Source: an optimization exercise on an open RTL-to-GDS flow (aim: small area, a short achievable clock period and few clock cycles per item). Production flows keep margins and buffers that such runs may drop.
Where RTL was checked, it was by simulation tests only, not by an equivalence proof against the original.
Some runs may be left out. An edit can pass the tests and still lose a function that they never use.
No functional check of the RTL was part of runs 2 to 12.

**flow/design.v**
```verilog
module integer_sqrt #(parameter WIDTH = 32, parameter CYCLES = 14)(stall, clk, data_in, quotient, remainder, ready);
    output reg signed [WIDTH-1: 0] quotient;
    output reg signed [WIDTH-1: 0] remainder;
    output reg ready;
    input wire unsigned [WIDTH-1: 0] data_in;
    input clk;
    input stall;
    parameter s_IDLE = 1'b0;
    parameter s_CALC = 1'b1;
    reg unsigned [6:0] c;
    reg state;
    reg signed [WIDTH-1: 0] q;
    reg signed [WIDTH-1: 0] rem;
    reg rdy;
    always @(posedge clk) begin
        q = quotient;
        rem = remainder;
        rdy = ready;
        if(stall == 1)begin
            state = s_IDLE;
            q = 0;
            rem = 0;
            rdy = 0;
            c = CYCLES;
        end 
        case(state)
            s_IDLE:
                begin
                    if(rdy == 1) begin
                        state = s_IDLE;
                    end
                    else begin
                        state = s_CALC;
                    end
                end
            s_CALC:
                begin
                    if (rem >= 0) begin                                                        
                        rem = (rem << 2) | ((data_in >> (c << 1)) & 3);
                        rem = rem - ((q << 2) | 1);
                    end
                    else begin
                        rem = (rem << 2) | ((data_in >> (c + 1)) & 3);
                        rem = rem + ((q << 2) | 3);
                    end
                    if (rem >= 0) begin                                                        
                        q = ((q << 1) | 1);
                    end
                    else begin
                        q = (q << 1);
                    end
                    if (rem < 0) begin                                                        
                        rem = rem + ((q << 1) | 1);
                    end
                    if (c == 0) begin
                        rdy = 1;
                        state = s_IDLE;
                    end
                    c = c - 1;
                end
        endcase
        quotient <= q;
        remainder <= rem;
        ready <= rdy;
    end
endmodule
module fp_sqrt(reset, clk, i_sign, i_exp, i_frac, ready, o_sign, o_exp, o_frac);
    parameter WIDTH = 64;
    parameter EXP_WIDTH = 11;
    parameter FRAC_WIDTH = 52;
    parameter BIAS = 1023;
    parameter CYCLES = 28;
input reset;
input clk;
input i_sign;
input wire unsigned [EXP_WIDTH-1: 0] i_exp;
input wire unsigned [FRAC_WIDTH-1: 0] i_frac;
output reg ready;
output reg o_sign;
output reg unsigned [EXP_WIDTH-1: 0] o_exp;
output reg unsigned [FRAC_WIDTH-1: 0] o_frac;
reg unsigned [WIDTH-1: 0] temp_frac;
wire unsigned [WIDTH-1: 0] temp_frac2;
reg stall;
wire signed [WIDTH-1: 0] remainder;
wire r;
parameter s_IDLE = 2'b00;
parameter s_INIT = 2'b01;
parameter s_CALC = 2'b10;
reg[1:0] state;
defparam rooter.CYCLES = CYCLES;
defparam rooter.WIDTH = WIDTH;
integer_sqrt rooter(stall, clk, temp_frac, temp_frac2, remainder, r);
always @(posedge clk) begin
    if(reset == 1'b1) begin
        state = s_IDLE;
        ready = 1'b0;
        o_sign = 1'b0;
        o_exp = 0;
        o_frac = 0;
        stall <= 1;
    end
    case(state)
        s_IDLE: begin
            if(ready == 1)begin
                state = s_IDLE;
            end
            else begin
                state = s_INIT;
            end
        end
        s_INIT: begin
            o_sign = i_sign;
            o_exp[EXP_WIDTH-1: 0] = (i_exp >> 1) + (BIAS >> 1) + i_exp[0];
            if(i_exp[0] == 1'b0) begin
                    temp_frac[4:0] <= 0;
                    temp_frac[56:5] <= i_frac[51:0];
                    temp_frac[57] <= 1;
                    temp_frac[63:58] <= 0;
            end
            else begin
                    temp_frac[3:0] <= 0;
                    temp_frac[55:4] <= i_frac[51:0];
                    temp_frac[56] <= 1;
                    temp_frac[63:57] <= 0;
            end
            stall <= 0;                                          
            state = s_CALC;
        end
        s_CALC: begin
            if(r == 1'b1) begin
                ready = 1'b1;
                    o_frac[23:0] = 0;
                    o_frac[51:24] = temp_frac2[27:0];
                state = s_IDLE;
            end 
        end
    endcase
end
endmodule
```
**flow/run.sh**
```bash
#!/bin/bash
# synth_recipe.tcl (not shown) runs the flow's synth.tcl, then flattens the netlist and writes it again
# the make line also repeats each setting of config.mk as NAME=value (left out here)
make -C /OpenROAD-flow-scripts/flow DESIGN_CONFIG=/design/flow/config.mk WORK_HOME=/design/flow/orfs CLKGATE_MAP_FILE= SYNTH_SCRIPT=/design/flow/synth_recipe.tcl finish
```
**flow/config.mk**
```make
export PLATFORM = sky130hd
export DESIGN_NAME = fp_sqrt
export DESIGN_NICKNAME = fp_sqrt
export VERILOG_FILES = /design/flow/design.v
export SDC_FILE = /design/flow/constraint.sdc
export NUM_CORES = 4
export LEC_CHECK = 0
export CAP_MARGIN = 20
export CORE_MARGIN = 2
export CORE_UTILIZATION = 40
export SLEW_MARGIN = 20
```
**flow/constraint.sdc**
```tcl
create_clock -name core_clock -period 11.0 [get_ports {clk}]
set_input_delay 2.2000 -clock core_clock [delete_from_list [all_inputs] [get_ports {clk}]]
set_output_delay 2.2000 -clock core_clock [all_outputs]
set_load 0.01 [all_outputs]
```
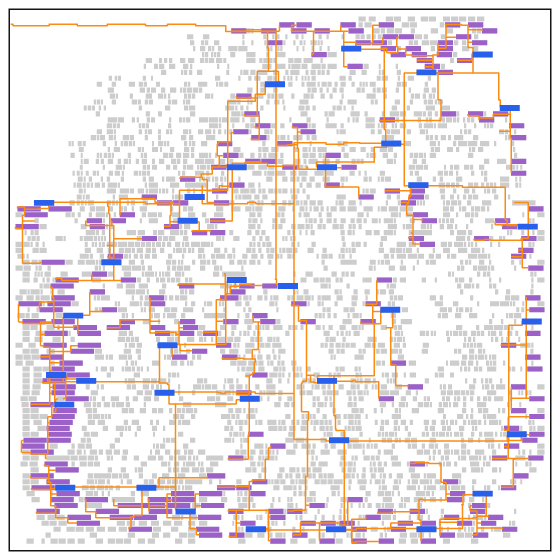
Fig. 1. Clock wires, drivers and flops (run 1).
[purple] flip-flops | count: 256
[orange] clock wires | length: 4560 um
[blue] clock-net drivers | count: 35
flops lie: widely spread

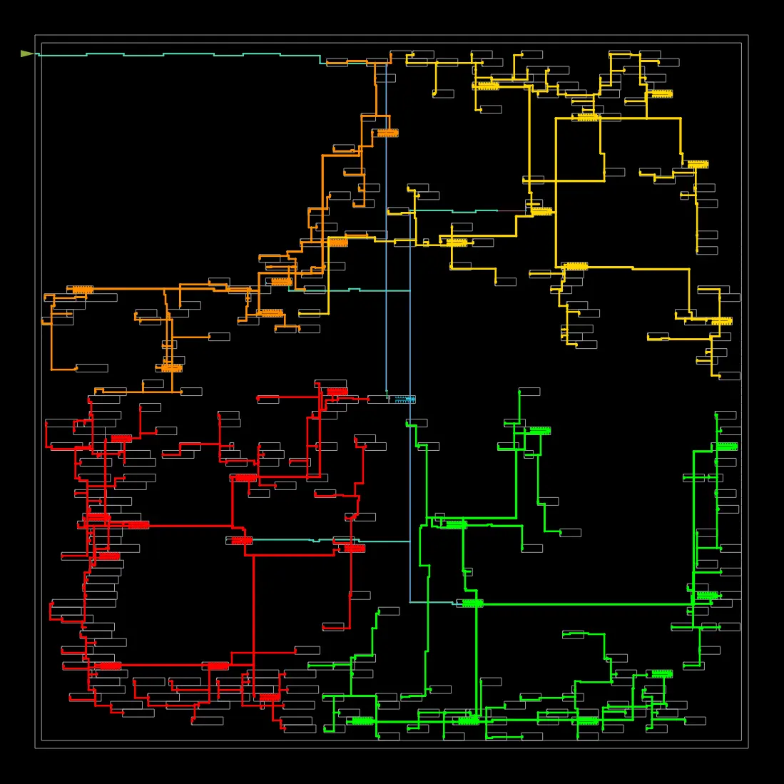
Fig. 2. Clock tree branches (run 1).
FF+latch count: 256
H-tree depth: 2
CTS sink cnt: 256
CTS root buf: clkbuf_16

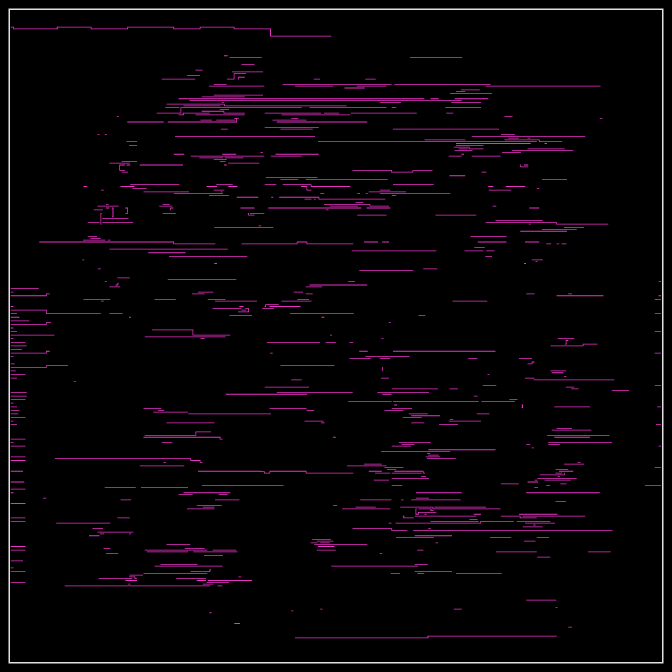
Fig. 3. Signal wires on met3 (run 1).
main direction: horizontal
share of all routed wire: 6.5%
wire length on this layer: 5660 um
nets with wire on the layer: 386
longest straight run: 103 um

==> results.py, run 1 <==
metrics = {
    "run_status": {
        "status": "finished clean",
    },
    "logic_synthesis": {
        "netlist_instances": 3114,
        "synth_edf_count": 66,
        "syn_area_um2": 23700,
    },
    "floorplan": {
        "io-pin-count": 131,
        "dieWidth_um": 248,
        "die_y_um": 248,
    },
    "setup_path": {
        "crit_path_start_kind": "flip-flop",
        "worstPathArrival_ns": 9.84,
        "required_ns": 11.45,
        "r2r_start": "stall",
        "critPathSlowestCell": "inv_2",
        "r2r_slack_ns": 1.61,
    },
    "layout": {
        "seq_share_pct": 21.8,
        "clkCellAreaFrac_pct": 4.68,
    },
    "timing": {
        "setup_viol": 0,
        "worst_slew_pin_slew_ns": 1.11,
        "finalCriticalPeriod_ns": 9.39,
    },
    "grt": {
        "gr-usage-all-layers_pct": 28.2,
    },
    "clock_tree": {
        "clk_path_buf_depth": 3,
        "cts_tree": "done",
        "numCtsBuffers": 35,
        "clk_pin_slew_worst_paths_ns": 0.06,
        "ctsResizeCount": 0,
        "ctsHoldBuffers": 0,
    },
    "hold_path": {
        "hold_end": "o_frac[19]",
        "hold_path_class": "reg -> reg",
    },
    "detailed_routing": {
        "wl_per_cell_um": 22.4,
    },
}
Testbench counts for the RTL of run 1, summed over its fixed seeds: cycles 61,440, items 1,920.
run 1: worst max-delay path, delay by kind of cell, from the launching register on:
| kind | cells | cell delay, ns |
|---|---|---|
| AOI/OAI and AO/OA | 12 | 3.74 |
| xor gates and xnor gates | 2 | 0.34 |
| adders and majority gates | 2 | 0.93 |
| buffers and inverters | 4 | 1.55 |
| DFF | 1 | 0.58 |
| and+or+nand+nor | 9 | 2.00 |
run 1: layer usage:
layer / vias up / track usage [%] / routed length, um
met4: 0 / 10.3 / 3140
met3: 151 / 4.08 / 5660
met2: 951 / 46.1 / 39900
met5: - / 0 / 0
li1: 11315 / - / -
met1: 11457 / 37.6 / 39000
run 1: cell usage in the layout (no fill, tap or decap), drive strengths merged, types with 56 or more instances in the layout:
master	count
a21o	77
a21oi	299
clkdlybuf4s50	129
dfxtp	190
edfxtp	66
ha	188
inv	174
mux2	63
nand2	370
nand4	56
nor2	219
nor2b	90
o21ai	242
o21bai	59
xnor2	96
run 1: sequential cells by signal (all words and copies together) (netlist names):
register,flops
o_sign,1
rooter.ready,1
rooter.quotient,62
o_frac,52
rooter.data_in,54
rooter.remainder,63
o_exp,11
rooter.c,7
stall,1
rooter.state,1
ready,1
state,2
run 1: logic make-up (layout without fill, tap and decap cells):
logic type | count (synthesis) | count (layout) | synth area share, %
other | 0 | 1 | 0
buffers and inverters | 369 | 398 | 6.82
and+or+nand+nor | 1028 | 1028 | 20.7
DFF | 256 | 256 | 24.4
xor gates and xnor gates | 128 | 128 | 4.76
adders and majority gates | 189 | 189 | 10.0
AOI/OAI and AO/OA | 1036 | 1036 | 28.2
muxes | 108 | 108 | 5.10
run 1: cell usage after synthesis (42+ instances only):
library cell,instances,area [um^2]
a21oi_1,299,1500
nor2b_1,90,563
nor2_1,218,818
nand3_1,46,230
inv_1,167,627
nand4_1,56,350
edfxtp_1,66,1980
nor3_1,48,240
clkbuf_1,141,529
mux2_2,61,687
and2_1,45,282
nand2_1,370,1390
o31ai_1,42,315
o21bai_1,58,435
nor4_1,47,294
o21ai_0,236,1180
xnor2_1,96,841
dfxtp_1,190,3800
ha_1,188,2350
a21o_1,77,578
run 1: stage by stage:
stage / cell area [um^2] / setup WS [ns]
after floorplan: 23700 / 3.57
after global placement: 25300 / 1.77
after detailed placement: 25300 / 1.84
after CTS: 26500 / 1.74
after global routing: 26500 / 0.920
final: 26600 / 1.61
--- run 2 (diff from run 1) ---
==> flow/design.v (replaced) <==
module integer_sqrt #(parameter K = 1) (clk, start, odd, frac, root, done);
    input clk;
    input start;
    input odd;
    input [51:0] frac;
    output [27:0] root;
    output done;
    localparam C  = 28 / K;          
    localparam CW = $clog2(C + 1);
    reg [28:0] q;                    
    reg signed [30:0] rem;           
    reg [CW-1:0] cnt;                
    reg [2*K-1:0] p;                 
    assign root = q[27:0];
    assign done = q[28];
    wire [56:0] fe = {frac, 5'd0};
    function [2*K-1:0] window;
        input [CW-1:0] c;
        input e0;
        reg [2*K:0] w;
        integer i;
        begin
            w = 0;
            for (i = 0; i < C; i = i + 1)
                if (c == i) w = fe[56 - 2*i*K -: 2*K+1];
            window = e0 ? w[2*K:1] : w[2*K-1:0];
        end
    endfunction
    reg signed [30:0] r;
    reg [28:0] qq;
    reg signed [30:0] t;
    integer s;
    always @(*) begin
        r = rem;
        qq = q;
        for (s = 0; s < K; s = s + 1) begin
            if (!r[30])
                t = {r[28:0], p[2*K-1-2*s -: 2]} - {qq[27:0], 2'b01};
            else
                t = {r[28:0], p[2*K-1-2*s -: 2]} + {qq[27:0], 2'b11};
            qq = {qq[27:0], ~t[30]};
            r = t;
        end
    end
    always @(posedge clk) begin
        if (start) begin
            q   <= 29'd1;
            rem <= odd ? 31'd0 : {29'd0, frac[51], ~frac[51]};
            cnt <= 1;
            p   <= window(0, odd);
        end else begin
            if (!q[28]) q <= qq;
            rem <= r;
            cnt <= cnt + 1'b1;
            p   <= window(cnt, odd);
        end
    end
endmodule
module fp_sqrt(reset, clk, i_sign, i_exp, i_frac, ready, o_sign, o_exp, o_frac);
    input reset;
    input clk;
    input i_sign;
    input wire [10:0] i_exp;
    input wire [51:0] i_frac;
    output wire ready;
    output reg o_sign;
    output reg [10:0] o_exp;
    output wire [51:0] o_frac;
    wire [27:0] root;
    always @(posedge clk) begin
        if (reset) begin
            o_sign <= i_sign;
            o_exp  <= (i_exp >> 1) + 11'd511 + i_exp[0];
        end
    end
    integer_sqrt rooter(.clk(clk), .start(reset), .odd(i_exp[0]), .frac(i_frac),
                        .root(root), .done(ready));
    assign o_frac = {root, 24'd0};
endmodule
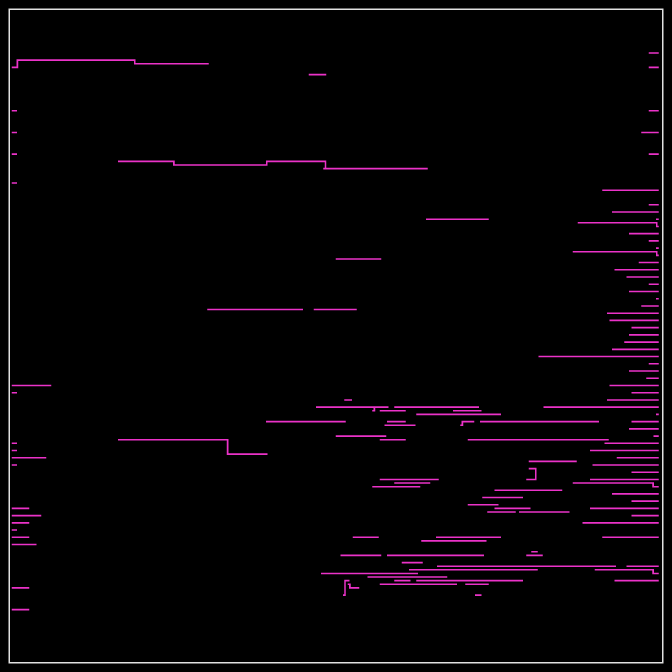
Fig. 4. Signal wires on met3 (run 2).
share of all routed wire: 7.7%
wire length on this layer: 1040 um
longest straight run: 33.4 um
main direction: horizontal

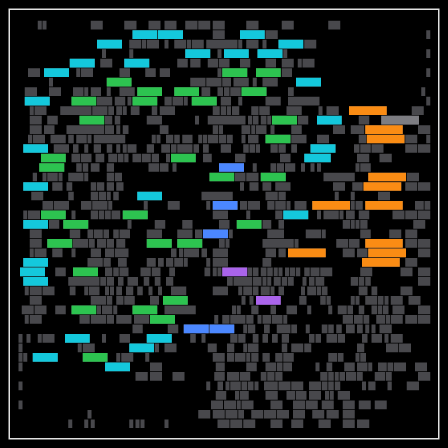
Fig. 5. Sequential cells grouped by signal name (run 2).
| color | netlist name | sequential cells |
|---|---|---|
| blue | rooter.cnt | 5 |
| cyan | rooter.q | 29 |
| purple | rooter.p | 2 |
| green | rooter.rem | 30 |
| orange | o_exp | 11 |
not colored: 1

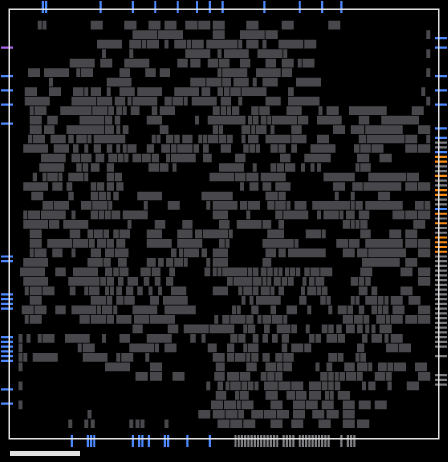
Fig. 6. I/O pins on the die edge (run 2).
The bar under the picture is 20 um long. Pins as bars across the die edge, other pins in gray.
| color | port | pins | direction | edge |
|---|---|---|---|---|
| blue | o_frac | 52 | output | 18 west, 13 north, 12 south, 9 east |
| purple | clk | 1 | input | west |
| orange | o_exp | 11 | output | east |
all pins by edge: 55 east, 44 south, 19 west, 13 north

==> run 2 against run 1 <==
Net effect:
- global-route usage shrank 9.8 points
- synthesized area shrank 76%
- design area shrank 74%
- count of clock-buffer cells in the layout shrank 33
- sequential cell count shrank 178
- highest routed layer unchanged
==> results.py, run 2 <==
metrics = {
    "logic_synthesis": {
        "netlist_instances": 684,
        "syn_area_um2": 5630,
        "synth.most_common_cell": "nor2_1",
        "netlist_top_cells_count": "nor2_1, dfxtp_1, buf_4",
        "synth_area_leader_cell": "dfxtp_1",
        "yosysWarnings": 2,
        "synth.top_cell.area_share_pct": 23.5,
        "synth-main-ff-cell": "dfxtp_1",
        "synth_edf_count": 12,
        "synth_area_leaders": "dfxtp_1, ha_1, buf_4",
    },
    "clock_tree": {
        "clk_path_buf_depth": 2,
        "clock_sinks": 78,
        "ctsResizeCount": 0,
        "cts_tree": "done",
        "numCtsBuffers": 9,
        "htree_levels": 3,
        "ctsHoldBuffers": 0,
        "root_buffer": "clkbuf_16",
        "clk_pin_slew_worst_paths_ns": 0.06,
    },
    "setup_path": {
        "required_ns": 8.80,
        "r2r_start": "rooter.cnt[1]",
        "r2r_slack_ns": 7.48,
        "critPathSlowestCell": "dfxtp_2",
        "path_buf_inv": 1,
        "path_cells": "clkdlybuf4s50_1",
        "crit_path_start_kind": "flip-flop",
        "worstPathArrival_ns": 2.04,
        "path_delay_family": "flip-flops",
    },
    "run_status": {
        "status": "finished clean",
    },
    "placed_design": {
        "io_buffers": 106,
        "dp_hpwl_mm": 9.74,
        "gp_congestion": 0.831,
    },
    "floorplan": {
        "dieArea_um2": 15000,
        "io-pin-count": 131,
        "dieWidth_um": 123,
        "die_y_um": 123,
        "rows": 43,
    },
    "detailed_routing": {
        "dr.first_iter.drc_count": 385,
        "wl_mm": 13.5,
        "wl_per_cell_um": 14.6,
    },
    "timing": {
        "worst_slew_pin_slew_ns": 0.987,
        "finalHoldViolCount": 0,
        "relSlewSlack_pct": 34.2,
        "finalCriticalPeriod_ns": 4.24,
        "setup_viol": 0,
    },
    "layout": {
        "fin_nets": 845,
        "largest_reg_flops": 30,
        "final_cell_mix": "clkdlybuf4s50_1, nor2_1, dfxtp_1",
        "regMostFlops": "rooter.rem",
        "layout_commonest_cell": "clkdlybuf4s50_1",
    },
    "grt": {
        "gr-usage-all-layers_pct": 18.4,
    },
    "hold_path": {
        "hold_path_class": "reg -> reg",
        "hold_end": "rooter.cnt[0]",
    },
}
[run 2: changes by cell type in the layout (fill, tap and decap cells not counted), moves of 122 or more]
cell,delta
o21ai_0,-216
a21oi_1,-259
dfxtp_1,-122
nor2_1,-132
nand2_1,-333
inv_1,-147
ha_1,-152
[run 2: worst max-delay path by stage]
stage	endpoint	slack, ns	cells after the start
CTS	ready	6.70	1
finish	ready	6.76	1
floorplan	rooter.p[1]	7.34	8
detailed placement	rooter.p[1]	6.61	9
global route	ready	6.66	1
global placement	rooter.p[1]	6.62	9
[run 2: per-layer routing]
metal  vias to the layer above  track usage [%]  part of all wire [%]
li1                       2463                -                     -
met1                      2282             24.9                    47
met2                       177             28.5                    45
met3                        10             5.34                   7.7
met4                         0             5.17                  0.66
met5                         -                0                     0
[run 2: logic make-up after synthesis]
logic type | synth area share [%]
adders and majority gates | 8.00
DFF | 29.9
xor gates and xnor gates | 9.02
buffers and inverters | 10.6
AOI/OAI and AO/OA | 18.4
other | 0.0666
and+or+nand+nor | 18.7
muxes | 5.35
[run 2: layout make-up]
cell class | count | area [um^2] | area share [%]
clock buffers | 12 | 246 | 3.61
clock inverters | 4 | 70.1 | 1.03
inverters | 21 | 78.8 | 1.16
multi-input cells | 524 | 3440 | 50.4
flip-flops and latches | 78 | 1680 | 24.7
well taps | 180 | 225 | 3.30
repair buffers | 109 | 1080 | 15.8
[run 2: metrics by stage]
stage,cell area [um^2],util [%],instances,hold slack (ns),setup WS [ns]
after floorplan,5720,-,707,0.404,7.34
after global placement,6510,47.1,912,0.422,6.62
after detailed placement,6510,47.1,912,0.438,6.61
after CTS,6820,49.4,928,0.453,6.70
after global routing,6820,49.4,928,0.475,6.66
final,6820,49.4,928,0.455,6.76
--- run 3 (diff from run 2) ---
--- a/flow/design.v
+++ b/flow/design.v
@@ -74,5 +74,5 @@
         end
     end
-    integer_sqrt rooter(.clk(clk), .start(reset), .odd(i_exp[0]), .frac(i_frac),
+    integer_sqrt #(.K(2)) rooter(.clk(clk), .start(reset), .odd(i_exp[0]), .frac(i_frac),
                         .root(root), .done(ready));
     assign o_frac = {root, 24'd0};
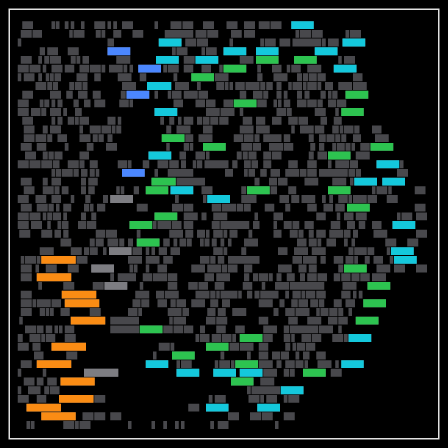
Fig. 7. Sequential cells grouped by signal name (run 3).
Reg area: 1700 um^2
Post-Route Utilization: 48.3%
Seq area share: 21.3%

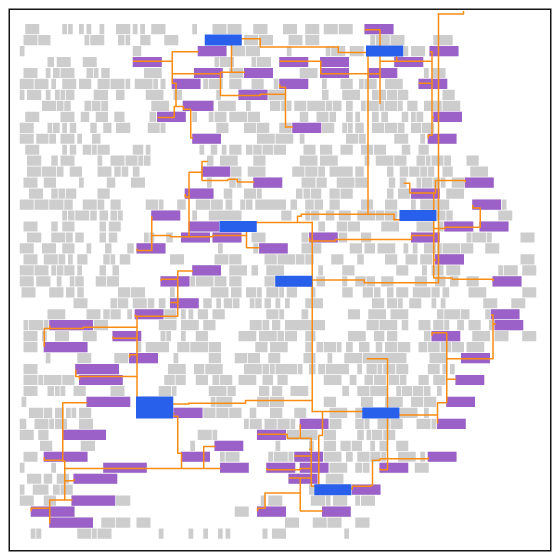
Fig. 8. Clock wires, drivers and flops (run 3).
[orange] clock wires | length: 1230 um
[blue] clock-net drivers | count: 9
[purple] flip-flops | count: 79
routed clock nets: 10

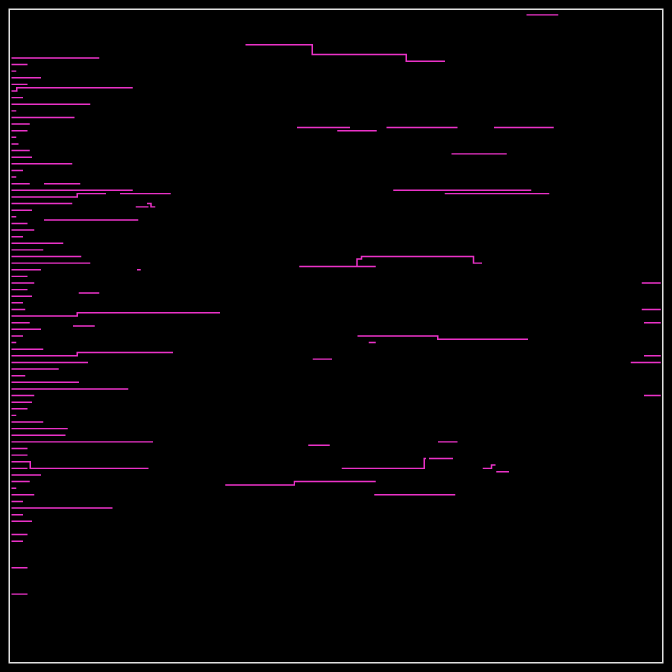
Fig. 9. Signal wires on met3 (run 3).
wire length on this layer: 978 um
longest straight run: 29.2 um

==> run 3 against run 2 <==
Net effect:
- first-iteration DRC count decreased by 34%
- hold slack got worse by 0.00074 ns
- sequential cell count increased by 1
- sequential share of layout area decreased by 3.3 points
- non-clock buffer count decreased by 1
- design area increased by 17%
==> results.py, run 3 <==
metrics = {
    "run_status": {
        "status": "finished clean",
    },
    "clock_tree": {
        "numCtsBuffers": 9,
        "root_buffer": "clkbuf_16",
        "clock_sinks": 79,
        "clk_path_buf_depth": 2,
        "ctsResizeCount": 0,
        "htree_levels": 3,
        "cts_tree": "done",
        "clk_pin_slew_worst_paths_ns": 0.06,
    },
    "setup_path": {
        "required_ns": 11.23,
        "crit_path_end": "rooter.q[0]",
        "r2r_slack_ns": 4.03,
        "crit_path_start_kind": "flip-flop",
        "r2r_start": "rooter.rem[30]",
        "worstPathArrival_ns": 7.20,
    },
    "logic_synthesis": {
        "syn_area_um2": 6750,
        "synth_area_leaders": "dfxtp_1, xnor2_1, ha_1",
        "synth_area_leader_cell": "dfxtp_1",
        "synth-seq-area-share_pct": 25.2,
        "synth_edf_count": 12,
        "synth.most_common_cell": "nor2_1",
        "yosysWarnings": 2,
        "synth.top_cell.area_share_pct": 19.9,
        "avgSynthCellArea_um2": 8.55,
        "netlist_top_cells_count": "nor2_1, xnor2_1, dfxtp_1",
        "synth-main-ff-cell": "dfxtp_1",
        "netlist_instances": 790,
    },
    "layout": {
        "final_cell_mix": "clkdlybuf4s50_1, nor2_1, xnor2_1",
        "largest_reg_flops": 30,
        "regMostFlops": "rooter.rem",
        "final_area_um2": 7980,
        "final_cells": 1079,
    },
    "hold_path": {
        "hold_path_class": "reg -> reg",
        "hold_end": "rooter.cnt[0]",
    },
    "placed_design": {
        "gp_congestion": 0.856,
        "placed_cell_area_um2": 7700,
        "dp_hpwl_mm": 12.3,
        "io_buffers": 106,
        "dp.cells": 1063,
    },
    "timing": {
        "finalCriticalPeriod_ns": 6.97,
        "setup_viol": 0,
        "worst_slew_pin_slew_ns": 0.991,
    },
    "grt": {
        "gr-usage-all-layers_pct": 18.7,
    },
    "floorplan": {
        "dieWidth_um": 134,
        "die_y_um": 134,
        "rows": 47,
    },
    "detailed_routing": {
        "wl_per_cell_um": 15.1,
        "wl_mm": 16.3,
        "dr.first_iter.drc_count": 254,
    },
}
run 3: routing by layer:
metal / wire length, um / part of all wire (%) / track usage [%]
met5: 0 / 0 / 0
met4: 186 / 1.1 / 5.20
met3: 978 / 6.0 / 5.18
met2: 7660 / 47 / 31.4
met1: 7510 / 46 / 23.5
run 3: kinds of logic after synthesis:
group	Yosys count	synth area share [%]
AOI/OAI and AO/OA	204	21.3
and+or+nand+nor	189	12.8
xor gates and xnor gates	119	15.6
buffers and inverters	105	8.80
DFF	79	25.2
adders and majority gates	65	12.0
muxes	28	4.15
other	1	0.0555
run 3: critical path, cell delays in order, from the launching register on:
cell and delay (ns):
dfxtp_2 0.98, xnor2_1 0.19, ha_1 0.37, o211ai_1 0.09, a21oi_1 0.28, o41ai_4 0.14
o31ai_2 0.31, a211oi_2 0.15, o21ai_1 0.26, a31oi_1 0.17, xnor2_2 0.58, buf_4 0.44
xnor2_1 0.11, ha_1 0.39, a21o_1 0.24, a2111oi_2 0.40, a2111oi_0 0.20, a211oi_2 0.21
nor2b_1 0.10, or4b_4 0.51, a31oi_4 0.21, o21ai_1 0.10, xnor3_1 0.20, mux2i_1 0.14
nand2b_1 0.07
run 3: stage by stage:
step / utilization (%) / setup slack [ns] / hold slack (ns)
2_1_floorplan: - / 4.66 / 0.416
3_3_place_gp: 46.6 / 4.12 / 0.436
3_5_place_dp: 46.6 / 4.03 / 0.444
4_1_cts: 48.3 / 3.96 / 0.459
5_1_grt: 48.3 / 3.48 / 0.476
6_report: 48.3 / 4.03 / 0.455
run 3: final cells by class:
cell class / instances / share of cell area [%]
clock buffers: 10 / 2.87
clock inverters: 6 / 0.643
inverters: 27 / 1.27
multi-input cells: 629 / 57.0
flip-flops and latches: 79 / 21.3
well taps: 220 / 3.45
repair buffers: 108 / 13.4
--- run 4 (diff from run 3) ---
--- a/flow/design.v
+++ b/flow/design.v
@@ -1,3 +1,3 @@
-module integer_sqrt #(parameter K = 1) (clk, start, odd, frac, root, done);
+module integer_sqrt #(parameter K = 1, parameter S = 0) (clk, start, odd, frac, root, done);
     input clk;
     input start;
@@ -6,5 +6,5 @@
     output [27:0] root;
     output done;
-    localparam C  = 28 / K;          
+    localparam C  = (28 - S) / K;    
     localparam CW = $clog2(C + 1);
     reg [28:0] q;                    
@@ -14,17 +14,44 @@
     assign root = q[27:0];
     assign done = q[28];
-    wire [56:0] fe = {frac, 5'd0};
-    function [2*K-1:0] window;
+    function [2*K-1:0] fetch;
         input [CW-1:0] c;
         input e0;
-        reg [2*K:0] w;
-        integer i;
+        reg [K-1:0] ev;              
+        reg [K:0]   od;              
+        integer n, k, i;
         begin
-            w = 0;
-            for (i = 0; i < C; i = i + 1)
-                if (c == i) w = fe[56 - 2*i*K -: 2*K+1];
-            window = e0 ? w[2*K:1] : w[2*K-1:0];
+            ev = 0;
+            od = 0;
+            for (n = 0; n < C; n = n + 1)
+                if (c == n)
+                    for (k = 0; k <= K; k = k + 1) begin
+                        i = 25 - S - K*n - k;
+                        if (k < K && i >= 0) ev[K-1-k] = frac[2*i];
+                        if (i >= 0) od[K-k] = frac[2*i+1];
+                    end
+            for (k = 0; k < K; k = k + 1)
+                fetch[2*K-1-2*k -: 2] = e0 ? {od[K-k], ev[K-1-k]} : {ev[K-1-k], od[K-1-k]};
         end
     endfunction
+    localparam TW = 2*S + 2;
+    wire [TW-1:0] mtop = odd ? {2'b01, frac[51 -: 2*S]} : {1'b1, frac[51 -: 2*S+1]};
+    reg [S:0] r0;
+    reg [S+1:0] m0;
+    reg [S+3:0] tt;
+    integer u;
+    always @(*) begin
+        r0 = 1;
+        m0 = mtop[TW-1:TW-2] - 1'b1;
+        for (u = 0; u < S; u = u + 1) begin
+            tt = {m0, mtop[2*S-1-2*u -: 2]} - {r0, 2'b01};
+            if (!tt[S+3]) begin
+                m0 = tt;
+                r0 = {r0, 1'b1};
+            end else begin
+                m0 = {m0, mtop[2*S-1-2*u -: 2]};
+                r0 = {r0, 1'b0};
+            end
+        end
+    end
     reg signed [30:0] r;
     reg [28:0] qq;
@@ -45,13 +72,13 @@
     always @(posedge clk) begin
         if (start) begin
-            q   <= 29'd1;
-            rem <= odd ? 31'd0 : {29'd0, frac[51], ~frac[51]};
+            q   <= r0;
+            rem <= m0;
             cnt <= 1;
-            p   <= window(0, odd);
+            p   <= fetch(0, odd);
         end else begin
             if (!q[28]) q <= qq;
             rem <= r;
             cnt <= cnt + 1'b1;
-            p   <= window(cnt, odd);
+            p   <= fetch(cnt, odd);
         end
     end
@@ -74,6 +101,6 @@
         end
     end
-    integer_sqrt #(.K(2)) rooter(.clk(clk), .start(reset), .odd(i_exp[0]), .frac(i_frac),
-                        .root(root), .done(ready));
+    integer_sqrt #(.K(1), .S(2)) rooter(.clk(clk), .start(reset), .odd(i_exp[0]),
+                        .frac(i_frac), .root(root), .done(ready));
     assign o_frac = {root, 24'd0};
 endmodule
--- a/flow/config.mk
+++ b/flow/config.mk
@@ -6,6 +6,8 @@
 export NUM_CORES = 4
 export LEC_CHECK = 0
+export ABC_CLOCK_PERIOD_IN_PS = 2500
 export CAP_MARGIN = 20
 export CORE_MARGIN = 2
 export CORE_UTILIZATION = 40
+export SETUP_SLACK_MARGIN = 5
 export SLEW_MARGIN = 20
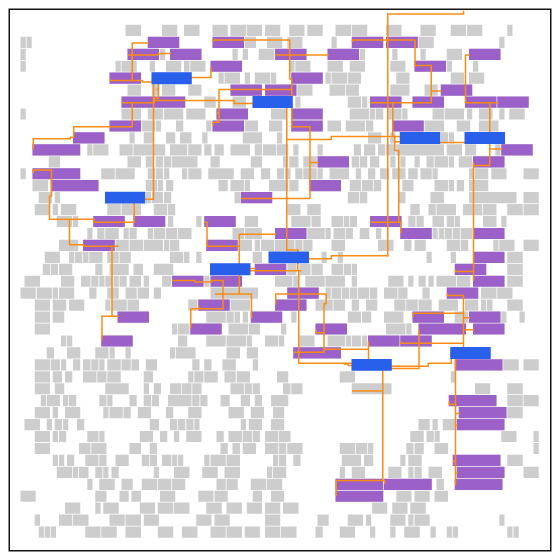
Fig. 10. Clock wires, drivers and flops (run 4).
[orange] clock wires | length: 1090 um
[blue] clock-net drivers | count: 9
[purple] flip-flops | count: 78
flops lie: widely spread

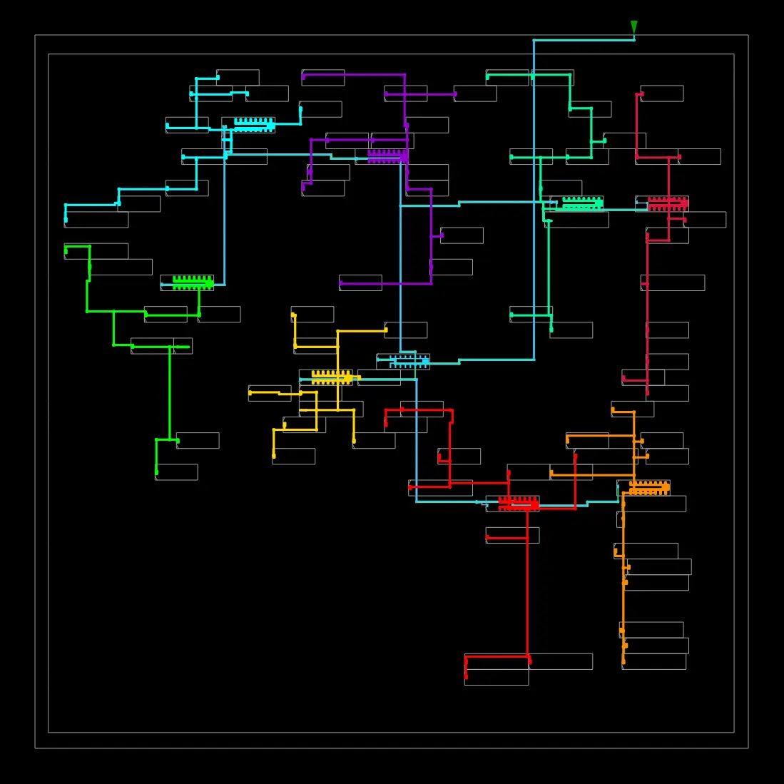
Fig. 11. Clock tree branches (run 4).
FF+latch count: 78
total CTS buffers: 9
CTS sink cnt: 78
H-tree depth: 3

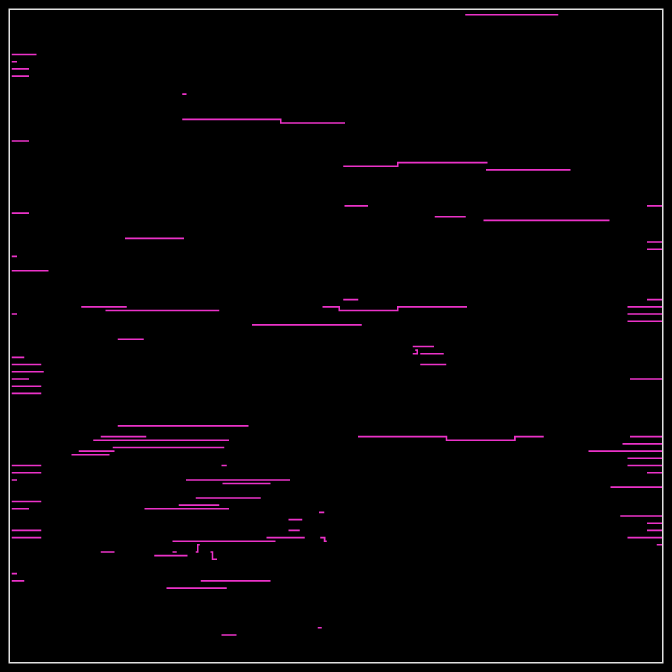
Fig. 12. Signal wires on met3 (run 4).
final wirelength: 13.8 mm
via count: 5028

==> run 4 against run 3 <==
Net effect:
- critical path depth shrank 12
- sequential share of layout area increased by 2.8 points
- register-to-register slack improved by 3.5 ns
- still clean
- hold slack lost 0.011 ns
- global-route usage grew 0.069 points
- core utilization is 3.1 points higher
- die area shrank 16%
- critical endpoint is now rooter.rem[2]
- synthesized cell count down 15%
==> results.py, run 4 <==
metrics = {
    "layout": {
        "largest_reg_flops": 30,
        "final_cell_mix": "clkdlybuf4s50_1, nor2_1, dfxtp_1",
        "regArea_um2": 1710,
        "final_cells": 944,
    },
    "logic_synthesis": {
        "yosysWarnings": 137,
        "synth_edf_count": 15,
        "synth_area_leader_cell": "dfxtp_1",
        "avgSynthCellArea_um2": 8.40,
        "synthAdderAreaFrac_pct": 8.40,
        "synth-seq-area-share_pct": 30.2,
        "synth-main-ff-cell": "dfxtp_1",
        "synth.most_common_cell": "nor2_1",
    },
    "placed_design": {
        "dp_hpwl_mm": 10.2,
        "io_buffers": 106,
        "gp_congestion": 0.843,
        "dp.cells": 928,
    },
    "timing": {
        "whs_ns": 0.444,
        "finalCriticalPeriod_ns": 4.60,
    },
    "floorplan": {
        "die_y_um": 123,
    },
    "detailed_routing": {
        "dr.first_iter.drc_count": 309,
    },
    "setup_path": {
        "crit_path_start_kind": "primary input",
        "required_ns": 11.25,
    },
    "clock_tree": {
        "ctsResizeCount": 0,
    },
    "run_status": {
        "status": "finished clean",
    },
}
## run 4: stage by stage
stage	setup slack, ns	util [%]	instance area [um^2]
3_5_place_dp	6.03	48.8	6750
4_1_cts	6.39	51.4	7100
3_3_place_gp	6.19	48.8	6750
5_1_grt	6.11	51.4	7100
2_1_floorplan	6.71	-	5750
6_report	6.40	51.4	7100
## run 4: logic make-up after synthesis
| group | count (synthesis) |
|---|---|
| other | 1 |
| XOR/XNOR | 62 |
| AO/OA/AOI/OAI | 177 |
| AND/OR/NAND/NOR | 201 |
| multiplexers | 34 |
| flip-flops | 78 |
| adder cells (fa/ha/maj) | 38 |
| buffers and inverters | 83 |
## run 4: final timing paths
path | startpoint | endpoint | slack (ns)
worst min-delay path | rooter.cnt[0] | rooter.cnt[0] | 0.44
worst max-delay path | i_exp[0] | rooter.rem[2] | 6.40
worst min register to register | rooter.cnt[0] | rooter.cnt[0] | 0.44
worst max register to register | rooter.rem[30] | rooter.rem[25] | 7.51
## run 4: final cells by class
| cell class | count | area share (%) |
|---|---|---|
| Clock inverter | 5 | 1.46 |
| Sequential cell | 78 | 24.1 |
| Tap cell | 180 | 3.17 |
| Multi-Input combinational cell | 536 | 51.1 |
| Inverter | 23 | 1.22 |
| Clock buffer | 11 | 3.58 |
| Timing Repair Buffer | 111 | 15.4 |
## run 4: metal layers
metal  global-route usage (%)  share of wire, %
met5                        0                 0
met4                     5.11               1.5
met3                     3.92               5.0
met2                     31.9                48
met1                     24.2                45
## run 4: worst max-delay path, stage by stage
cell and delay [ns]:
clkdlybuf4s50_1 0.82, inv_1 0.20, a21boi_0 0.22, ha_1 0.23, nand3b_1 0.09, o31ai_1 0.08
o21ai_0 0.11, o21ai_1 0.30, nor2_1 0.11, xnor2_1 0.15, o21ai_0 0.09, o32ai_1 0.25
--- run 5 (diff from run 4) ---
--- a/flow/design.v
+++ b/flow/design.v
@@ -101,5 +101,5 @@
         end
     end
-    integer_sqrt #(.K(1), .S(2)) rooter(.clk(clk), .start(reset), .odd(i_exp[0]),
+    integer_sqrt #(.K(2), .S(2)) rooter(.clk(clk), .start(reset), .odd(i_exp[0]),
                         .frac(i_frac), .root(root), .done(ready));
     assign o_frac = {root, 24'd0};
--- a/flow/config.mk
+++ b/flow/config.mk
@@ -6,5 +6,5 @@
 export NUM_CORES = 4
 export LEC_CHECK = 0
-export ABC_CLOCK_PERIOD_IN_PS = 2500
+export ABC_CLOCK_PERIOD_IN_PS = 3500
 export CAP_MARGIN = 20
 export CORE_MARGIN = 2
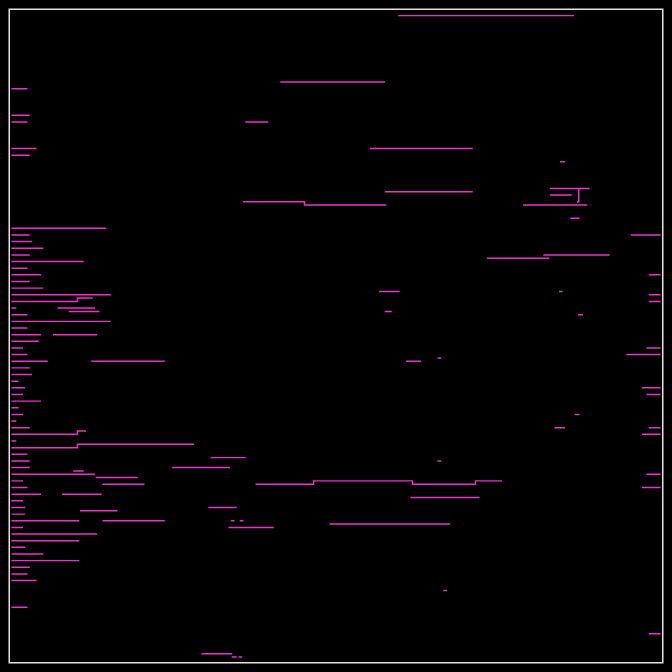
Fig. 13. Signal wires on met3 (run 5).
wire length on this layer: 833 um
main direction: horizontal
nets with wire on the layer: 101
longest straight run: 35.7 um
share of all routed wire: 4.9%

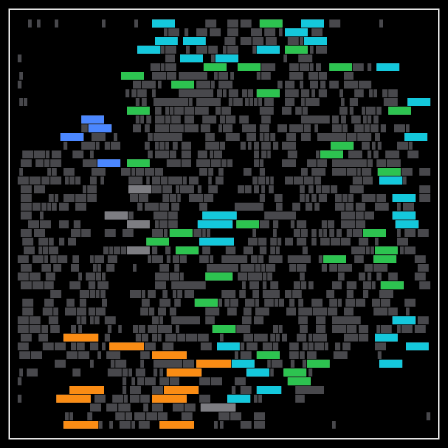
Fig. 14. Sequential cells grouped by signal name (run 5).
Seq area share: 21.0%
Reg area: 1740 um^2

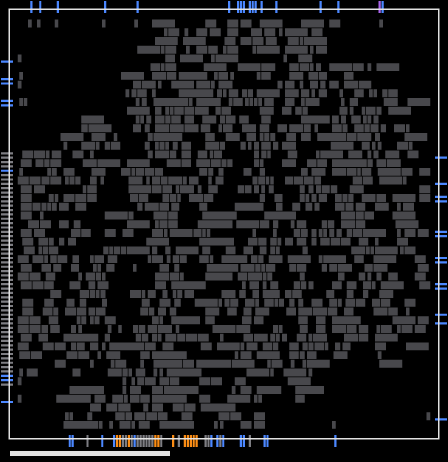
Fig. 15. I/O pins on the die edge (run 5).
The bar under the picture is 50 um long. Pins as bars across the die edge, other pins in gray.
| color | port | pins | direction | edge |
|---|---|---|---|---|
| blue | o_frac | 52 | output | 17 north, 13 east, 13 south, 9 west |
| purple | clk | 1 | input | north |
| orange | o_exp | 11 | output | south |
all pins by edge: 60 west, 40 south, 18 north, 13 east

==> run 5 against run 4 <==
Net effect:
- still clean on timing, DRC and antenna
- synthesized cell count is 19% higher
- hold slack better by 0.0046 ns
- register-to-register slack worse by 2.0 ns
- cell count is 18% higher
- die area is 18% higher
- via count is 16% higher
- fmax is 15% lower
- first-iteration DRC count is 10% lower
- core utilization is 1.2 points lower
==> results.py, run 5 <==
metrics = {
    "logic_synthesis": {
        "synth_area_leader_cell": "dfxtp_1",
        "yosysWarnings": 72,
        "synth_edf_count": 15,
        "synth-seq-area-share_pct": 25.8,
        "avgSynthCellArea_um2": 8.38,
        "syn_area_um2": 6700,
        "synth_area_leaders": "dfxtp_1, ha_1, xnor2_1",
        "synthArstFlopShare_pct": 0,
        "synth-main-ff-cell": "dfxtp_1",
    },
    "setup_path": {
        "max_stage_delay_ns": 0.52,
        "cp.depth": 22,
        "path_delay_family": "compound AO/OA/AOI/OAI gates",
        "cp_common_cell": "a21oi_1",
        "path_cells": "xnor2_1 -> ha_1 -> o211ai_2 -> a21oi_1 -> nor2_1 -> o31ai_4 -> a211oi_2 -> a21oi_1 -> xnor2_4 -> buf_12 -> buf_4 -> xnor2_1 -> ha_1 -> and2_1 -> and3_1 -> a221oi_1 -> nor2_1 -> a21oi_1 -> a31oi_1 -> xor2_1 -> xnor3_1 -> a31o_1",
        "required_ns": 11.09,
        "critPathSlowestCell": "edfxtp_1",
        "crit_path_start_kind": "flip-flop",
        "path_buf_inv": 2,
    },
    "floorplan": {
        "die_y_um": 133,
    },
    "placed_design": {
        "gp_congestion": 0.846,
        "dp_hpwl_mm": 12.8,
        "io_buffers": 106,
        "dp.cells": 1090,
        "placed_cell_area_um2": 7810,
        "dp_slack_ns": 4.80,
    },
    "timing": {
        "finalHoldViolCount": 0,
        "slew_viol_final": 0,
        "setup_ws_ns": 5.55,
        "setup_viol": 0,
        "whs_ns": 0.449,
        "rsz0062_at_grt": "no",
        "finalCriticalPeriod_ns": 5.45,
    },
    "clock_tree": {
        "htree_levels": 3,
        "numCtsBuffers": 9,
        "clock_sinks": 79,
    },
    "layout": {
        "largest_reg_flops": 30,
        "final_cells": 1110,
        "final_cell_mix": "clkdlybuf4s50_1, nor2_1, xnor2_1",
        "utilization_pct": 50.1,
        "regMostFlops": "rooter.rem",
        "final_area_um2": 8260,
    },
    "grt": {
        "grt_pass1_wl_mm": 27.3,
        "grt_overflow": 0,
    },
    "detailed_routing": {
        "firstDrtPassIters": 4,
        "num_vias": 5845,
        "wl_per_cell_um": 15.3,
        "dr.first_iter.drc_count": 277,
        "wl_mm": 16.9,
    },
    "hold_path": {
        "hold_path_class": "reg -> reg",
    },
    "run_status": {
        "status": "finished clean",
    },
}
## run 5: path summary, 6_finish.rpt
check	from	end	slack [ns]
setup / recovery	rooter.q[1]	rooter.q[0]	5.55
hold / removal	rooter.cnt[0]	rooter.cnt[0]	0.45
setup reg to reg	rooter.q[1]	rooter.q[0]	5.55
hold reg to reg	rooter.cnt[0]	rooter.cnt[0]	0.45
## run 5: cell type report
| type | instances | area [um^2] |
|---|---|---|
| multi-input cells | 652 | 4620 |
| inverters | 31 | 116 |
| fillers | 1596 | 8210 |
| clock inverters | 7 | 145 |
| clock buffers | 9 | 225 |
| repair buffers | 112 | 1130 |
| well taps | 220 | 275 |
| flip-flops and latches | 79 | 1740 |
## run 5: per-layer routing
metal | GRT usage, % | vias up | routed length [um] | part of all wire (%)
met1 | 23.9 | 2710 | 7740 | 46
met4 | 5.85 | 0 | 306 | 1.8
li1 | - | 2960 | - | -
met5 | 0 | - | 0 | 0
met3 | 3.58 | 23 | 832 | 4.9
met2 | 32.2 | 152 | 8070 | 48
## run 5: repair_timing
| item | CTS | global route |
|---|---|---|
| gates resized for setup | 1 | 1 |
| hold endpoints to repair | 0 | 0 |
| setup buffers | 0 | 4 |
| pin swaps | 0 | 1 |
| endpoints found under the setup margin | 3 | 5 |
## run 5: cells by family after synthesis
kind of cell | count (synthesis) | synth area share, %
other | 1 | 0.0560
AND/OR/NAND/NOR | 207 | 14.1
XOR/XNOR | 121 | 16.0
buffers and inverters | 91 | 6.69
flip-flops | 79 | 25.8
AO/OA/AOI/OAI | 201 | 19.9
adder cells (fa/ha/maj) | 67 | 12.5
multiplexers | 32 | 4.78
--- run 6 (diff from run 5) ---
--- a/flow/design.v
+++ b/flow/design.v
@@ -101,5 +101,5 @@
         end
     end
-    integer_sqrt #(.K(2), .S(2)) rooter(.clk(clk), .start(reset), .odd(i_exp[0]),
+    integer_sqrt #(.K(4), .S(4)) rooter(.clk(clk), .start(reset), .odd(i_exp[0]),
                         .frac(i_frac), .root(root), .done(ready));
     assign o_frac = {root, 24'd0};
--- a/flow/config.mk
+++ b/flow/config.mk
@@ -6,5 +6,5 @@
 export NUM_CORES = 4
 export LEC_CHECK = 0
-export ABC_CLOCK_PERIOD_IN_PS = 3500
+export ABC_CLOCK_PERIOD_IN_PS = 6000
 export CAP_MARGIN = 20
 export CORE_MARGIN = 2
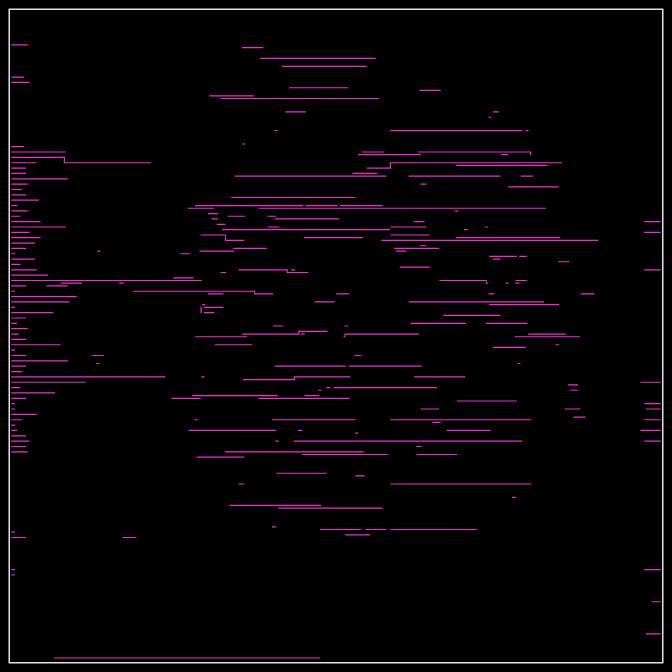
Fig. 16. Signal wires on met3 (run 6).
wire length on this layer: 2200 um
main direction: horizontal
longest straight run: 72.7 um
share of all routed wire: 6.5%

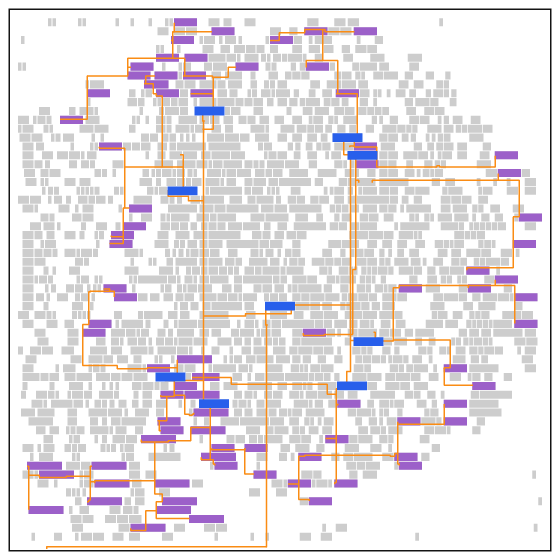
Fig. 17. Clock wires, drivers and flops (run 6).
[purple] flip-flops | count: 82
[blue] clock-net drivers | count: 9
[orange] clock wires | length: 1560 um
routed clock nets: 10
flops lie: widely spread

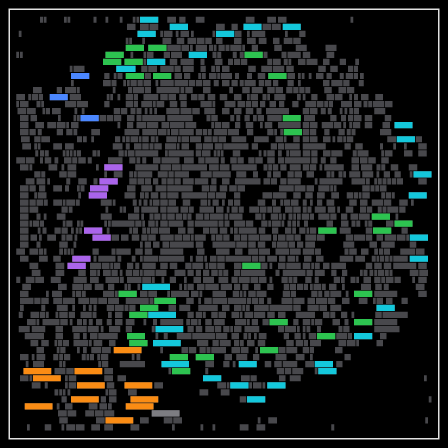
Fig. 18. Sequential cells grouped by signal name (run 6).
| color | netlist name | sequential cells |
|---|---|---|
| orange | o_exp | 11 |
| purple | rooter.p | 8 |
| blue | rooter.cnt | 3 |
| green | rooter.rem | 30 |
| cyan | rooter.q | 29 |

==> run 6 against run 5 <==
Net effect:
- clock skew shrank 0.00080 ns
- routed wire length grew 100%
- global-route usage grew 4.5 points
- count of clock-buffer cells in the layout is the same
- design area grew 72%
- highest routed layer is now met5
==> results.py, run 6 <==
metrics = {
    "setup_path": {
        "crit_path_start_kind": "flip-flop",
        "r2r_start": "rooter.rem[30]",
        "cp.depth": 47,
        "startpoint": "rooter.rem[30]",
        "path_delay_family": "compound AO/OA/AOI/OAI gates",
        "max_stage_delay_ns": 0.44,
    },
    "hold_path": {
        "hold_path_class": "reg -> reg",
    },
    "timing": {
        "rsz0062_at_grt": "yes",
        "slew_viol_final": 0,
        "finalCriticalPeriod_ns": 10.10,
    },
    "logic_synthesis": {
        "synth_edf_count": 17,
        "syn_area_um2": 10400,
        "synth_area_leader_cell": "ha_1",
        "avgSynthCellArea_um2": 7.93,
        "synthXorXnorAreaFrac_pct": 19.7,
        "synth_compound_area_share_pct": 22.4,
        "synthMuxAreaShare_pct": 4.28,
        "synth_top_family_by_area": "compound AO/OA/AOI/OAI gates",
        "synthAdderAreaFrac_pct": 15.7,
    },
    "detailed_routing": {
        "dr.first_iter.drc_count": 654,
        "wl_mm": 34.1,
        "wl_per_cell_um": 18.3,
        "firstDrtPassIters": 5,
    },
    "placed_design": {
        "gp_congestion": 0.951,
        "dp_hpwl_mm": 24.6,
    },
    "layout": {
        "final_cell_mix": "buf_4, nor2_1, xnor2_1",
        "largest_reg_flops": 30,
        "utilization_pct": 54.8,
    },
    "clock_tree": {
        "numCtsBuffers": 9,
        "clock_sinks": 82,
    },
    "run_status": {
        "status": "finished clean",
    },
    "floorplan": {
        "die_y_um": 166,
    },
}
## run 6: metal layers
metal  vias up  part of all wire [%]  GRT usage, %
met2       322                    46          38.0
met1      4935                    44          30.3
met3        75                   6.5          4.32
met5         -                 0.038             0
met4         2                   3.5          9.34
li1       5021                     -             -
## run 6: through the flow
step | cell area (um^2) | std cells | setup WS [ns] | hold slack [ns]
5_1_grt | 14200 | 1866 | 0.548 | 0.437
3_5_place_dp | 12100 | 1739 | -0.0286 | 0.414
3_3_place_gp | 12100 | 1739 | 0.280 | 0.405
6_report | 14200 | 1866 | 0.902 | 0.428
2_1_floorplan | 10900 | 1340 | 1.01 | 0.392
4_1_cts | 13300 | 1808 | 0.653 | 0.431
## run 6: worst paths after layout
check                       end  slack [ns]
setup / recovery    rooter.q[0]        0.90
hold / removal    rooter.cnt[0]        0.43
setup reg to reg    rooter.q[0]        0.90
hold reg to reg   rooter.cnt[0]        0.43
## run 6: area by class of cell
class	instances	area, um^2	area share [%]
clock buffer	9	225	1.59
clock inverter	7	86.3	0.609
inverter	47	181	1.28
multi-input combinational	1127	9060	64.0
sequential	82	1820	12.8
tap	335	419	2.96
timing repair buffer	259	2370	16.8
## run 6: timing repair
item                       in CTS  in global routing
gates cloned                    4                  1
resized for setup              84                 99
pin swaps                      66                 90
buffers inserted               49                 57
setup endpoints to repair      33                 33
## run 6: logic make-up after synthesis
| kind of cell | count (synthesis) |
|---|---|
| AO/OA/AOI/OAI | 363 |
| AND/OR/NAND/NOR | 335 |
| XOR/XNOR | 230 |
| adder cells (fa/ha/maj) | 131 |
| buffers and inverters | 131 |
| flip-flops | 82 |
| multiplexers | 44 |
| other | 1 |
--- run 7 (diff from run 6) ---
--- a/flow/design.v
+++ b/flow/design.v
@@ -56,5 +56,6 @@
     reg signed [30:0] r;
     reg [28:0] qq;
-    reg signed [30:0] t;
+    reg [1:0] pp;
+    reg sg;
     integer s;
     always @(*) begin
@@ -62,10 +63,8 @@
         qq = q;
         for (s = 0; s < K; s = s + 1) begin
-            if (!r[30])
-                t = {r[28:0], p[2*K-1-2*s -: 2]} - {qq[27:0], 2'b01};
-            else
-                t = {r[28:0], p[2*K-1-2*s -: 2]} + {qq[27:0], 2'b11};
-            qq = {qq[27:0], ~t[30]};
-            r = t;
+            pp = p[2*K-1-2*s -: 2];
+            sg = r[30];
+            r = {r[28:0] + (qq ^ {29{~sg}}) + (pp != 2'b00), pp - 2'b01};
+            qq = {qq[27:0], ~r[30]};
         end
     end
@@ -101,5 +100,5 @@
         end
     end
-    integer_sqrt #(.K(4), .S(4)) rooter(.clk(clk), .start(reset), .odd(i_exp[0]),
+    integer_sqrt #(.K(1), .S(2)) rooter(.clk(clk), .start(reset), .odd(i_exp[0]),
                         .frac(i_frac), .root(root), .done(ready));
     assign o_frac = {root, 24'd0};
==> flow/flow/run.sh (new file) <==
#!/bin/bash
# The standard layout (standard.sh, standard synthesis unchanged) with
# two changes to how the layout is made: the port buffers use the smallest
# buffer cell, and timing repair aims for 8 ns of setup slack.
set -o pipefail
bash standard.sh "BUFFER_PORTS_ARGS=-buffer_cell sky130_fd_sc_hd__buf_1" SETUP_SLACK_MARGIN=8  finish > flow_make.log 2>&1
==> flow/standard.sh (new file) <==
#!/bin/bash
# synth_recipe.tcl (not shown) runs the flow's synth.tcl, then flattens the netlist and writes it again
# the make line also repeats each setting of config.mk as NAME=value (left out here)
make -C /OpenROAD-flow-scripts/flow DESIGN_CONFIG=/design/flow/config.mk WORK_HOME=/design/flow/orfs CLKGATE_MAP_FILE= SYNTH_SCRIPT=/design/flow/synth_recipe.tcl "${@:-finish}"
--- a/flow/config.mk
+++ b/flow/config.mk
@@ -6,5 +6,5 @@
 export NUM_CORES = 4
 export LEC_CHECK = 0
-export ABC_CLOCK_PERIOD_IN_PS = 6000
+export ABC_CLOCK_PERIOD_IN_PS = 2500
 export CAP_MARGIN = 20
 export CORE_MARGIN = 2
removed: flow/run.sh
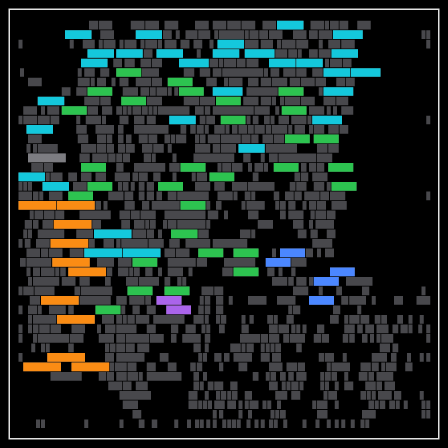
Fig. 19. Sequential cells grouped by signal name (run 7).
Reg area: 1760 um^2
Post-Route Utilization: 55.9%

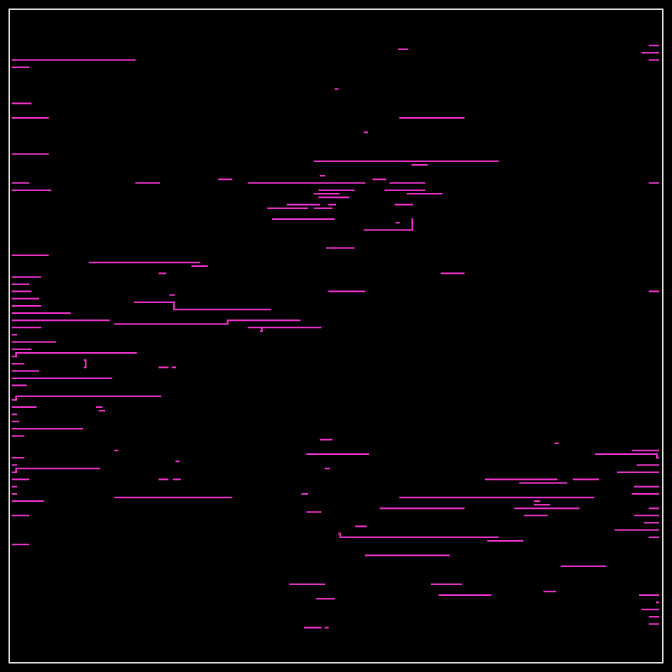
Fig. 20. Signal wires on met3 (run 7).
longest straight run: 36.3 um
main direction: horizontal

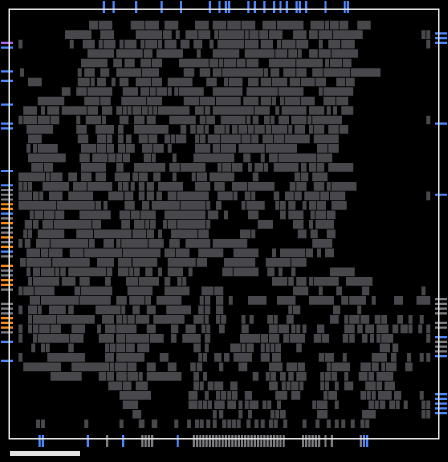
Fig. 21. I/O pins on the die edge (run 7).
The bar under the picture is 20 um long. Pins as bars across the die edge, other pins in gray.
| color | port | pins | direction | edge |
|---|---|---|---|---|
| purple | clk | 1 | input | west |
| orange | o_exp | 11 | output | west |
| blue | o_frac | 52 | output | 21 north, 12 east, 12 west, 7 south |

==> run 7 against run 6 <==
Net effect:
- core utilization up 1.1 points
- synthesized area down 46%
- register-to-register slack better by 7.0 ns
- critical path depth down 38
- non-clock buffer count down 90
- cell count down 46%
- critical path type is now in -> reg
- global-route usage down 2.5 points
- fmax rose to 2.9 times the previous value
- worst setup slack better by 6.6 ns
==> results.py, run 7 <==
metrics = {
    "clock_tree": {
        "clock_sinks": 78,
        "htree_levels": 3,
        "cts_tree": "done",
        "clk_pin_slew_worst_paths_ns": 0.05,
        "numCtsBuffers": 9,
    },
    "logic_synthesis": {
        "synth.most_common_cell": "nor2_1",
        "synthArstFlopShare_pct": 0,
        "synth-seq-area-share_pct": 30.4,
        "synth-main-ff-cell": "dfxtp_1",
        "synth.top_cell.area_share_pct": 22.4,
        "synth_area_leader_cell": "dfxtp_1",
        "synth_edf_count": 15,
        "avgSynthCellArea_um2": 8.35,
        "netlist_top_cells_count": "nor2_1, dfxtp_1, nand2_1",
        "syn_area_um2": 5630,
    },
    "grt": {
        "grt_start_max_net_pins": 43,
        "gr-usage-all-layers_pct": 20.8,
        "grt_pass1_wl_mm": 24.7,
    },
    "setup_path": {
        "path_buf_inv": 1,
        "r2r_slack_ns": 7.87,
        "crit_path_start_kind": "primary input",
        "max_stage_delay_ns": 0.37,
        "path_delay_family": "compound AO/OA/AOI/OAI gates",
    },
    "detailed_routing": {
        "vias_per_cell": 5.44,
        "firstDrtPassIters": 5,
        "wl_per_cell_um": 16.1,
        "dr.first_iter.drc_count": 294,
        "wl_mm": 16.2,
    },
    "layout": {
        "largest_reg_flops": 30,
        "fin_nets": 924,
        "regMostFlops": "rooter.rem",
        "final_cell_mix": "nor2_1, buf_1, buf_4",
        "final_cells": 1004,
        "drive_gt1_share_pct": 26.5,
    },
    "timing": {
        "rsz0062_at_grt": "yes",
        "slew_viol_final": 0,
        "finalCriticalPeriod_ns": 3.47,
        "finalHoldViolCount": 0,
    },
    "placed_design": {
        "dp_hpwl_mm": 10.1,
        "dp.cells": 928,
        "gp_congestion": 0.883,
    },
    "hold_path": {
        "hold_path_class": "reg -> reg",
    },
    "floorplan": {
        "die_y_um": 123,
        "coreArea_um2": 13800,
    },
    "run_status": {
        "status": "finished clean",
    },
}
[run 7: changes by cell type after synthesis, moves of 15 or more]
cell	before	now
a21oi_1	108	37
buf_1	30	5
xor2_1	97	15
xnor2_1	129	41
nor2_1	135	91
a21o_1	42	14
nand2_1	85	49
o21ai_0	76	34
inv_1	46	20
ha_1	131	37
o21a_1	19	4
[run 7: path summary, 6_finish.rpt]
check,from,end,cells after the start
setup / recovery,i_frac[41],rooter.p[1],9
hold / removal,rooter.p[0],rooter.rem[0],1
setup reg to reg,rooter.cnt[0],rooter.p[1],10
hold reg to reg,rooter.p[0],rooter.rem[0],1
[run 7: per-stage QoR]
step	area [um^2]	hold WS (ns)	setup slack [ns]
after global placement	6130	0.419	6.38
after CTS	7350	0.443	7.44
after global routing	7730	0.463	7.43
after floorplan	5900	0.404	7.11
after detailed placement	6130	0.433	6.27
final	7730	0.439	7.53
[run 7: metal layers]
layer | share of wire (%) | track usage (%) | wire (um) | up-vias
li1 | - | - | - | 2651
met3 | 5.3 | 4.09 | 862 | 30
met4 | 2.3 | 8.33 | 375 | 0
met5 | 0 | 0 | 0 | -
met1 | 43 | 27.0 | 7020 | 2593
met2 | 49 | 33.9 | 7950 | 184
[run 7: repair_timing]
| action | CTS | global route |
|---|---|---|
| hold buffers | 0 | 0 |
| pin swaps | 27 | 23 |
| setup buffers | 45 | 10 |
| setup endpoints to repair | 88 | 67 |
| resized for setup | 144 | 66 |
| gates cloned | 4 | 1 |
[run 7: layout make-up]
type / count / area [um^2]
inverters: 21 / 85.1
fillers: 1226 / 6090
clock buffers: 11 / 253
repair buffers: 169 / 1340
well taps: 180 / 225
multi-input cells: 540 / 4000
flip-flops and latches: 78 / 1760
clock inverters: 5 / 65.1
[run 7: logic make-up (layout without fill, tap and decap cells)]
family,after synthesis,count (layout),synth area share (%)
flops,78,78,30.4
fa+ha+maj,39,39,8.94
simple gates,219,219,18.0
compound gates,171,171,21.1
buf+inv,79,206,6.96
xor+xnor,57,57,9.11
mux,30,30,5.36
other cells,1,24,0.0666
--- run 8 (diff from run 7) ---
--- a/flow/design.v
+++ b/flow/design.v
@@ -100,5 +100,5 @@
         end
     end
-    integer_sqrt #(.K(1), .S(2)) rooter(.clk(clk), .start(reset), .odd(i_exp[0]),
+    integer_sqrt #(.K(2), .S(2)) rooter(.clk(clk), .start(reset), .odd(i_exp[0]),
                         .frac(i_frac), .root(root), .done(ready));
     assign o_frac = {root, 24'd0};
==> flow/flow/run.sh (replaced) <==
#!/bin/bash
# The standard layout (standard.sh, standard synthesis unchanged) with
# two changes to how the layout is made: the port buffers use the smallest
# buffer cell, and timing repair aims for 7 ns of setup slack.
set -o pipefail
bash standard.sh "BUFFER_PORTS_ARGS=-buffer_cell sky130_fd_sc_hd__buf_1" SETUP_SLACK_MARGIN=7  finish > flow_make.log 2>&1
--- a/flow/config.mk
+++ b/flow/config.mk
@@ -6,5 +6,5 @@
 export NUM_CORES = 4
 export LEC_CHECK = 0
-export ABC_CLOCK_PERIOD_IN_PS = 2500
+export ABC_CLOCK_PERIOD_IN_PS = 3500
 export CAP_MARGIN = 20
 export CORE_MARGIN = 2
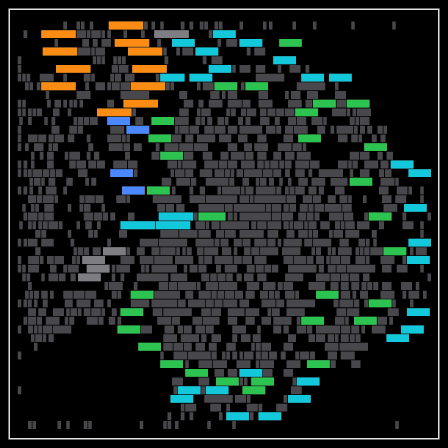
Fig. 22. Sequential cells grouped by signal name (run 8).
Reg area: 1740 um^2
Seq area share: 20.5%

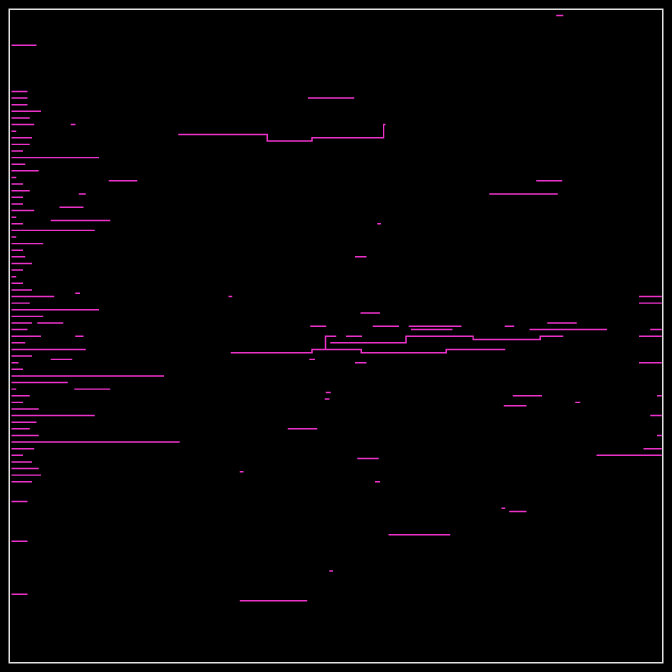
Fig. 23. Signal wires on met3 (run 8).
met3 Usage GRT: 3.93%
via count: 6007
final wirelength: 17.5 mm

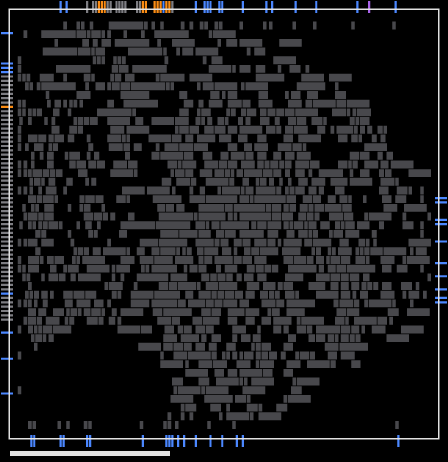
Fig. 24. I/O pins on the die edge (run 8).
The bar under the picture is 50 um long. Pins as bars across the die edge, other pins in gray.
| color | port | pins | direction | edge |
|---|---|---|---|---|
| purple | clk | 1 | input | north |
| orange | o_exp | 11 | output | 10 north, 1 west |
| blue | o_frac | 52 | output | 18 south, 16 north, 10 east, 8 west |
all pins by edge: 64 west, 39 north, 18 south, 10 east

==> run 8 against run 7 <==
Net effect:
- critical path type is now reg -> reg
- design area increased by 9.4%
- sequential cell count increased by 1
- core utilization decreased by 4.9 points
- synthesized area increased by 20%
- cell count increased by 16%
- largest cell class unchanged
- critical endpoint is now rooter.q[0]
- count of clock-buffer cells in the layout decreased by 2
==> results.py, run 8 <==
metrics = {
    "layout": {
        "drive_gt1_share_pct": 16.1,
        "final_cells": 1168,
        "fin_nets": 1077,
        "regMostFlops": "rooter.rem",
        "largest_reg_flops": 30,
        "layout_commonest_cell": "buf_1",
        "final_cell_mix": "buf_1, nor2_1, xnor2_1",
        "utilization_pct": 51.0,
    },
    "logic_synthesis": {
        "netlist_top_cells_count": "xnor2_1, nor2_1, ha_1",
        "synth.most_common_cell": "xnor2_1",
        "synth-main-ff-cell": "dfxtp_1",
        "synth.top_cell.area_share_pct": 18.9,
        "syn_area_um2": 6770,
        "synthArstFlopShare_pct": 0,
        "synth_edf_count": 15,
        "synth_area_leader_cell": "dfxtp_1",
    },
    "hold_path": {
        "hold_path_class": "reg -> reg",
        "worstHoldPathCells": 1,
        "hold_path_startpoint": "rooter.cnt[0]",
    },
    "floorplan": {
        "coreArea_um2": 16600,
        "die_y_um": 134,
    },
    "setup_path": {
        "r2r_start": "rooter.q[0]",
        "crit_path_end": "rooter.q[0]",
        "startpoint": "rooter.q[0]",
        "r2r_slack_ns": 5.49,
        "max_stage_delay_ns": 0.46,
        "crit_path_start_kind": "flip-flop",
    },
    "timing": {
        "whs_ns": 0.461,
        "period_share_pct": 50.1,
        "slew_viol_final": 0,
        "finalHoldViolCount": 0,
        "rsz0062_at_grt": "yes",
    },
    "clock_tree": {
        "htree_levels": 3,
        "numCtsBuffers": 9,
        "cts_tree": "done",
        "clock_sinks": 79,
        "clk_pin_slew_worst_paths_ns": 0.06,
        "ctsHoldBuffers": 0,
    },
    "detailed_routing": {
        "vias_per_cell": 5.14,
        "wl_per_cell_um": 15.0,
        "dr.first_iter.drc_count": 212,
    },
    "placed_design": {
        "dp_hpwl_mm": 12.2,
        "gp_congestion": 0.855,
        "dp.cells": 1100,
    },
    "grt": {
        "grt_pass1_wl_mm": 28.1,
        "gr-usage-all-layers_pct": 19.5,
    },
    "run_status": {
        "status": "finished clean",
    },
}
-- run 8: cell types whose count changed in the layout (fill, tap and decap cells not counted), sizes merged, moves of 6 or more --
cell / before / now
a21oi: 37 / 64
a31oi: 2 / 9
clkbuf: 20 / 11
ha: 37 / 65
inv: 20 / 37
nand4: 1 / 7
nor2b: 16 / 10
o21ai: 35 / 41
xnor2: 41 / 97
xor2: 15 / 21
-- run 8: per-layer routing --
| layer | track usage (%) | vias up | wire (um) |
|---|---|---|---|
| li1 | - | 3086 | - |
| met2 | 32.6 | 138 | 8440 |
| met4 | 7.49 | 0 | 468 |
| met1 | 24.8 | 2749 | 7900 |
| met5 | 0 | - | 0 |
| met3 | 3.93 | 34 | 732 |
-- run 8: logic make-up after synthesis --
| logic type | after synthesis | synth area share [%] |
|---|---|---|
| AOI/OAI and AO/OA | 206 | 20.4 |
| adders and majority gates | 68 | 12.9 |
| other | 1 | 0.0554 |
| and+or+nand+nor | 210 | 14.0 |
| buffers and inverters | 91 | 6.66 |
| DFF | 79 | 25.6 |
| muxes | 32 | 4.75 |
| xor gates and xnor gates | 119 | 15.6 |
-- run 8: area by class of cell --
class                   instances  area, um^2
fillers                      1612        8120
multi-input cells             659        5100
flip-flops and latches         79        1740
repair buffers                161         933
well taps                     220         275
clock buffers                   9         225
inverters                      33         126
clock inverters                 7        61.3
-- run 8: repair_timing --
item                       in CTS  in global routing
setup endpoints to repair      32                 29
gates resized for setup        38                 39
cloned                          2                  0
setup buffers                  34                 16
pin swaps                      41                 39
-- run 8: per-stage QoR --
stage / instance area [um^2]
after floorplan: 7010
after global placement: 7380
after detailed placement: 7380
after CTS: 8160
after global routing: 8460
final: 8460
-- run 8: critical path, delay by kind of cell (launching register included) --
family / cells / cell delay, ns
AOI/OAI and AO/OA: 10 / 2.10
adders and majority gates: 3 / 1.06
xor gates and xnor gates: 4 / 0.66
and+or+nand+nor: 3 / 0.57
DFF: 1 / 0.46
buffers and inverters: 3 / 0.39
--- run 9 (diff from run 8) ---
--- a/flow/design.v
+++ b/flow/design.v
@@ -1,3 +1,3 @@
-module integer_sqrt #(parameter K = 1, parameter S = 0) (clk, start, odd, frac, root, done);
+module integer_sqrt #(parameter K = 1, parameter S = 1) (clk, start, odd, frac, root, done);
     input clk;
     input start;
@@ -9,5 +9,5 @@
     localparam CW = $clog2(C + 1);
     reg [28:0] q;                    
-    reg signed [30:0] rem;           
+    reg [29:0] rem;                  
     reg [CW-1:0] cnt;                
     reg [2*K-1:0] p;                 
@@ -54,19 +54,19 @@
         end
     end
-    reg signed [30:0] r;
-    reg [28:0] qq;
-    reg [1:0] pp;
-    reg sg;
-    integer s;
-    always @(*) begin
-        r = rem;
-        qq = q;
-        for (s = 0; s < K; s = s + 1) begin
-            pp = p[2*K-1-2*s -: 2];
-            sg = r[30];
-            r = {r[28:0] + (qq ^ {29{~sg}}) + (pp != 2'b00), pp - 2'b01};
-            qq = {qq[27:0], ~r[30]};
+    wire [29:0] rs [0:K];
+    wire [28:0] qs [0:K];
+    assign rs[0] = rem;
+    assign qs[0] = q;
+    genvar g;
+    generate
+        for (g = 0; g < K; g = g + 1) begin : step
+            wire [1:0] pp = p[2*K-1-2*g -: 2];
+            wire sg = rs[g][29];
+            wire [28:0] sum;
+            ksadd #(.N(29)) add(.a(rs[g][28:0]), .b(qs[g] ^ {29{~sg}}), .ci(pp != 2'b00), .s(sum));
+            assign rs[g+1] = {sum[28], sum[26:0], pp - 2'b01};
+            assign qs[g+1] = {qs[g][27:0], ~sum[28]};
         end
-    end
+    endgenerate
     always @(posedge clk) begin
         if (start) begin
@@ -76,10 +76,28 @@
             p   <= fetch(0, odd);
         end else begin
-            if (!q[28]) q <= qq;
-            rem <= r;
+            if (!q[28]) q <= qs[K];
+            rem <= rs[K];
             cnt <= cnt + 1'b1;
             p   <= fetch(cnt, odd);
         end
     end
+endmodule
+module ksadd #(parameter N = 29) (input [N-1:0] a, input [N-1:0] b, input ci, output [N-1:0] s);
+    wire [N-1:0] p0 = a ^ b;
+    reg [N-1:0] g, p, gn, pn;
+    integer i, d;
+    always @(*) begin
+        g = a & b; p = p0;
+        g[0] = g[0] | (p0[0] & ci);
+        for (d = 1; d < N; d = d * 2) begin
+            gn = g; pn = p;
+            for (i = d; i < N; i = i + 1) begin
+                gn[i] = g[i] | (p[i] & g[i-d]);
+                pn[i] = p[i] & p[i-d];
+            end
+            g = gn; p = pn;
+        end
+    end
+    assign s = p0 ^ {g[N-2:0], ci};
 endmodule
 module fp_sqrt(reset, clk, i_sign, i_exp, i_frac, ready, o_sign, o_exp, o_frac);
==> flow/flow/run.sh (replaced) <==
#!/bin/bash
# The standard layout (standard.sh, standard synthesis unchanged) with
# two changes to how the layout is made: the port buffers use the smallest
# buffer cell, and timing repair aims for 5 ns of setup slack.
set -o pipefail
bash standard.sh "BUFFER_PORTS_ARGS=-buffer_cell sky130_fd_sc_hd__buf_1" SETUP_SLACK_MARGIN=5  finish > flow_make.log 2>&1
--- a/flow/config.mk
+++ b/flow/config.mk
@@ -6,5 +6,5 @@
 export NUM_CORES = 4
 export LEC_CHECK = 0
-export ABC_CLOCK_PERIOD_IN_PS = 3500
+export ABC_CLOCK_PERIOD_IN_PS = 2500
 export CAP_MARGIN = 20
 export CORE_MARGIN = 2
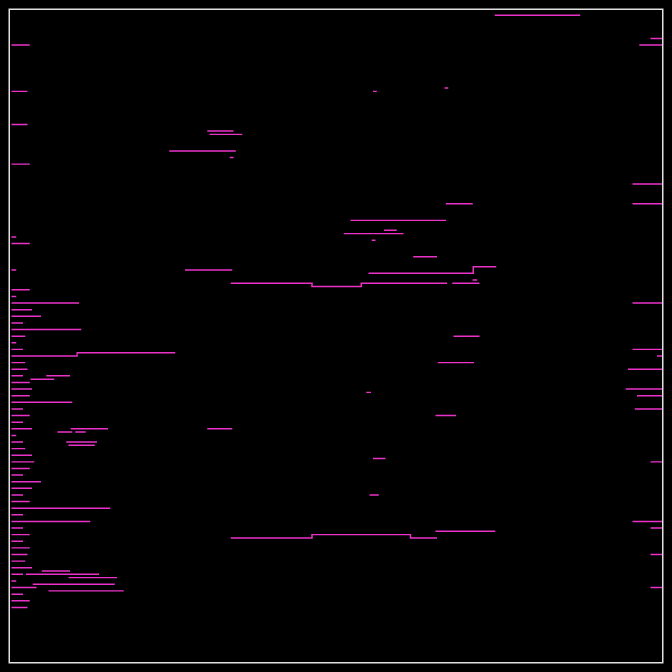
Fig. 25. Signal wires on met3 (run 9).
via count: 5780
met3 Usage GRT: 3.25%
final wirelength: 16.4 mm

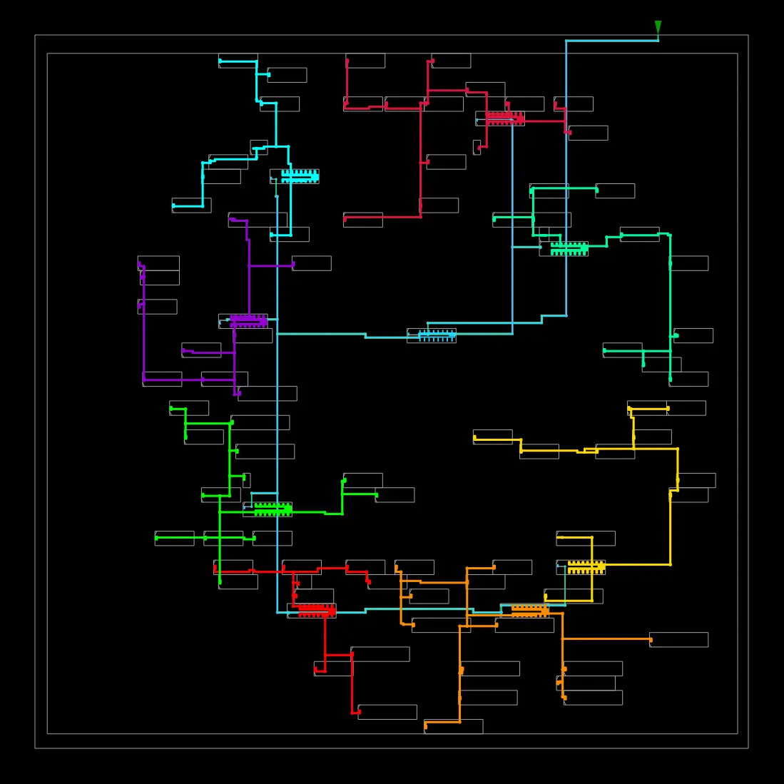
Fig. 26. Clock tree branches (run 9).
FF+latch count: 79
CTS sink cnt: 79

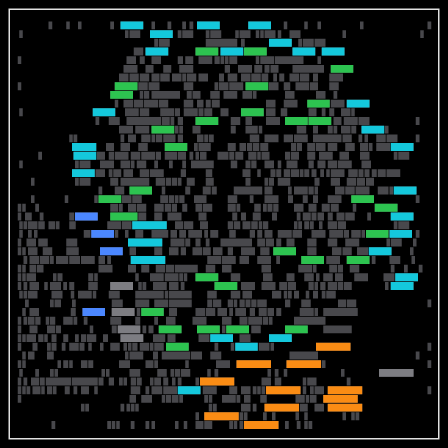
Fig. 27. Sequential cells grouped by signal name (run 9).
| color | netlist name | sequential cells |
|---|---|---|
| blue | rooter.cnt | 4 |
| cyan | rooter.q | 29 |
| orange | o_exp | 11 |
| green | rooter.rem | 30 |

==> run 9 against run 8 <==
Net effect:
- still clean on timing, DRC and antenna
- global-route usage fell by 1.5 points
- register-to-register slack got worse by 0.22 ns
- count of clock-buffer cells in the layout rose by 1
- first-iteration DRC count rose by 16%
- critical path type unchanged
- critical endpoint unchanged
==> results.py, run 9 <==
metrics = {
    "layout": {
        "multiInputGateArea_um2": 4750,
        "largest_class": "multi-input gates",
        "regArea_um2": 1740,
        "seq_share_pct": 22.3,
        "inv_count": 30,
        "num-nonclk-buffers": 129,
        "multi_input_area_share_pct": 61.2,
        "layout_commonest_cell": "buf_1",
        "fillers": 1692,
    },
    "setup_path": {
        "r2r_slack_ns": 5.27,
        "cp.depth": 22,
        "path_buf_inv": 1,
        "r2r_start": "rooter.q[0]",
    },
    "timing": {
        "slew_viol_final": 0,
        "finalHoldViolCount": 0,
    },
    "logic_synthesis": {
        "synth.top_cell.area_share_pct": 18.9,
        "synth.most_common_cell": "nor2_1",
        "synth_area_leader_cell": "dfxtp_1",
        "synthArstFlopShare_pct": 0,
    },
    "clock_tree": {
        "cts_setup_buffers": 2,
        "htree_levels": 3,
        "clk_pin_slew_worst_paths_ns": 0.06,
    },
    "detailed_routing": {
        "wl_per_cell_um": 14.6,
        "vias_per_cell": 5.14,
    },
    "grt": {
        "gr-usage-all-layers_pct": 17.9,
    },
    "floorplan": {
        "die_y_um": 134,
        "tap_cells": 220,
        "coreArea_um2": 16600,
    },
    "run_status": {
        "status": "finished clean",
    },
    "placed_design": {
        "dp_hpwl_mm": 11.8,
    },
}
-- run 9: cell count changes after synthesis, sizes merged, moves of 5 or more --
cell,previous run,this run
nand2,49,43
nand2b,13,8
a31oi,9,2
o21ai,41,33
mux2,1,7
xnor2,97,85
clkbuf,21,14
a21o,16,33
o21bai,8,3
-- run 9: worst register-to-register path: stages, from the launching register on --
cell      delay [ns]
edfxtp_1        0.43
xnor2_1         0.18
fa_1            0.47
fa_1            0.47
a211oi_1        0.24
o21ai_1         0.16
o211ai_1        0.18
buf_4           0.15
a211oi_2        0.10
o21ai_1         0.20
a31o_2          0.23
and3_4          0.26
xnor2_1         0.13
ha_1            0.27
nor2b_1         0.17
o31a_1          0.34
o311ai_1        0.27
nand3_1         0.23
a211oi_4        0.33
o31ai_1         0.12
xor2_1          0.17
xor2_1          0.17
a22o_1          0.21
-- run 9: routing by layer --
| metal | wire, um | vias to the layer above | GRT usage [%] |
|---|---|---|---|
| met1 | 7740 | 2653 | 23.3 |
| met5 | 0 | - | 0 |
| met2 | 7740 | 137 | 30.2 |
| met4 | 265 | 0 | 5.73 |
| li1 | - | 2972 | - |
| met3 | 668 | 18 | 3.25 |
-- run 9: worst min-delay path by stage --
stage                                to  slack, ns  cells past startpoint
after detailed placement  rooter.rem[0]       0.44                      1
final                     rooter.rem[0]       0.45                      1
after floorplan           rooter.cnt[0]       0.42                      1
after CTS                 rooter.rem[0]       0.45                      1
after global placement    rooter.rem[0]       0.44                      1
after global routing      rooter.cnt[0]       0.48                      1
-- run 9: kinds of logic (layout without fill, tap and decap cells) --
logic type      count (synthesis)  after routing  share of synthesized area [%]
buf+inv                        80            175                           6.11
fa+ha+maj                      68             68                           12.9
compound gates                199            199                           20.6
simple gates                  205            207                           13.7
flops                          79             79                           25.6
xor+xnor                      108            108                           14.0
other cells                     1             24                         0.0555
mux                            44             44                           7.01
-- run 9: stage by stage --
stage,cells,area [um^2]
6_report,1124,7770
5_1_grt,1124,7770
4_1_cts,1104,7590
3_5_place_dp,1085,7240
3_3_place_gp,1085,7240
2_1_floorplan,807,6850
--- run 10 (diff from run 9) ---
==> flow/flow/run.sh (replaced) <==
#!/bin/bash
# The standard layout (standard.sh, standard synthesis unchanged) with
# two changes to how the layout is made: the port buffers use the smallest
# buffer cell, and timing repair aims for 6.5 ns of setup slack.
set -o pipefail
bash standard.sh "BUFFER_PORTS_ARGS=-buffer_cell sky130_fd_sc_hd__buf_1" SETUP_SLACK_MARGIN=6.5  finish > flow_make.log 2>&1
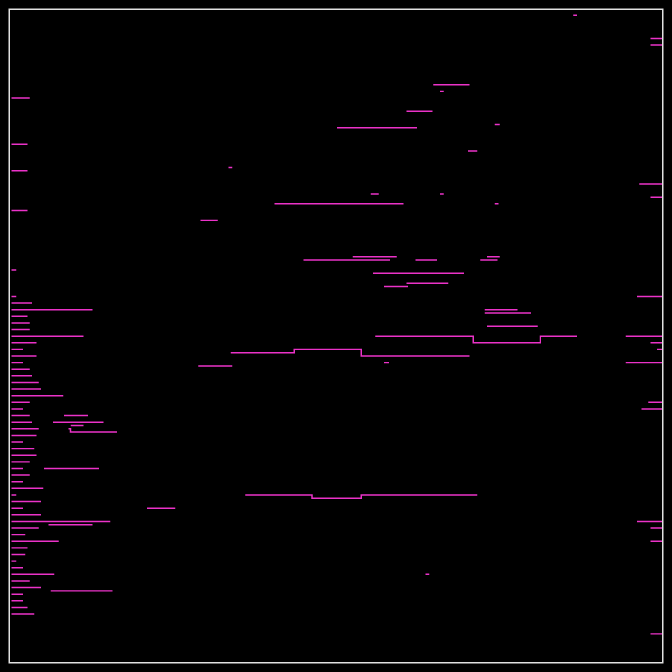
Fig. 28. Signal wires on met3 (run 10).
share of all routed wire: 3.9%
wire length on this layer: 663 um
main direction: horizontal

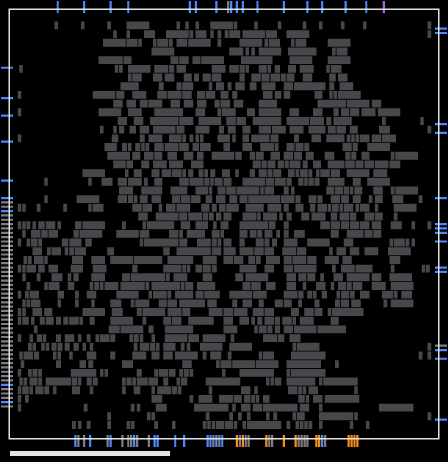
Fig. 29. I/O pins on the die edge (run 10).
The bar under the picture is 50 um long. Pins as bars across the die edge, other pins in gray.
| color | port | pins | direction | edge |
|---|---|---|---|---|
| orange | o_exp | 11 | output | south |
| blue | o_frac | 52 | output | 16 north, 14 east, 13 south, 9 west |
| purple | clk | 1 | input | north |
all pins by edge: 54 west, 44 south, 18 north, 15 east

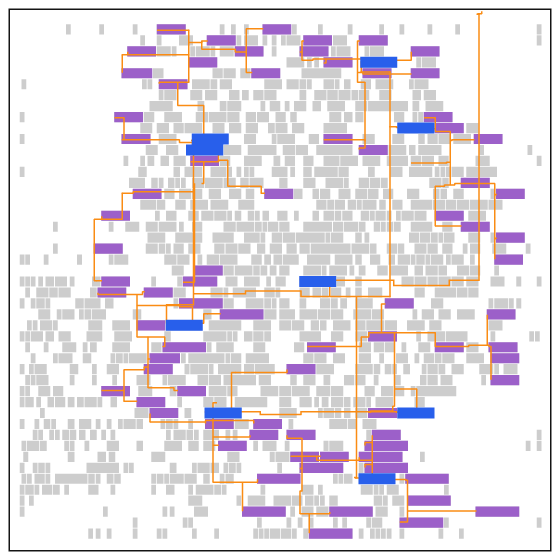
Fig. 30. Clock wires, drivers and flops (run 10).
clock latency on the worst-skew pair: 0.35 ns

==> run 10 against run 9 <==
Net effect:
- still clean
- non-clock buffer count grew 27
- critical path type unchanged
- first-iteration DRC count grew 13%
- worst setup slack gained 0.72 ns
- design area grew 5.8%
==> results.py, run 10 <==
metrics = {
    "grt": {
        "use_met3_pct": 2.72,
        "grt-busiest-layer": "met2",
        "grt_pass1_vias": 5526,
        "met1_usage_pct": 24.7,
        "grt_use_met2_pct": 32.3,
        "gr-usage-all-layers_pct": 18.9,
        "grt_pass1_wl_mm": 27.4,
    },
    "placed_design": {
        "dp_hpwl_mm": 11.8,
        "io_buffers": 106,
    },
    "detailed_routing": {
        "ant_nets": 0,
        "met2_wirelength_mm": 8.13,
        "wl_met3_um": 662,
        "maxUsedRoutingLayer": "met4",
        "dr.first_iter.drc_count": 276,
        "wl_per_cell_um": 14.7,
        "drt-met1-wl_mm": 7.86,
        "wl_mm": 16.9,
        "firstDrtPassIters": 5,
        "num_vias": 5967,
        "vias_per_cell": 5.19,
    },
    "logic_synthesis": {
        "synth_cell_types": 66,
        "synth_area_leader_cell": "dfxtp_1",
        "synthArstFlopShare_pct": 0,
        "synth.most_common_cell": "nor2_1",
        "synth-seq-area-share_pct": 25.6,
        "synth.top_cell.area_share_pct": 18.9,
    },
    "clock_tree": {
        "ctsHoldBuffers": 0,
        "root_buffer": "clkbuf_16",
        "htree_levels": 3,
        "clock_sinks": 79,
        "clk_pin_slew_worst_paths_ns": 0.06,
    },
    "floorplan": {
        "initial_core_util_pct": 40.8,
        "dieArea_um2": 18000,
        "rows": 47,
        "die_y_um": 134,
        "coreArea_um2": 16600,
    },
    "setup_path": {
        "max_stage_delay_ns": 0.43,
        "cp_common_cell": "buf_4",
        "path_buf_inv": 3,
        "path_delay_family": "compound AO/OA/AOI/OAI gates",
        "path_cells": "xnor2_2 -> fa_2 -> fa_2 -> a211oi_2 -> o21ai_2 -> o211ai_1 -> buf_4 -> a211oi_4 -> o21ai_2 -> a31o_2 -> buf_4 -> buf_4 -> and3_4 -> xnor2_1 -> ha_2 -> o21ai_0 -> nor2_1 -> o311ai_2 -> nand3_2 -> a211oi_2 -> o31ai_1 -> xor2_1 -> xor2_1 -> a22o_1",
    },
    "timing": {
        "setup_viol": 0,
        "fin_skew_ns": 0.00891,
        "tns_ns": 0,
        "max_freq_mhz": 200,
        "slew_viol_final": 0,
        "finalHoldViolCount": 0,
        "period_share_pct": 45.5,
    },
    "layout": {
        "utilization_pct": 49.6,
        "layout_commonest_cell": "buf_1",
        "regMostFlops": "rooter.rem",
        "largest_reg_flops": 30,
    },
    "run_status": {
        "status": "finished clean",
    },
}
run 10: cell counts after synthesis:
Identical to the previous run, type by type.
run 10: through the flow:
step | worst slack [ns] | hold WS (ns) | cell area, um^2 | instances
2_1_floorplan | 5.92 | 0.416 | 6920 | 807
3_3_place_gp | 4.77 | 0.442 | 7300 | 1085
3_5_place_dp | 4.59 | 0.451 | 7300 | 1085
4_1_cts | 5.75 | 0.461 | 7900 | 1130
5_1_grt | 5.75 | 0.495 | 8220 | 1150
6_report | 5.99 | 0.464 | 8220 | 1150
run 10: logic make-up after synthesis:
family,synth area share (%)
buffers and inverters,6.11
and+or+nand+nor,13.7
adders and majority gates,12.9
DFF,25.6
xor gates and xnor gates,14.0
muxes,7.01
other,0.0555
AOI/OAI and AO/OA,20.6
run 10: path summary, 6_finish.rpt:
kind | start | endpoint | slack, ns | cells after the start
min | rooter.cnt[0] | rooter.cnt[0] | 0.46 | 1
max | rooter.q[0] | rooter.q[0] | 5.99 | 24
max reg2reg | rooter.q[0] | rooter.q[0] | 5.99 | 24
min reg2reg | rooter.cnt[0] | rooter.cnt[0] | 0.46 | 1
run 10: what timing repair did:
action | CTS | global route
pin swaps | 36 | 38
gates cloned | 1 | 0
endpoints found under the hold margin | 0 | 0
resized for setup | 19 | 39
endpoints found under the setup margin | 28 | 24
setup buffers | 28 | 20
run 10: worst register-to-register path: cells and delay by family, from the launching register on:
kind | cells | cell delay (ns)
XOR/XNOR | 4 | 0.67
AND/OR/NAND/NOR | 3 | 0.53
adder cells (fa/ha/maj) | 3 | 1.05
AO/OA/AOI/OAI | 11 | 1.75
buffers and inverters | 3 | 0.35
flip-flops | 1 | 0.43
run 10: layout make-up:
class                           instances  area, um^2
Clock buffer                            9         225
Clock inverter                          7        50.0
Fill cell                            1629        8360
Inverter                               30         113
Multi-Input combinational cell        649        5000
Sequential cell                        79        1740
Tap cell                              220         275
Timing Repair Buffer                  156         821
--- run 11 (diff from run 10) ---
--- a/flow/design.v
+++ b/flow/design.v
@@ -118,5 +118,5 @@
         end
     end
-    integer_sqrt #(.K(2), .S(2)) rooter(.clk(clk), .start(reset), .odd(i_exp[0]),
+    integer_sqrt #(.K(1), .S(3)) rooter(.clk(clk), .start(reset), .odd(i_exp[0]),
                         .frac(i_frac), .root(root), .done(ready));
     assign o_frac = {root, 24'd0};
==> flow/flow/run.sh (replaced) <==
#!/bin/bash
# The standard layout (standard.sh, standard synthesis unchanged) with
# two changes to how the layout is made: the port buffers use the smallest
# buffer cell, and timing repair aims for 7.5 ns of setup slack.
set -o pipefail
bash standard.sh "BUFFER_PORTS_ARGS=-buffer_cell sky130_fd_sc_hd__buf_1" SETUP_SLACK_MARGIN=7.5  finish > flow_make.log 2>&1
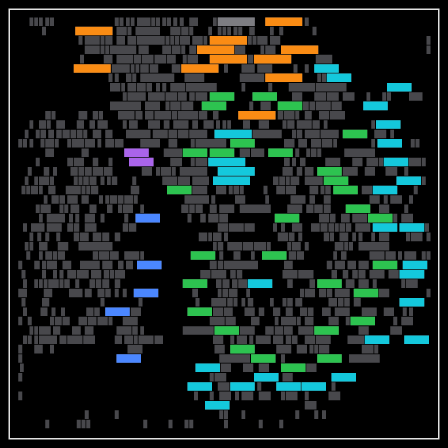
Fig. 31. Sequential cells grouped by signal name (run 11).
| color | netlist name | sequential cells |
|---|---|---|
| cyan | rooter.q | 29 |
| orange | o_exp | 11 |
| blue | rooter.cnt | 5 |
| purple | rooter.p | 2 |
| green | rooter.rem | 30 |
not colored: 1

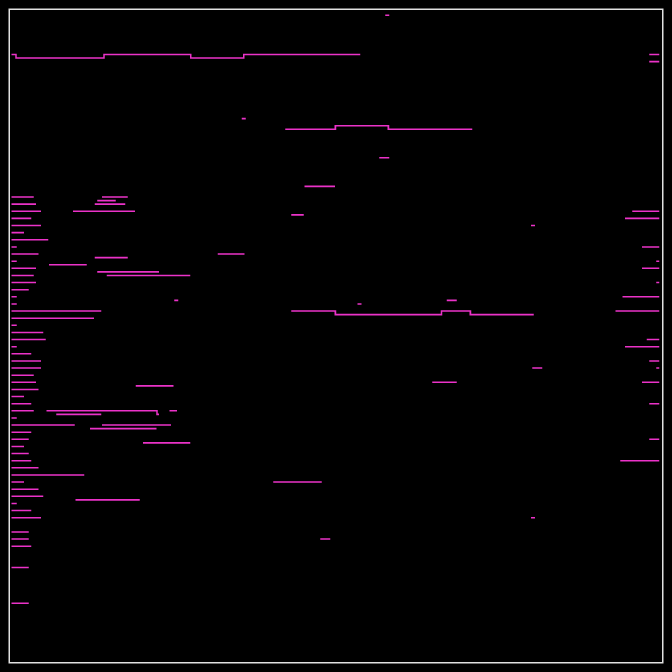
Fig. 32. Signal wires on met3 (run 11).
share of all routed wire: 4.5%
wire length on this layer: 615 um
longest straight run: 22.1 um
nets with wire on the layer: 90
main direction: horizontal

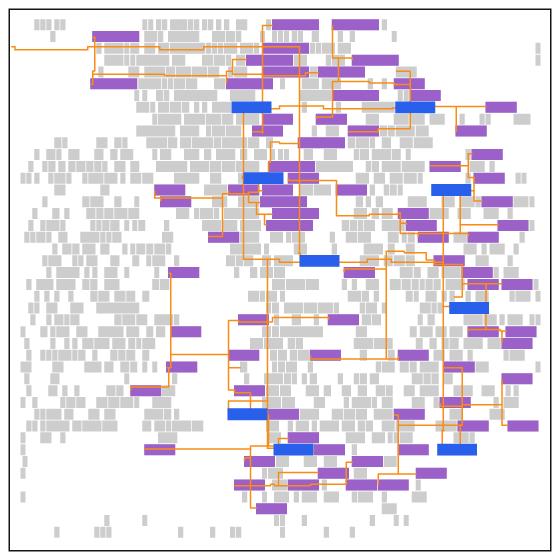
Fig. 33. Clock wires, drivers and flops (run 11).
[orange] clock wires | length: 1180 um
[purple] flip-flops | count: 78
[blue] clock-net drivers | count: 9
routed clock nets: 10

==> run 11 against run 10 <==
Net effect:
- still clean on timing, DRC and antenna
- count of clock-buffer cells in the layout rose by 5
- critical path depth decreased by 10
- synthesized cell count fell by 14%
- non-clock buffer count fell by 29
- fmax increased by 10%
- sequential share of layout area grew 3.8 points
- largest cell class unchanged
==> results.py, run 11 <==
metrics = {
    "floorplan": {
        "dieArea_um2": 15500,
        "initial_core_util_pct": 40.4,
        "coreArea_um2": 14400,
        "rows": 44,
    },
    "timing": {
        "fin_skew_ns": 0.00639,
        "slew_viol_final": 0,
        "finalHoldViolCount": 0,
    },
    "clock_tree": {
        "insertion_delay_ns": 0.34,
        "clk_pin_slew_worst_paths_ns": 0.05,
        "root_buffer": "clkbuf_16",
        "clock_sinks": 78,
        "htree_levels": 3,
    },
    "layout": {
        "regMostFlops": "rooter.rem",
        "layout_commonest_cell": "buf_1",
    },
    "detailed_routing": {
        "ant_nets": 0,
        "maxUsedRoutingLayer": "met4",
        "num_vias": 5095,
        "vias_per_cell": 5.24,
        "wl_mm": 13.8,
        "dr.first_iter.drc_count": 288,
        "met2_wirelength_mm": 6.57,
    },
    "logic_synthesis": {
        "synthArstFlopShare_pct": 0,
        "synth-seq-area-share_pct": 29.7,
        "synth.most_common_cell": "nor2_1",
        "synth.top_cell.area_share_pct": 21.4,
        "synth_area_leader_cell": "dfxtp_1",
        "synth_cell_types": 75,
    },
    "placed_design": {
        "dp_hpwl_mm": 9.90,
    },
    "grt": {
        "gr-usage-all-layers_pct": 18.0,
        "grt_pass1_vias": 5006,
        "grt_pass1_wl_mm": 23.3,
    },
    "run_status": {
        "status": "finished clean",
    },
}
-- run 11: cell count changes in the layout (fill, tap and decap cells not counted), moves of 6 or more --
cell and delta:
xnor2_2 -8, a21oi_1 -19, nand3b_1 +6, a21oi_2 -12, and2_1 +6, nor3_1 +6, xnor2_1 -31, a21o_1 -20
ha_1 -18, xor2_1 -12, nand2b_1 +6, mux2_2 -7, buf_4 -26
-- run 11: kinds of logic after synthesis --
kind of cell | synth area share (%)
other | 0.0646
and+or+nand+nor | 18.1
DFF | 29.7
buffers and inverters | 7.20
muxes | 7.16
AOI/OAI and AO/OA | 19.1
xor gates and xnor gates | 9.17
adders and majority gates | 9.53
-- run 11: path summary, 6_finish.rpt --
check                                 start              to  slack [ns]  depth (start not counted)
worst min-delay path            rooter.p[0]   rooter.rem[0]        0.44                          1
worst max register to register  rooter.q[0]  rooter.rem[29]        7.72                         11
worst min register to register  rooter.p[0]   rooter.rem[0]        0.44                          1
worst max-delay path               i_exp[0]     rooter.q[0]        6.45                         14
-- run 11: repair_timing --
item | 4_1_cts | 5_1_grt
pin swaps | 14 | 13
gates cloned | 1 | 0
gates resized for setup | 27 | 23
setup buffers | 12 | 3
setup endpoints to repair | 23 | 14
-- run 11: cell type report --
type | count | area [um^2]
Clock inverter | 1 | 5.00
Multi-Input combinational cell | 538 | 3940
Tap cell | 184 | 230
Clock buffer | 14 | 264
Timing Repair Buffer | 127 | 643
Fill cell | 1412 | 7450
Inverter | 30 | 113
Sequential cell | 78 | 1720
-- run 11: per-stage QoR --
stage / instance area [um^2] / setup WS [ns] / cells / hold slack (ns)
finish: 6910 / 6.45 / 972 / 0.440
global route: 6910 / 6.32 / 972 / 0.453
CTS: 6790 / 6.49 / 969 / 0.444
detailed placement: 6290 / 5.32 / 941 / 0.437
global placement: 6290 / 5.46 / 941 / 0.425
floorplan: 5950 / 6.16 / 700 / 0.404
-- run 11: layer usage --
layer	track usage (%)	vias up
met1	22.8	2379
met5	0	-
met2	29.9	122
met3	3.78	20
li1	-	2574
met4	7.01	0
--- run 12 (diff from run 11) ---
--- a/flow/design.v
+++ b/flow/design.v
@@ -54,17 +54,23 @@
         end
     end
-    wire [29:0] rs [0:K];
-    wire [28:0] qs [0:K];
+    wire [29:0] rs [0:K/2];
+    wire [28:0] qs [0:K/2];
     assign rs[0] = rem;
     assign qs[0] = q;
     genvar g;
     generate
-        for (g = 0; g < K; g = g + 1) begin : step
-            wire [1:0] pp = p[2*K-1-2*g -: 2];
+        for (g = 0; g < K/2; g = g + 1) begin : stage
+            wire [1:0] p1 = p[2*K-1-4*g -: 2];
+            wire [1:0] p2 = p[2*K-3-4*g -: 2];
             wire sg = rs[g][29];
-            wire [28:0] sum;
-            ksadd #(.N(29)) add(.a(rs[g][28:0]), .b(qs[g] ^ {29{~sg}}), .ci(pp != 2'b00), .s(sum));
-            assign rs[g+1] = {sum[28], sum[26:0], pp - 2'b01};
-            assign qs[g+1] = {qs[g][27:0], ~sum[28]};
+            wire [28:0] qn = qs[g] ^ {29{~sg}};
+            wire [30:0] t1 = {rs[g][28:0], p1} + {qn, 2'b11};
+            wire [30:0] x = {rs[g][26:0], p1, p2};
+            wire [30:0] t2s = x + {qn, 3'b111};
+            wire [30:0] t2b = x + {qn, 4'b1111} + {qn, 3'b000};
+            wire s1 = t1[30];
+            wire [30:0] t2 = (s1 == sg) ? t2b : t2s;
+            assign rs[g+1] = {t2[30], t2[28:0]};
+            assign qs[g+1] = {qs[g][26:0], ~s1, ~t2[30]};
         end
     endgenerate
@@ -76,28 +82,10 @@
             p   <= fetch(0, odd);
         end else begin
-            if (!q[28]) q <= qs[K];
-            rem <= rs[K];
+            if (!q[28]) q <= qs[K/2];
+            rem <= rs[K/2];
             cnt <= cnt + 1'b1;
             p   <= fetch(cnt, odd);
         end
     end
-endmodule
-module ksadd #(parameter N = 29) (input [N-1:0] a, input [N-1:0] b, input ci, output [N-1:0] s);
-    wire [N-1:0] p0 = a ^ b;
-    reg [N-1:0] g, p, gn, pn;
-    integer i, d;
-    always @(*) begin
-        g = a & b; p = p0;
-        g[0] = g[0] | (p0[0] & ci);
-        for (d = 1; d < N; d = d * 2) begin
-            gn = g; pn = p;
-            for (i = d; i < N; i = i + 1) begin
-                gn[i] = g[i] | (p[i] & g[i-d]);
-                pn[i] = p[i] & p[i-d];
-            end
-            g = gn; p = pn;
-        end
-    end
-    assign s = p0 ^ {g[N-2:0], ci};
 endmodule
 module fp_sqrt(reset, clk, i_sign, i_exp, i_frac, ready, o_sign, o_exp, o_frac);
@@ -118,5 +106,5 @@
         end
     end
-    integer_sqrt #(.K(1), .S(3)) rooter(.clk(clk), .start(reset), .odd(i_exp[0]),
+    integer_sqrt #(.K(2), .S(2)) rooter(.clk(clk), .start(reset), .odd(i_exp[0]),
                         .frac(i_frac), .root(root), .done(ready));
     assign o_frac = {root, 24'd0};
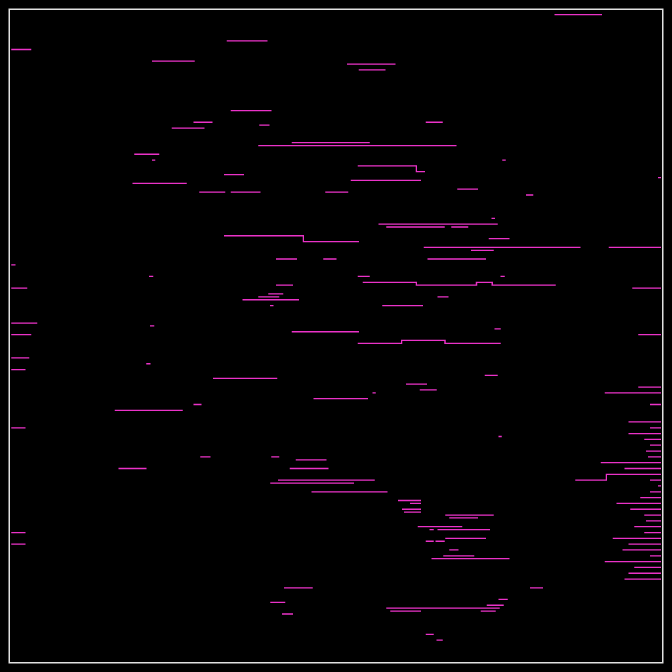
Fig. 34. Signal wires on met3 (run 12).
nets with wire on the layer: 108
share of all routed wire: 4.2%
wire length on this layer: 1050 um
longest straight run: 46.0 um
main direction: horizontal

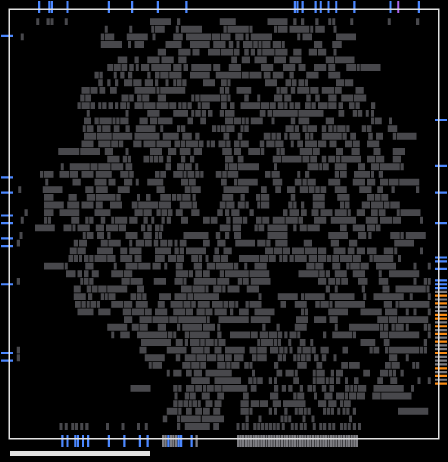
Fig. 35. I/O pins on the die edge (run 12).
The bar under the picture is 50 um long. Pins as bars across the die edge, other pins in gray.
die extent in x: 152 um
port bufs: 106
Die Y: 152 um

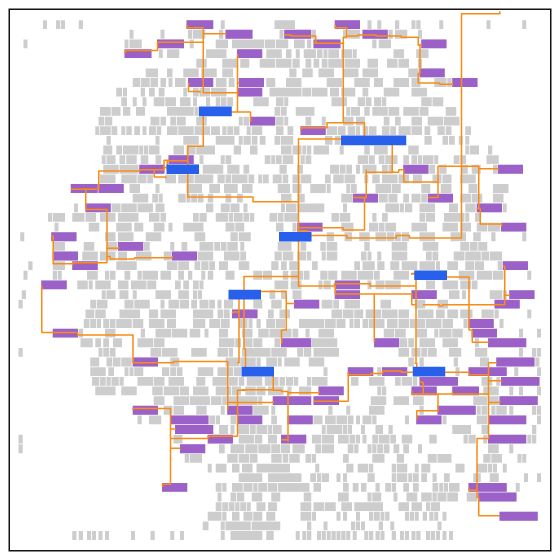
Fig. 36. Clock wires, drivers and flops (run 12).
clock latency on the worst-skew pair: 0.36 ns
Clock Skews: 0.0110 ns

==> run 12 against run 11 <==
Net effect:
- via count increased by 62%
- design area up 46%
- still clean on timing, DRC and antenna
- register-to-register slack lost 0.22 ns
- highest routed layer unchanged
- first-iteration DRC count up 110%
==> results.py, run 12 <==
metrics = {
    "run_status": {
        "status": "finished clean",
    },
    "logic_synthesis": {
        "netlist_instances": 1073,
        "synth_top_family_by_area": "compound AO/OA/AOI/OAI gates",
        "synthAdderAreaFrac_pct": 17.9,
        "synth_area_leaders": "ha_1, dfxtp_1, xnor2_1",
        "synth.most_common_cell": "ha_1",
        "synth.top_cell.area_share_pct": 17.3,
        "synth_edf_count": 15,
        "synth_area_leader_cell": "ha_1",
        "synth_compound_area_share_pct": 25.1,
        "synth_cell_types": 90,
        "synthMuxAreaShare_pct": 4.49,
        "synth-seq-area-share_pct": 19.7,
        "yosys.area_share.simple_pct": 16.5,
        "synthXorXnorAreaFrac_pct": 10.5,
        "netlist_top_cells_count": "ha_1, nor2_1, a21oi_1",
        "synthArstFlopShare_pct": 0,
    },
    "detailed_routing": {
        "ant_nets": 0,
        "wl_mm": 25.0,
        "num_vias": 8262,
        "dr.first_iter.drc_count": 616,
        "vias_per_cell": 5.69,
    },
    "hold_path": {
        "hold_path_class": "reg -> reg",
    },
    "clock_tree": {
        "clock_sinks": 79,
        "root_buffer": "clkbuf_16",
        "clk_pin_slew_worst_paths_ns": 0.07,
        "htree_levels": 3,
    },
    "grt": {
        "grt_use_met2_pct": 34.2,
        "use_met3_pct": 2.82,
        "grt_pass1_vias": 7694,
        "grt_overflow": 0,
        "grt-busiest-layer": "met2",
        "gr-usage-all-layers_pct": 20.6,
        "grt_pass1_wl_mm": 39.7,
        "met1_usage_pct": 28.2,
    },
    "timing": {
        "tns_ns": 0,
        "slew_viol_final": 0,
        "finalHoldViolCount": 0,
        "relSlewSlack_pct": 46.9,
        "rsz0062_at_grt": "yes",
    },
    "layout": {
        "fillers": 2126,
        "final_cells": 1451,
        "multiInputGateArea_um2": 6930,
        "layout_commonest_cell": "ha_1",
        "regArea_um2": 1750,
        "largest_reg_flops": 30,
        "antenna_cells": 0,
        "regMostFlops": "rooter.rem",
    },
    "floorplan": {
        "io-pin-count": 131,
        "dieArea_um2": 23200,
        "rows": 54,
        "coreArea_um2": 21700,
        "initial_core_util_pct": 40.6,
    },
    "placed_design": {
        "dp.cells": 1417,
        "dp_hpwl_mm": 18.9,
    },
}
[run 12: cell types whose count changed in the layout (fill, tap and decap cells not counted), sizes merged, moves of 10 or more]
cell   before  now
nand2      36   70
o21ai      31   58
xnor2      46   59
ha         41  122
a21oi      32   81
nand3      12   32
xor2       12   47
nor2       81   91
a21o       11   40
inv        29   40
[run 12: metrics by stage]
step / utilization [%] / hold slack, ns / cell area [um^2] / worst slack, ns
6_report: 46.6 / 0.447 / 10100 / 7.46
3_5_place_dp: 43.2 / 0.429 / 9380 / 6.53
4_1_cts: 45.3 / 0.447 / 9820 / 7.45
5_1_grt: 46.6 / 0.472 / 10100 / 7.37
3_3_place_gp: 43.2 / 0.422 / 9380 / 6.53
2_1_floorplan: - / 0.404 / 9000 / 7.09
[run 12: layout make-up]
class | count | area share [%]
inverter | 34 | 1.35
clock inverter | 7 | 0.681
multi-input combinational | 913 | 68.6
timing repair buffer | 129 | 6.41
sequential | 79 | 17.3
clock buffer | 9 | 2.23
tap | 280 | 3.47
[run 12: routing by layer]
metal,part of all wire [%],wire length (um)
met1,48,11900
met2,46,11600
met3,4.2,1050
met4,1.9,465
met5,0,0
[run 12: final timing paths]
| check | start | endpoint | slack (ns) | depth (start not counted) |
|---|---|---|---|---|
| worst max-delay path | i_exp[0] | rooter.rem[2] | 7.46 | 11 |
| worst min-delay path | rooter.cnt[0] | rooter.cnt[0] | 0.45 | 1 |
| worst min register to register | rooter.cnt[0] | rooter.cnt[0] | 0.45 | 1 |
| worst max register to register | rooter.rem[29] | rooter.q[0] | 7.50 | 12 |
[run 12: what timing repair did]
action | 4_1_cts | 5_1_grt
endpoints found under the hold margin | 0 | 0
endpoints found under the setup margin | 34 | 22
hold buffers | 0 | 0
gates resized for setup | 27 | 38
cloned | 0 | 1
buffers inserted | 6 | 11
pin swaps | 4 | 12
[run 12: worst max-delay path, stage by stage]
cell and delay [ns]:
buf_12 0.12, nand2_4 0.06, a21boi_4 0.19, ha_4 0.23
a221oi_4 0.22, a2bb2oi_4 0.21, nand2_2 0.08, a21oi_2 0.13
o22ai_1 0.08, a211o_1 0.22, o21ai_1 0.06

==> notes/layouts.md <==
Pictures saved along the way, in no particular order.

Clock tree branches.
(a)
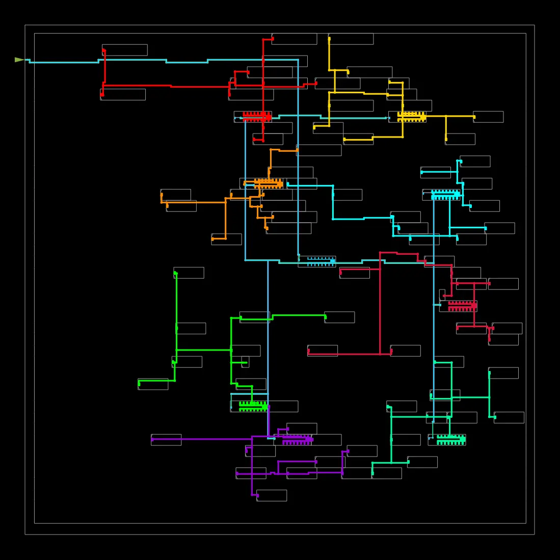
(b)
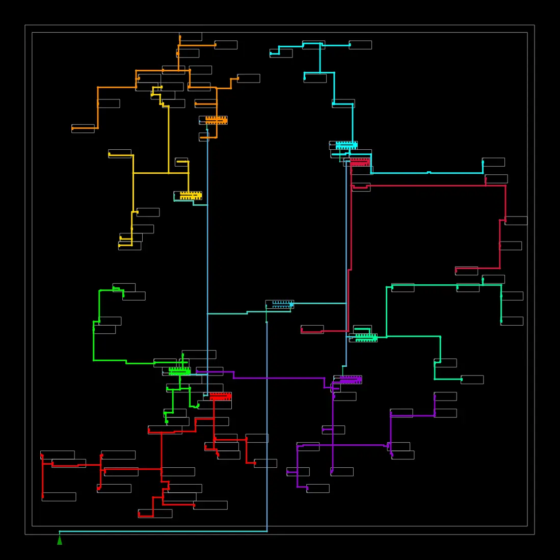
(c)
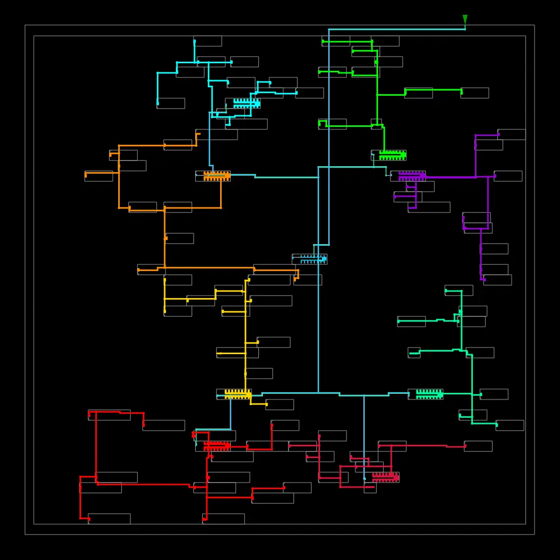
(d)
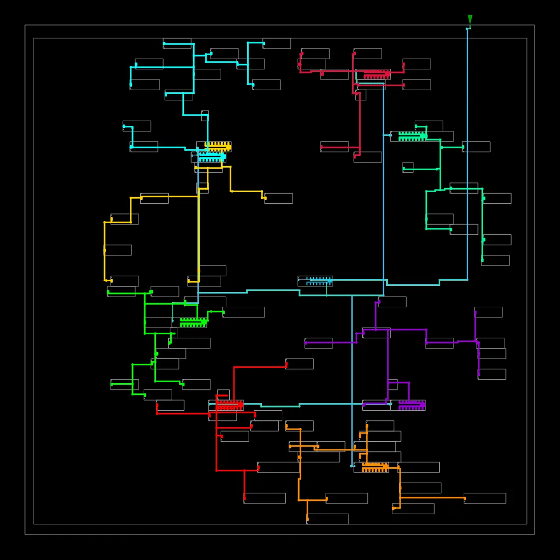
(e)
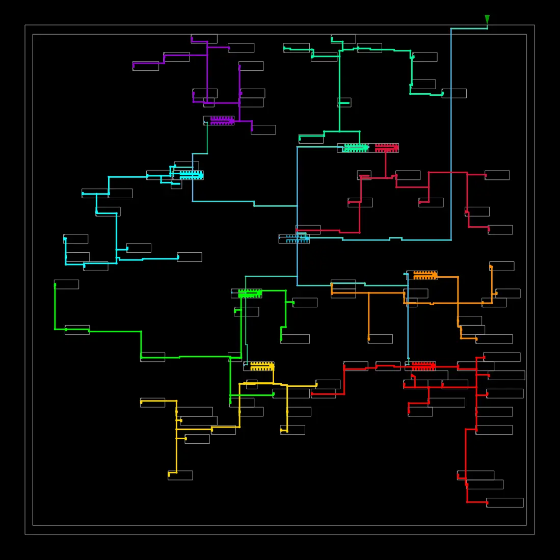
(f)
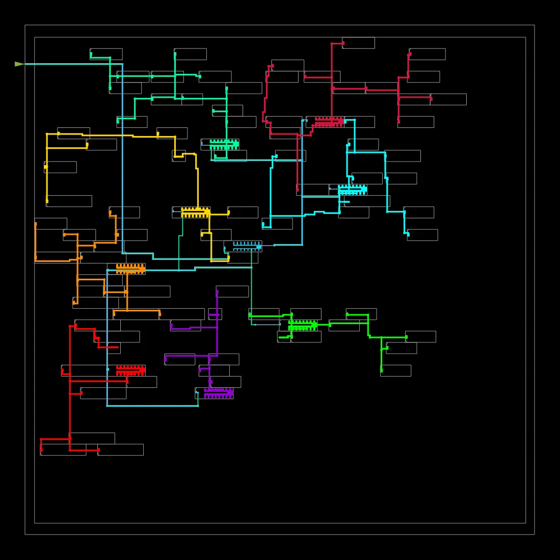
run 5: (c)
run 12: (e)
run 7: (f)
run 10: (d)
run 11: (a)
run 6: (b)


==> gallery <==
Clock tree branches.
panel A
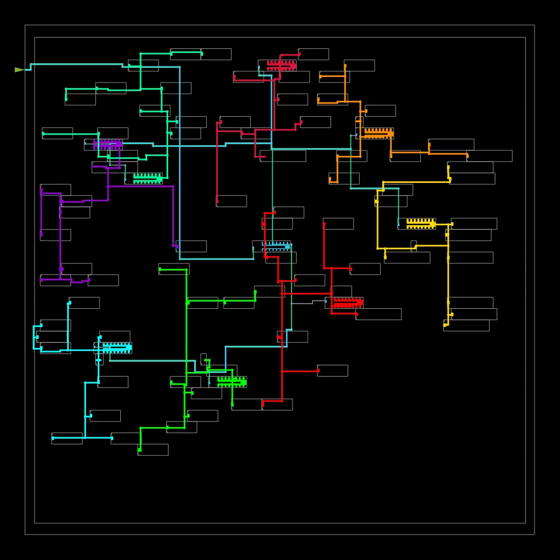
panel B
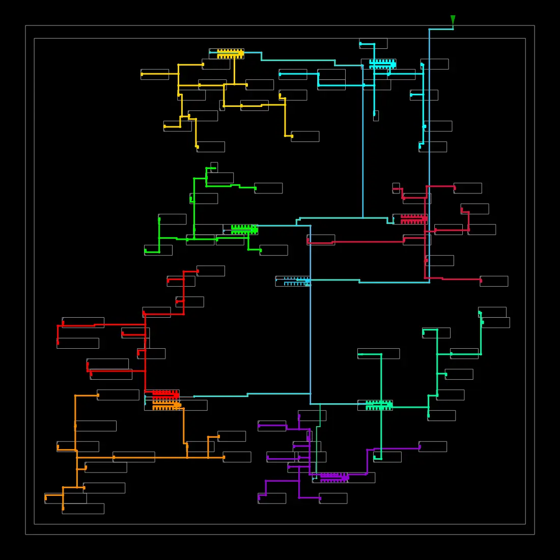
panel C
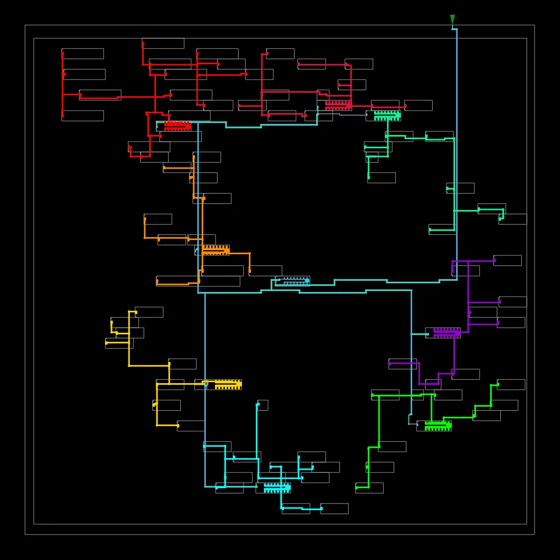
For run 3, see panel B.
For run 2, see panel A.
For run 8, see panel C.

-- what the ideal ports hide --
The results above use ideal ports. As a check the final layouts listed here were re-extracted and re-timed, cells and wires unchanged. Step 1: set_driving_cell puts a clkbuf_16 on clk and a buf_2 on each other input, an assumption about the parent block. Step 2, shift: input delay + t, output delay - t, t = (earliest + latest rising clock arrival at the registers) / 2. This alone moves slack from input paths to output paths. a / b / c = no drivers / after step 1 / after step 2; a / b = the first two.
run | t (ns) | slack for setup (ns) | clock arrival spread, ns | worst data-port slew with drivers (ns) | pins driven straight from the clock port
run 1 | 0.626 | 1.605 / 1.605 / 1.605 | 0.042 / 0.042 | 0.03 | 1
run 2 | 0.376 | 6.764 / 6.726 / 6.541 | 0.007 / 0.006 | 0.05 | 1
run 3 | 0.386 | 4.035 / 4.035 / 4.035 | 0.005 / 0.006 | 0.04 | 1
run 4 | 0.377 | 6.396 / 6.412 / 6.036 | 0.006 / 0.005 | 0.05 | 1
run 5 | 0.382 | 5.552 / 5.552 / 5.552 | 0.012 / 0.013 | 0.05 | 1
run 6 | 0.407 | 0.902 / 0.902 / 0.902 | 0.013 / 0.013 | 0.05 | 1
run 7 | 0.376 | 7.532 / 7.486 / 7.111 | 0.008 / 0.007 | 0.09 | 1
run 8 | 0.400 | 5.493 / 5.493 / 5.493 | 0.010 / 0.010 | 0.04 | 1
run 9 | 0.387 | 5.272 / 5.272 / 5.272 | 0.006 / 0.006 | 0.04 | 1
run 10 | 0.393 | 5.992 / 5.992 / 5.992 | 0.009 / 0.009 | 0.04 | 1
run 11 | 0.385 | 6.452 / 6.356 / 5.971 | 0.007 / 0.006 | 0.14 | 1
run 12 | 0.399 | 7.464 / 7.425 / 7.026 | 0.011 / 0.011 | 0.12 | 1
After both steps setup and hold are still met in every run listed. The setup slack of run 11, which loses most, moves by -0.096 ns with the drivers and by -0.481 ns with both steps.
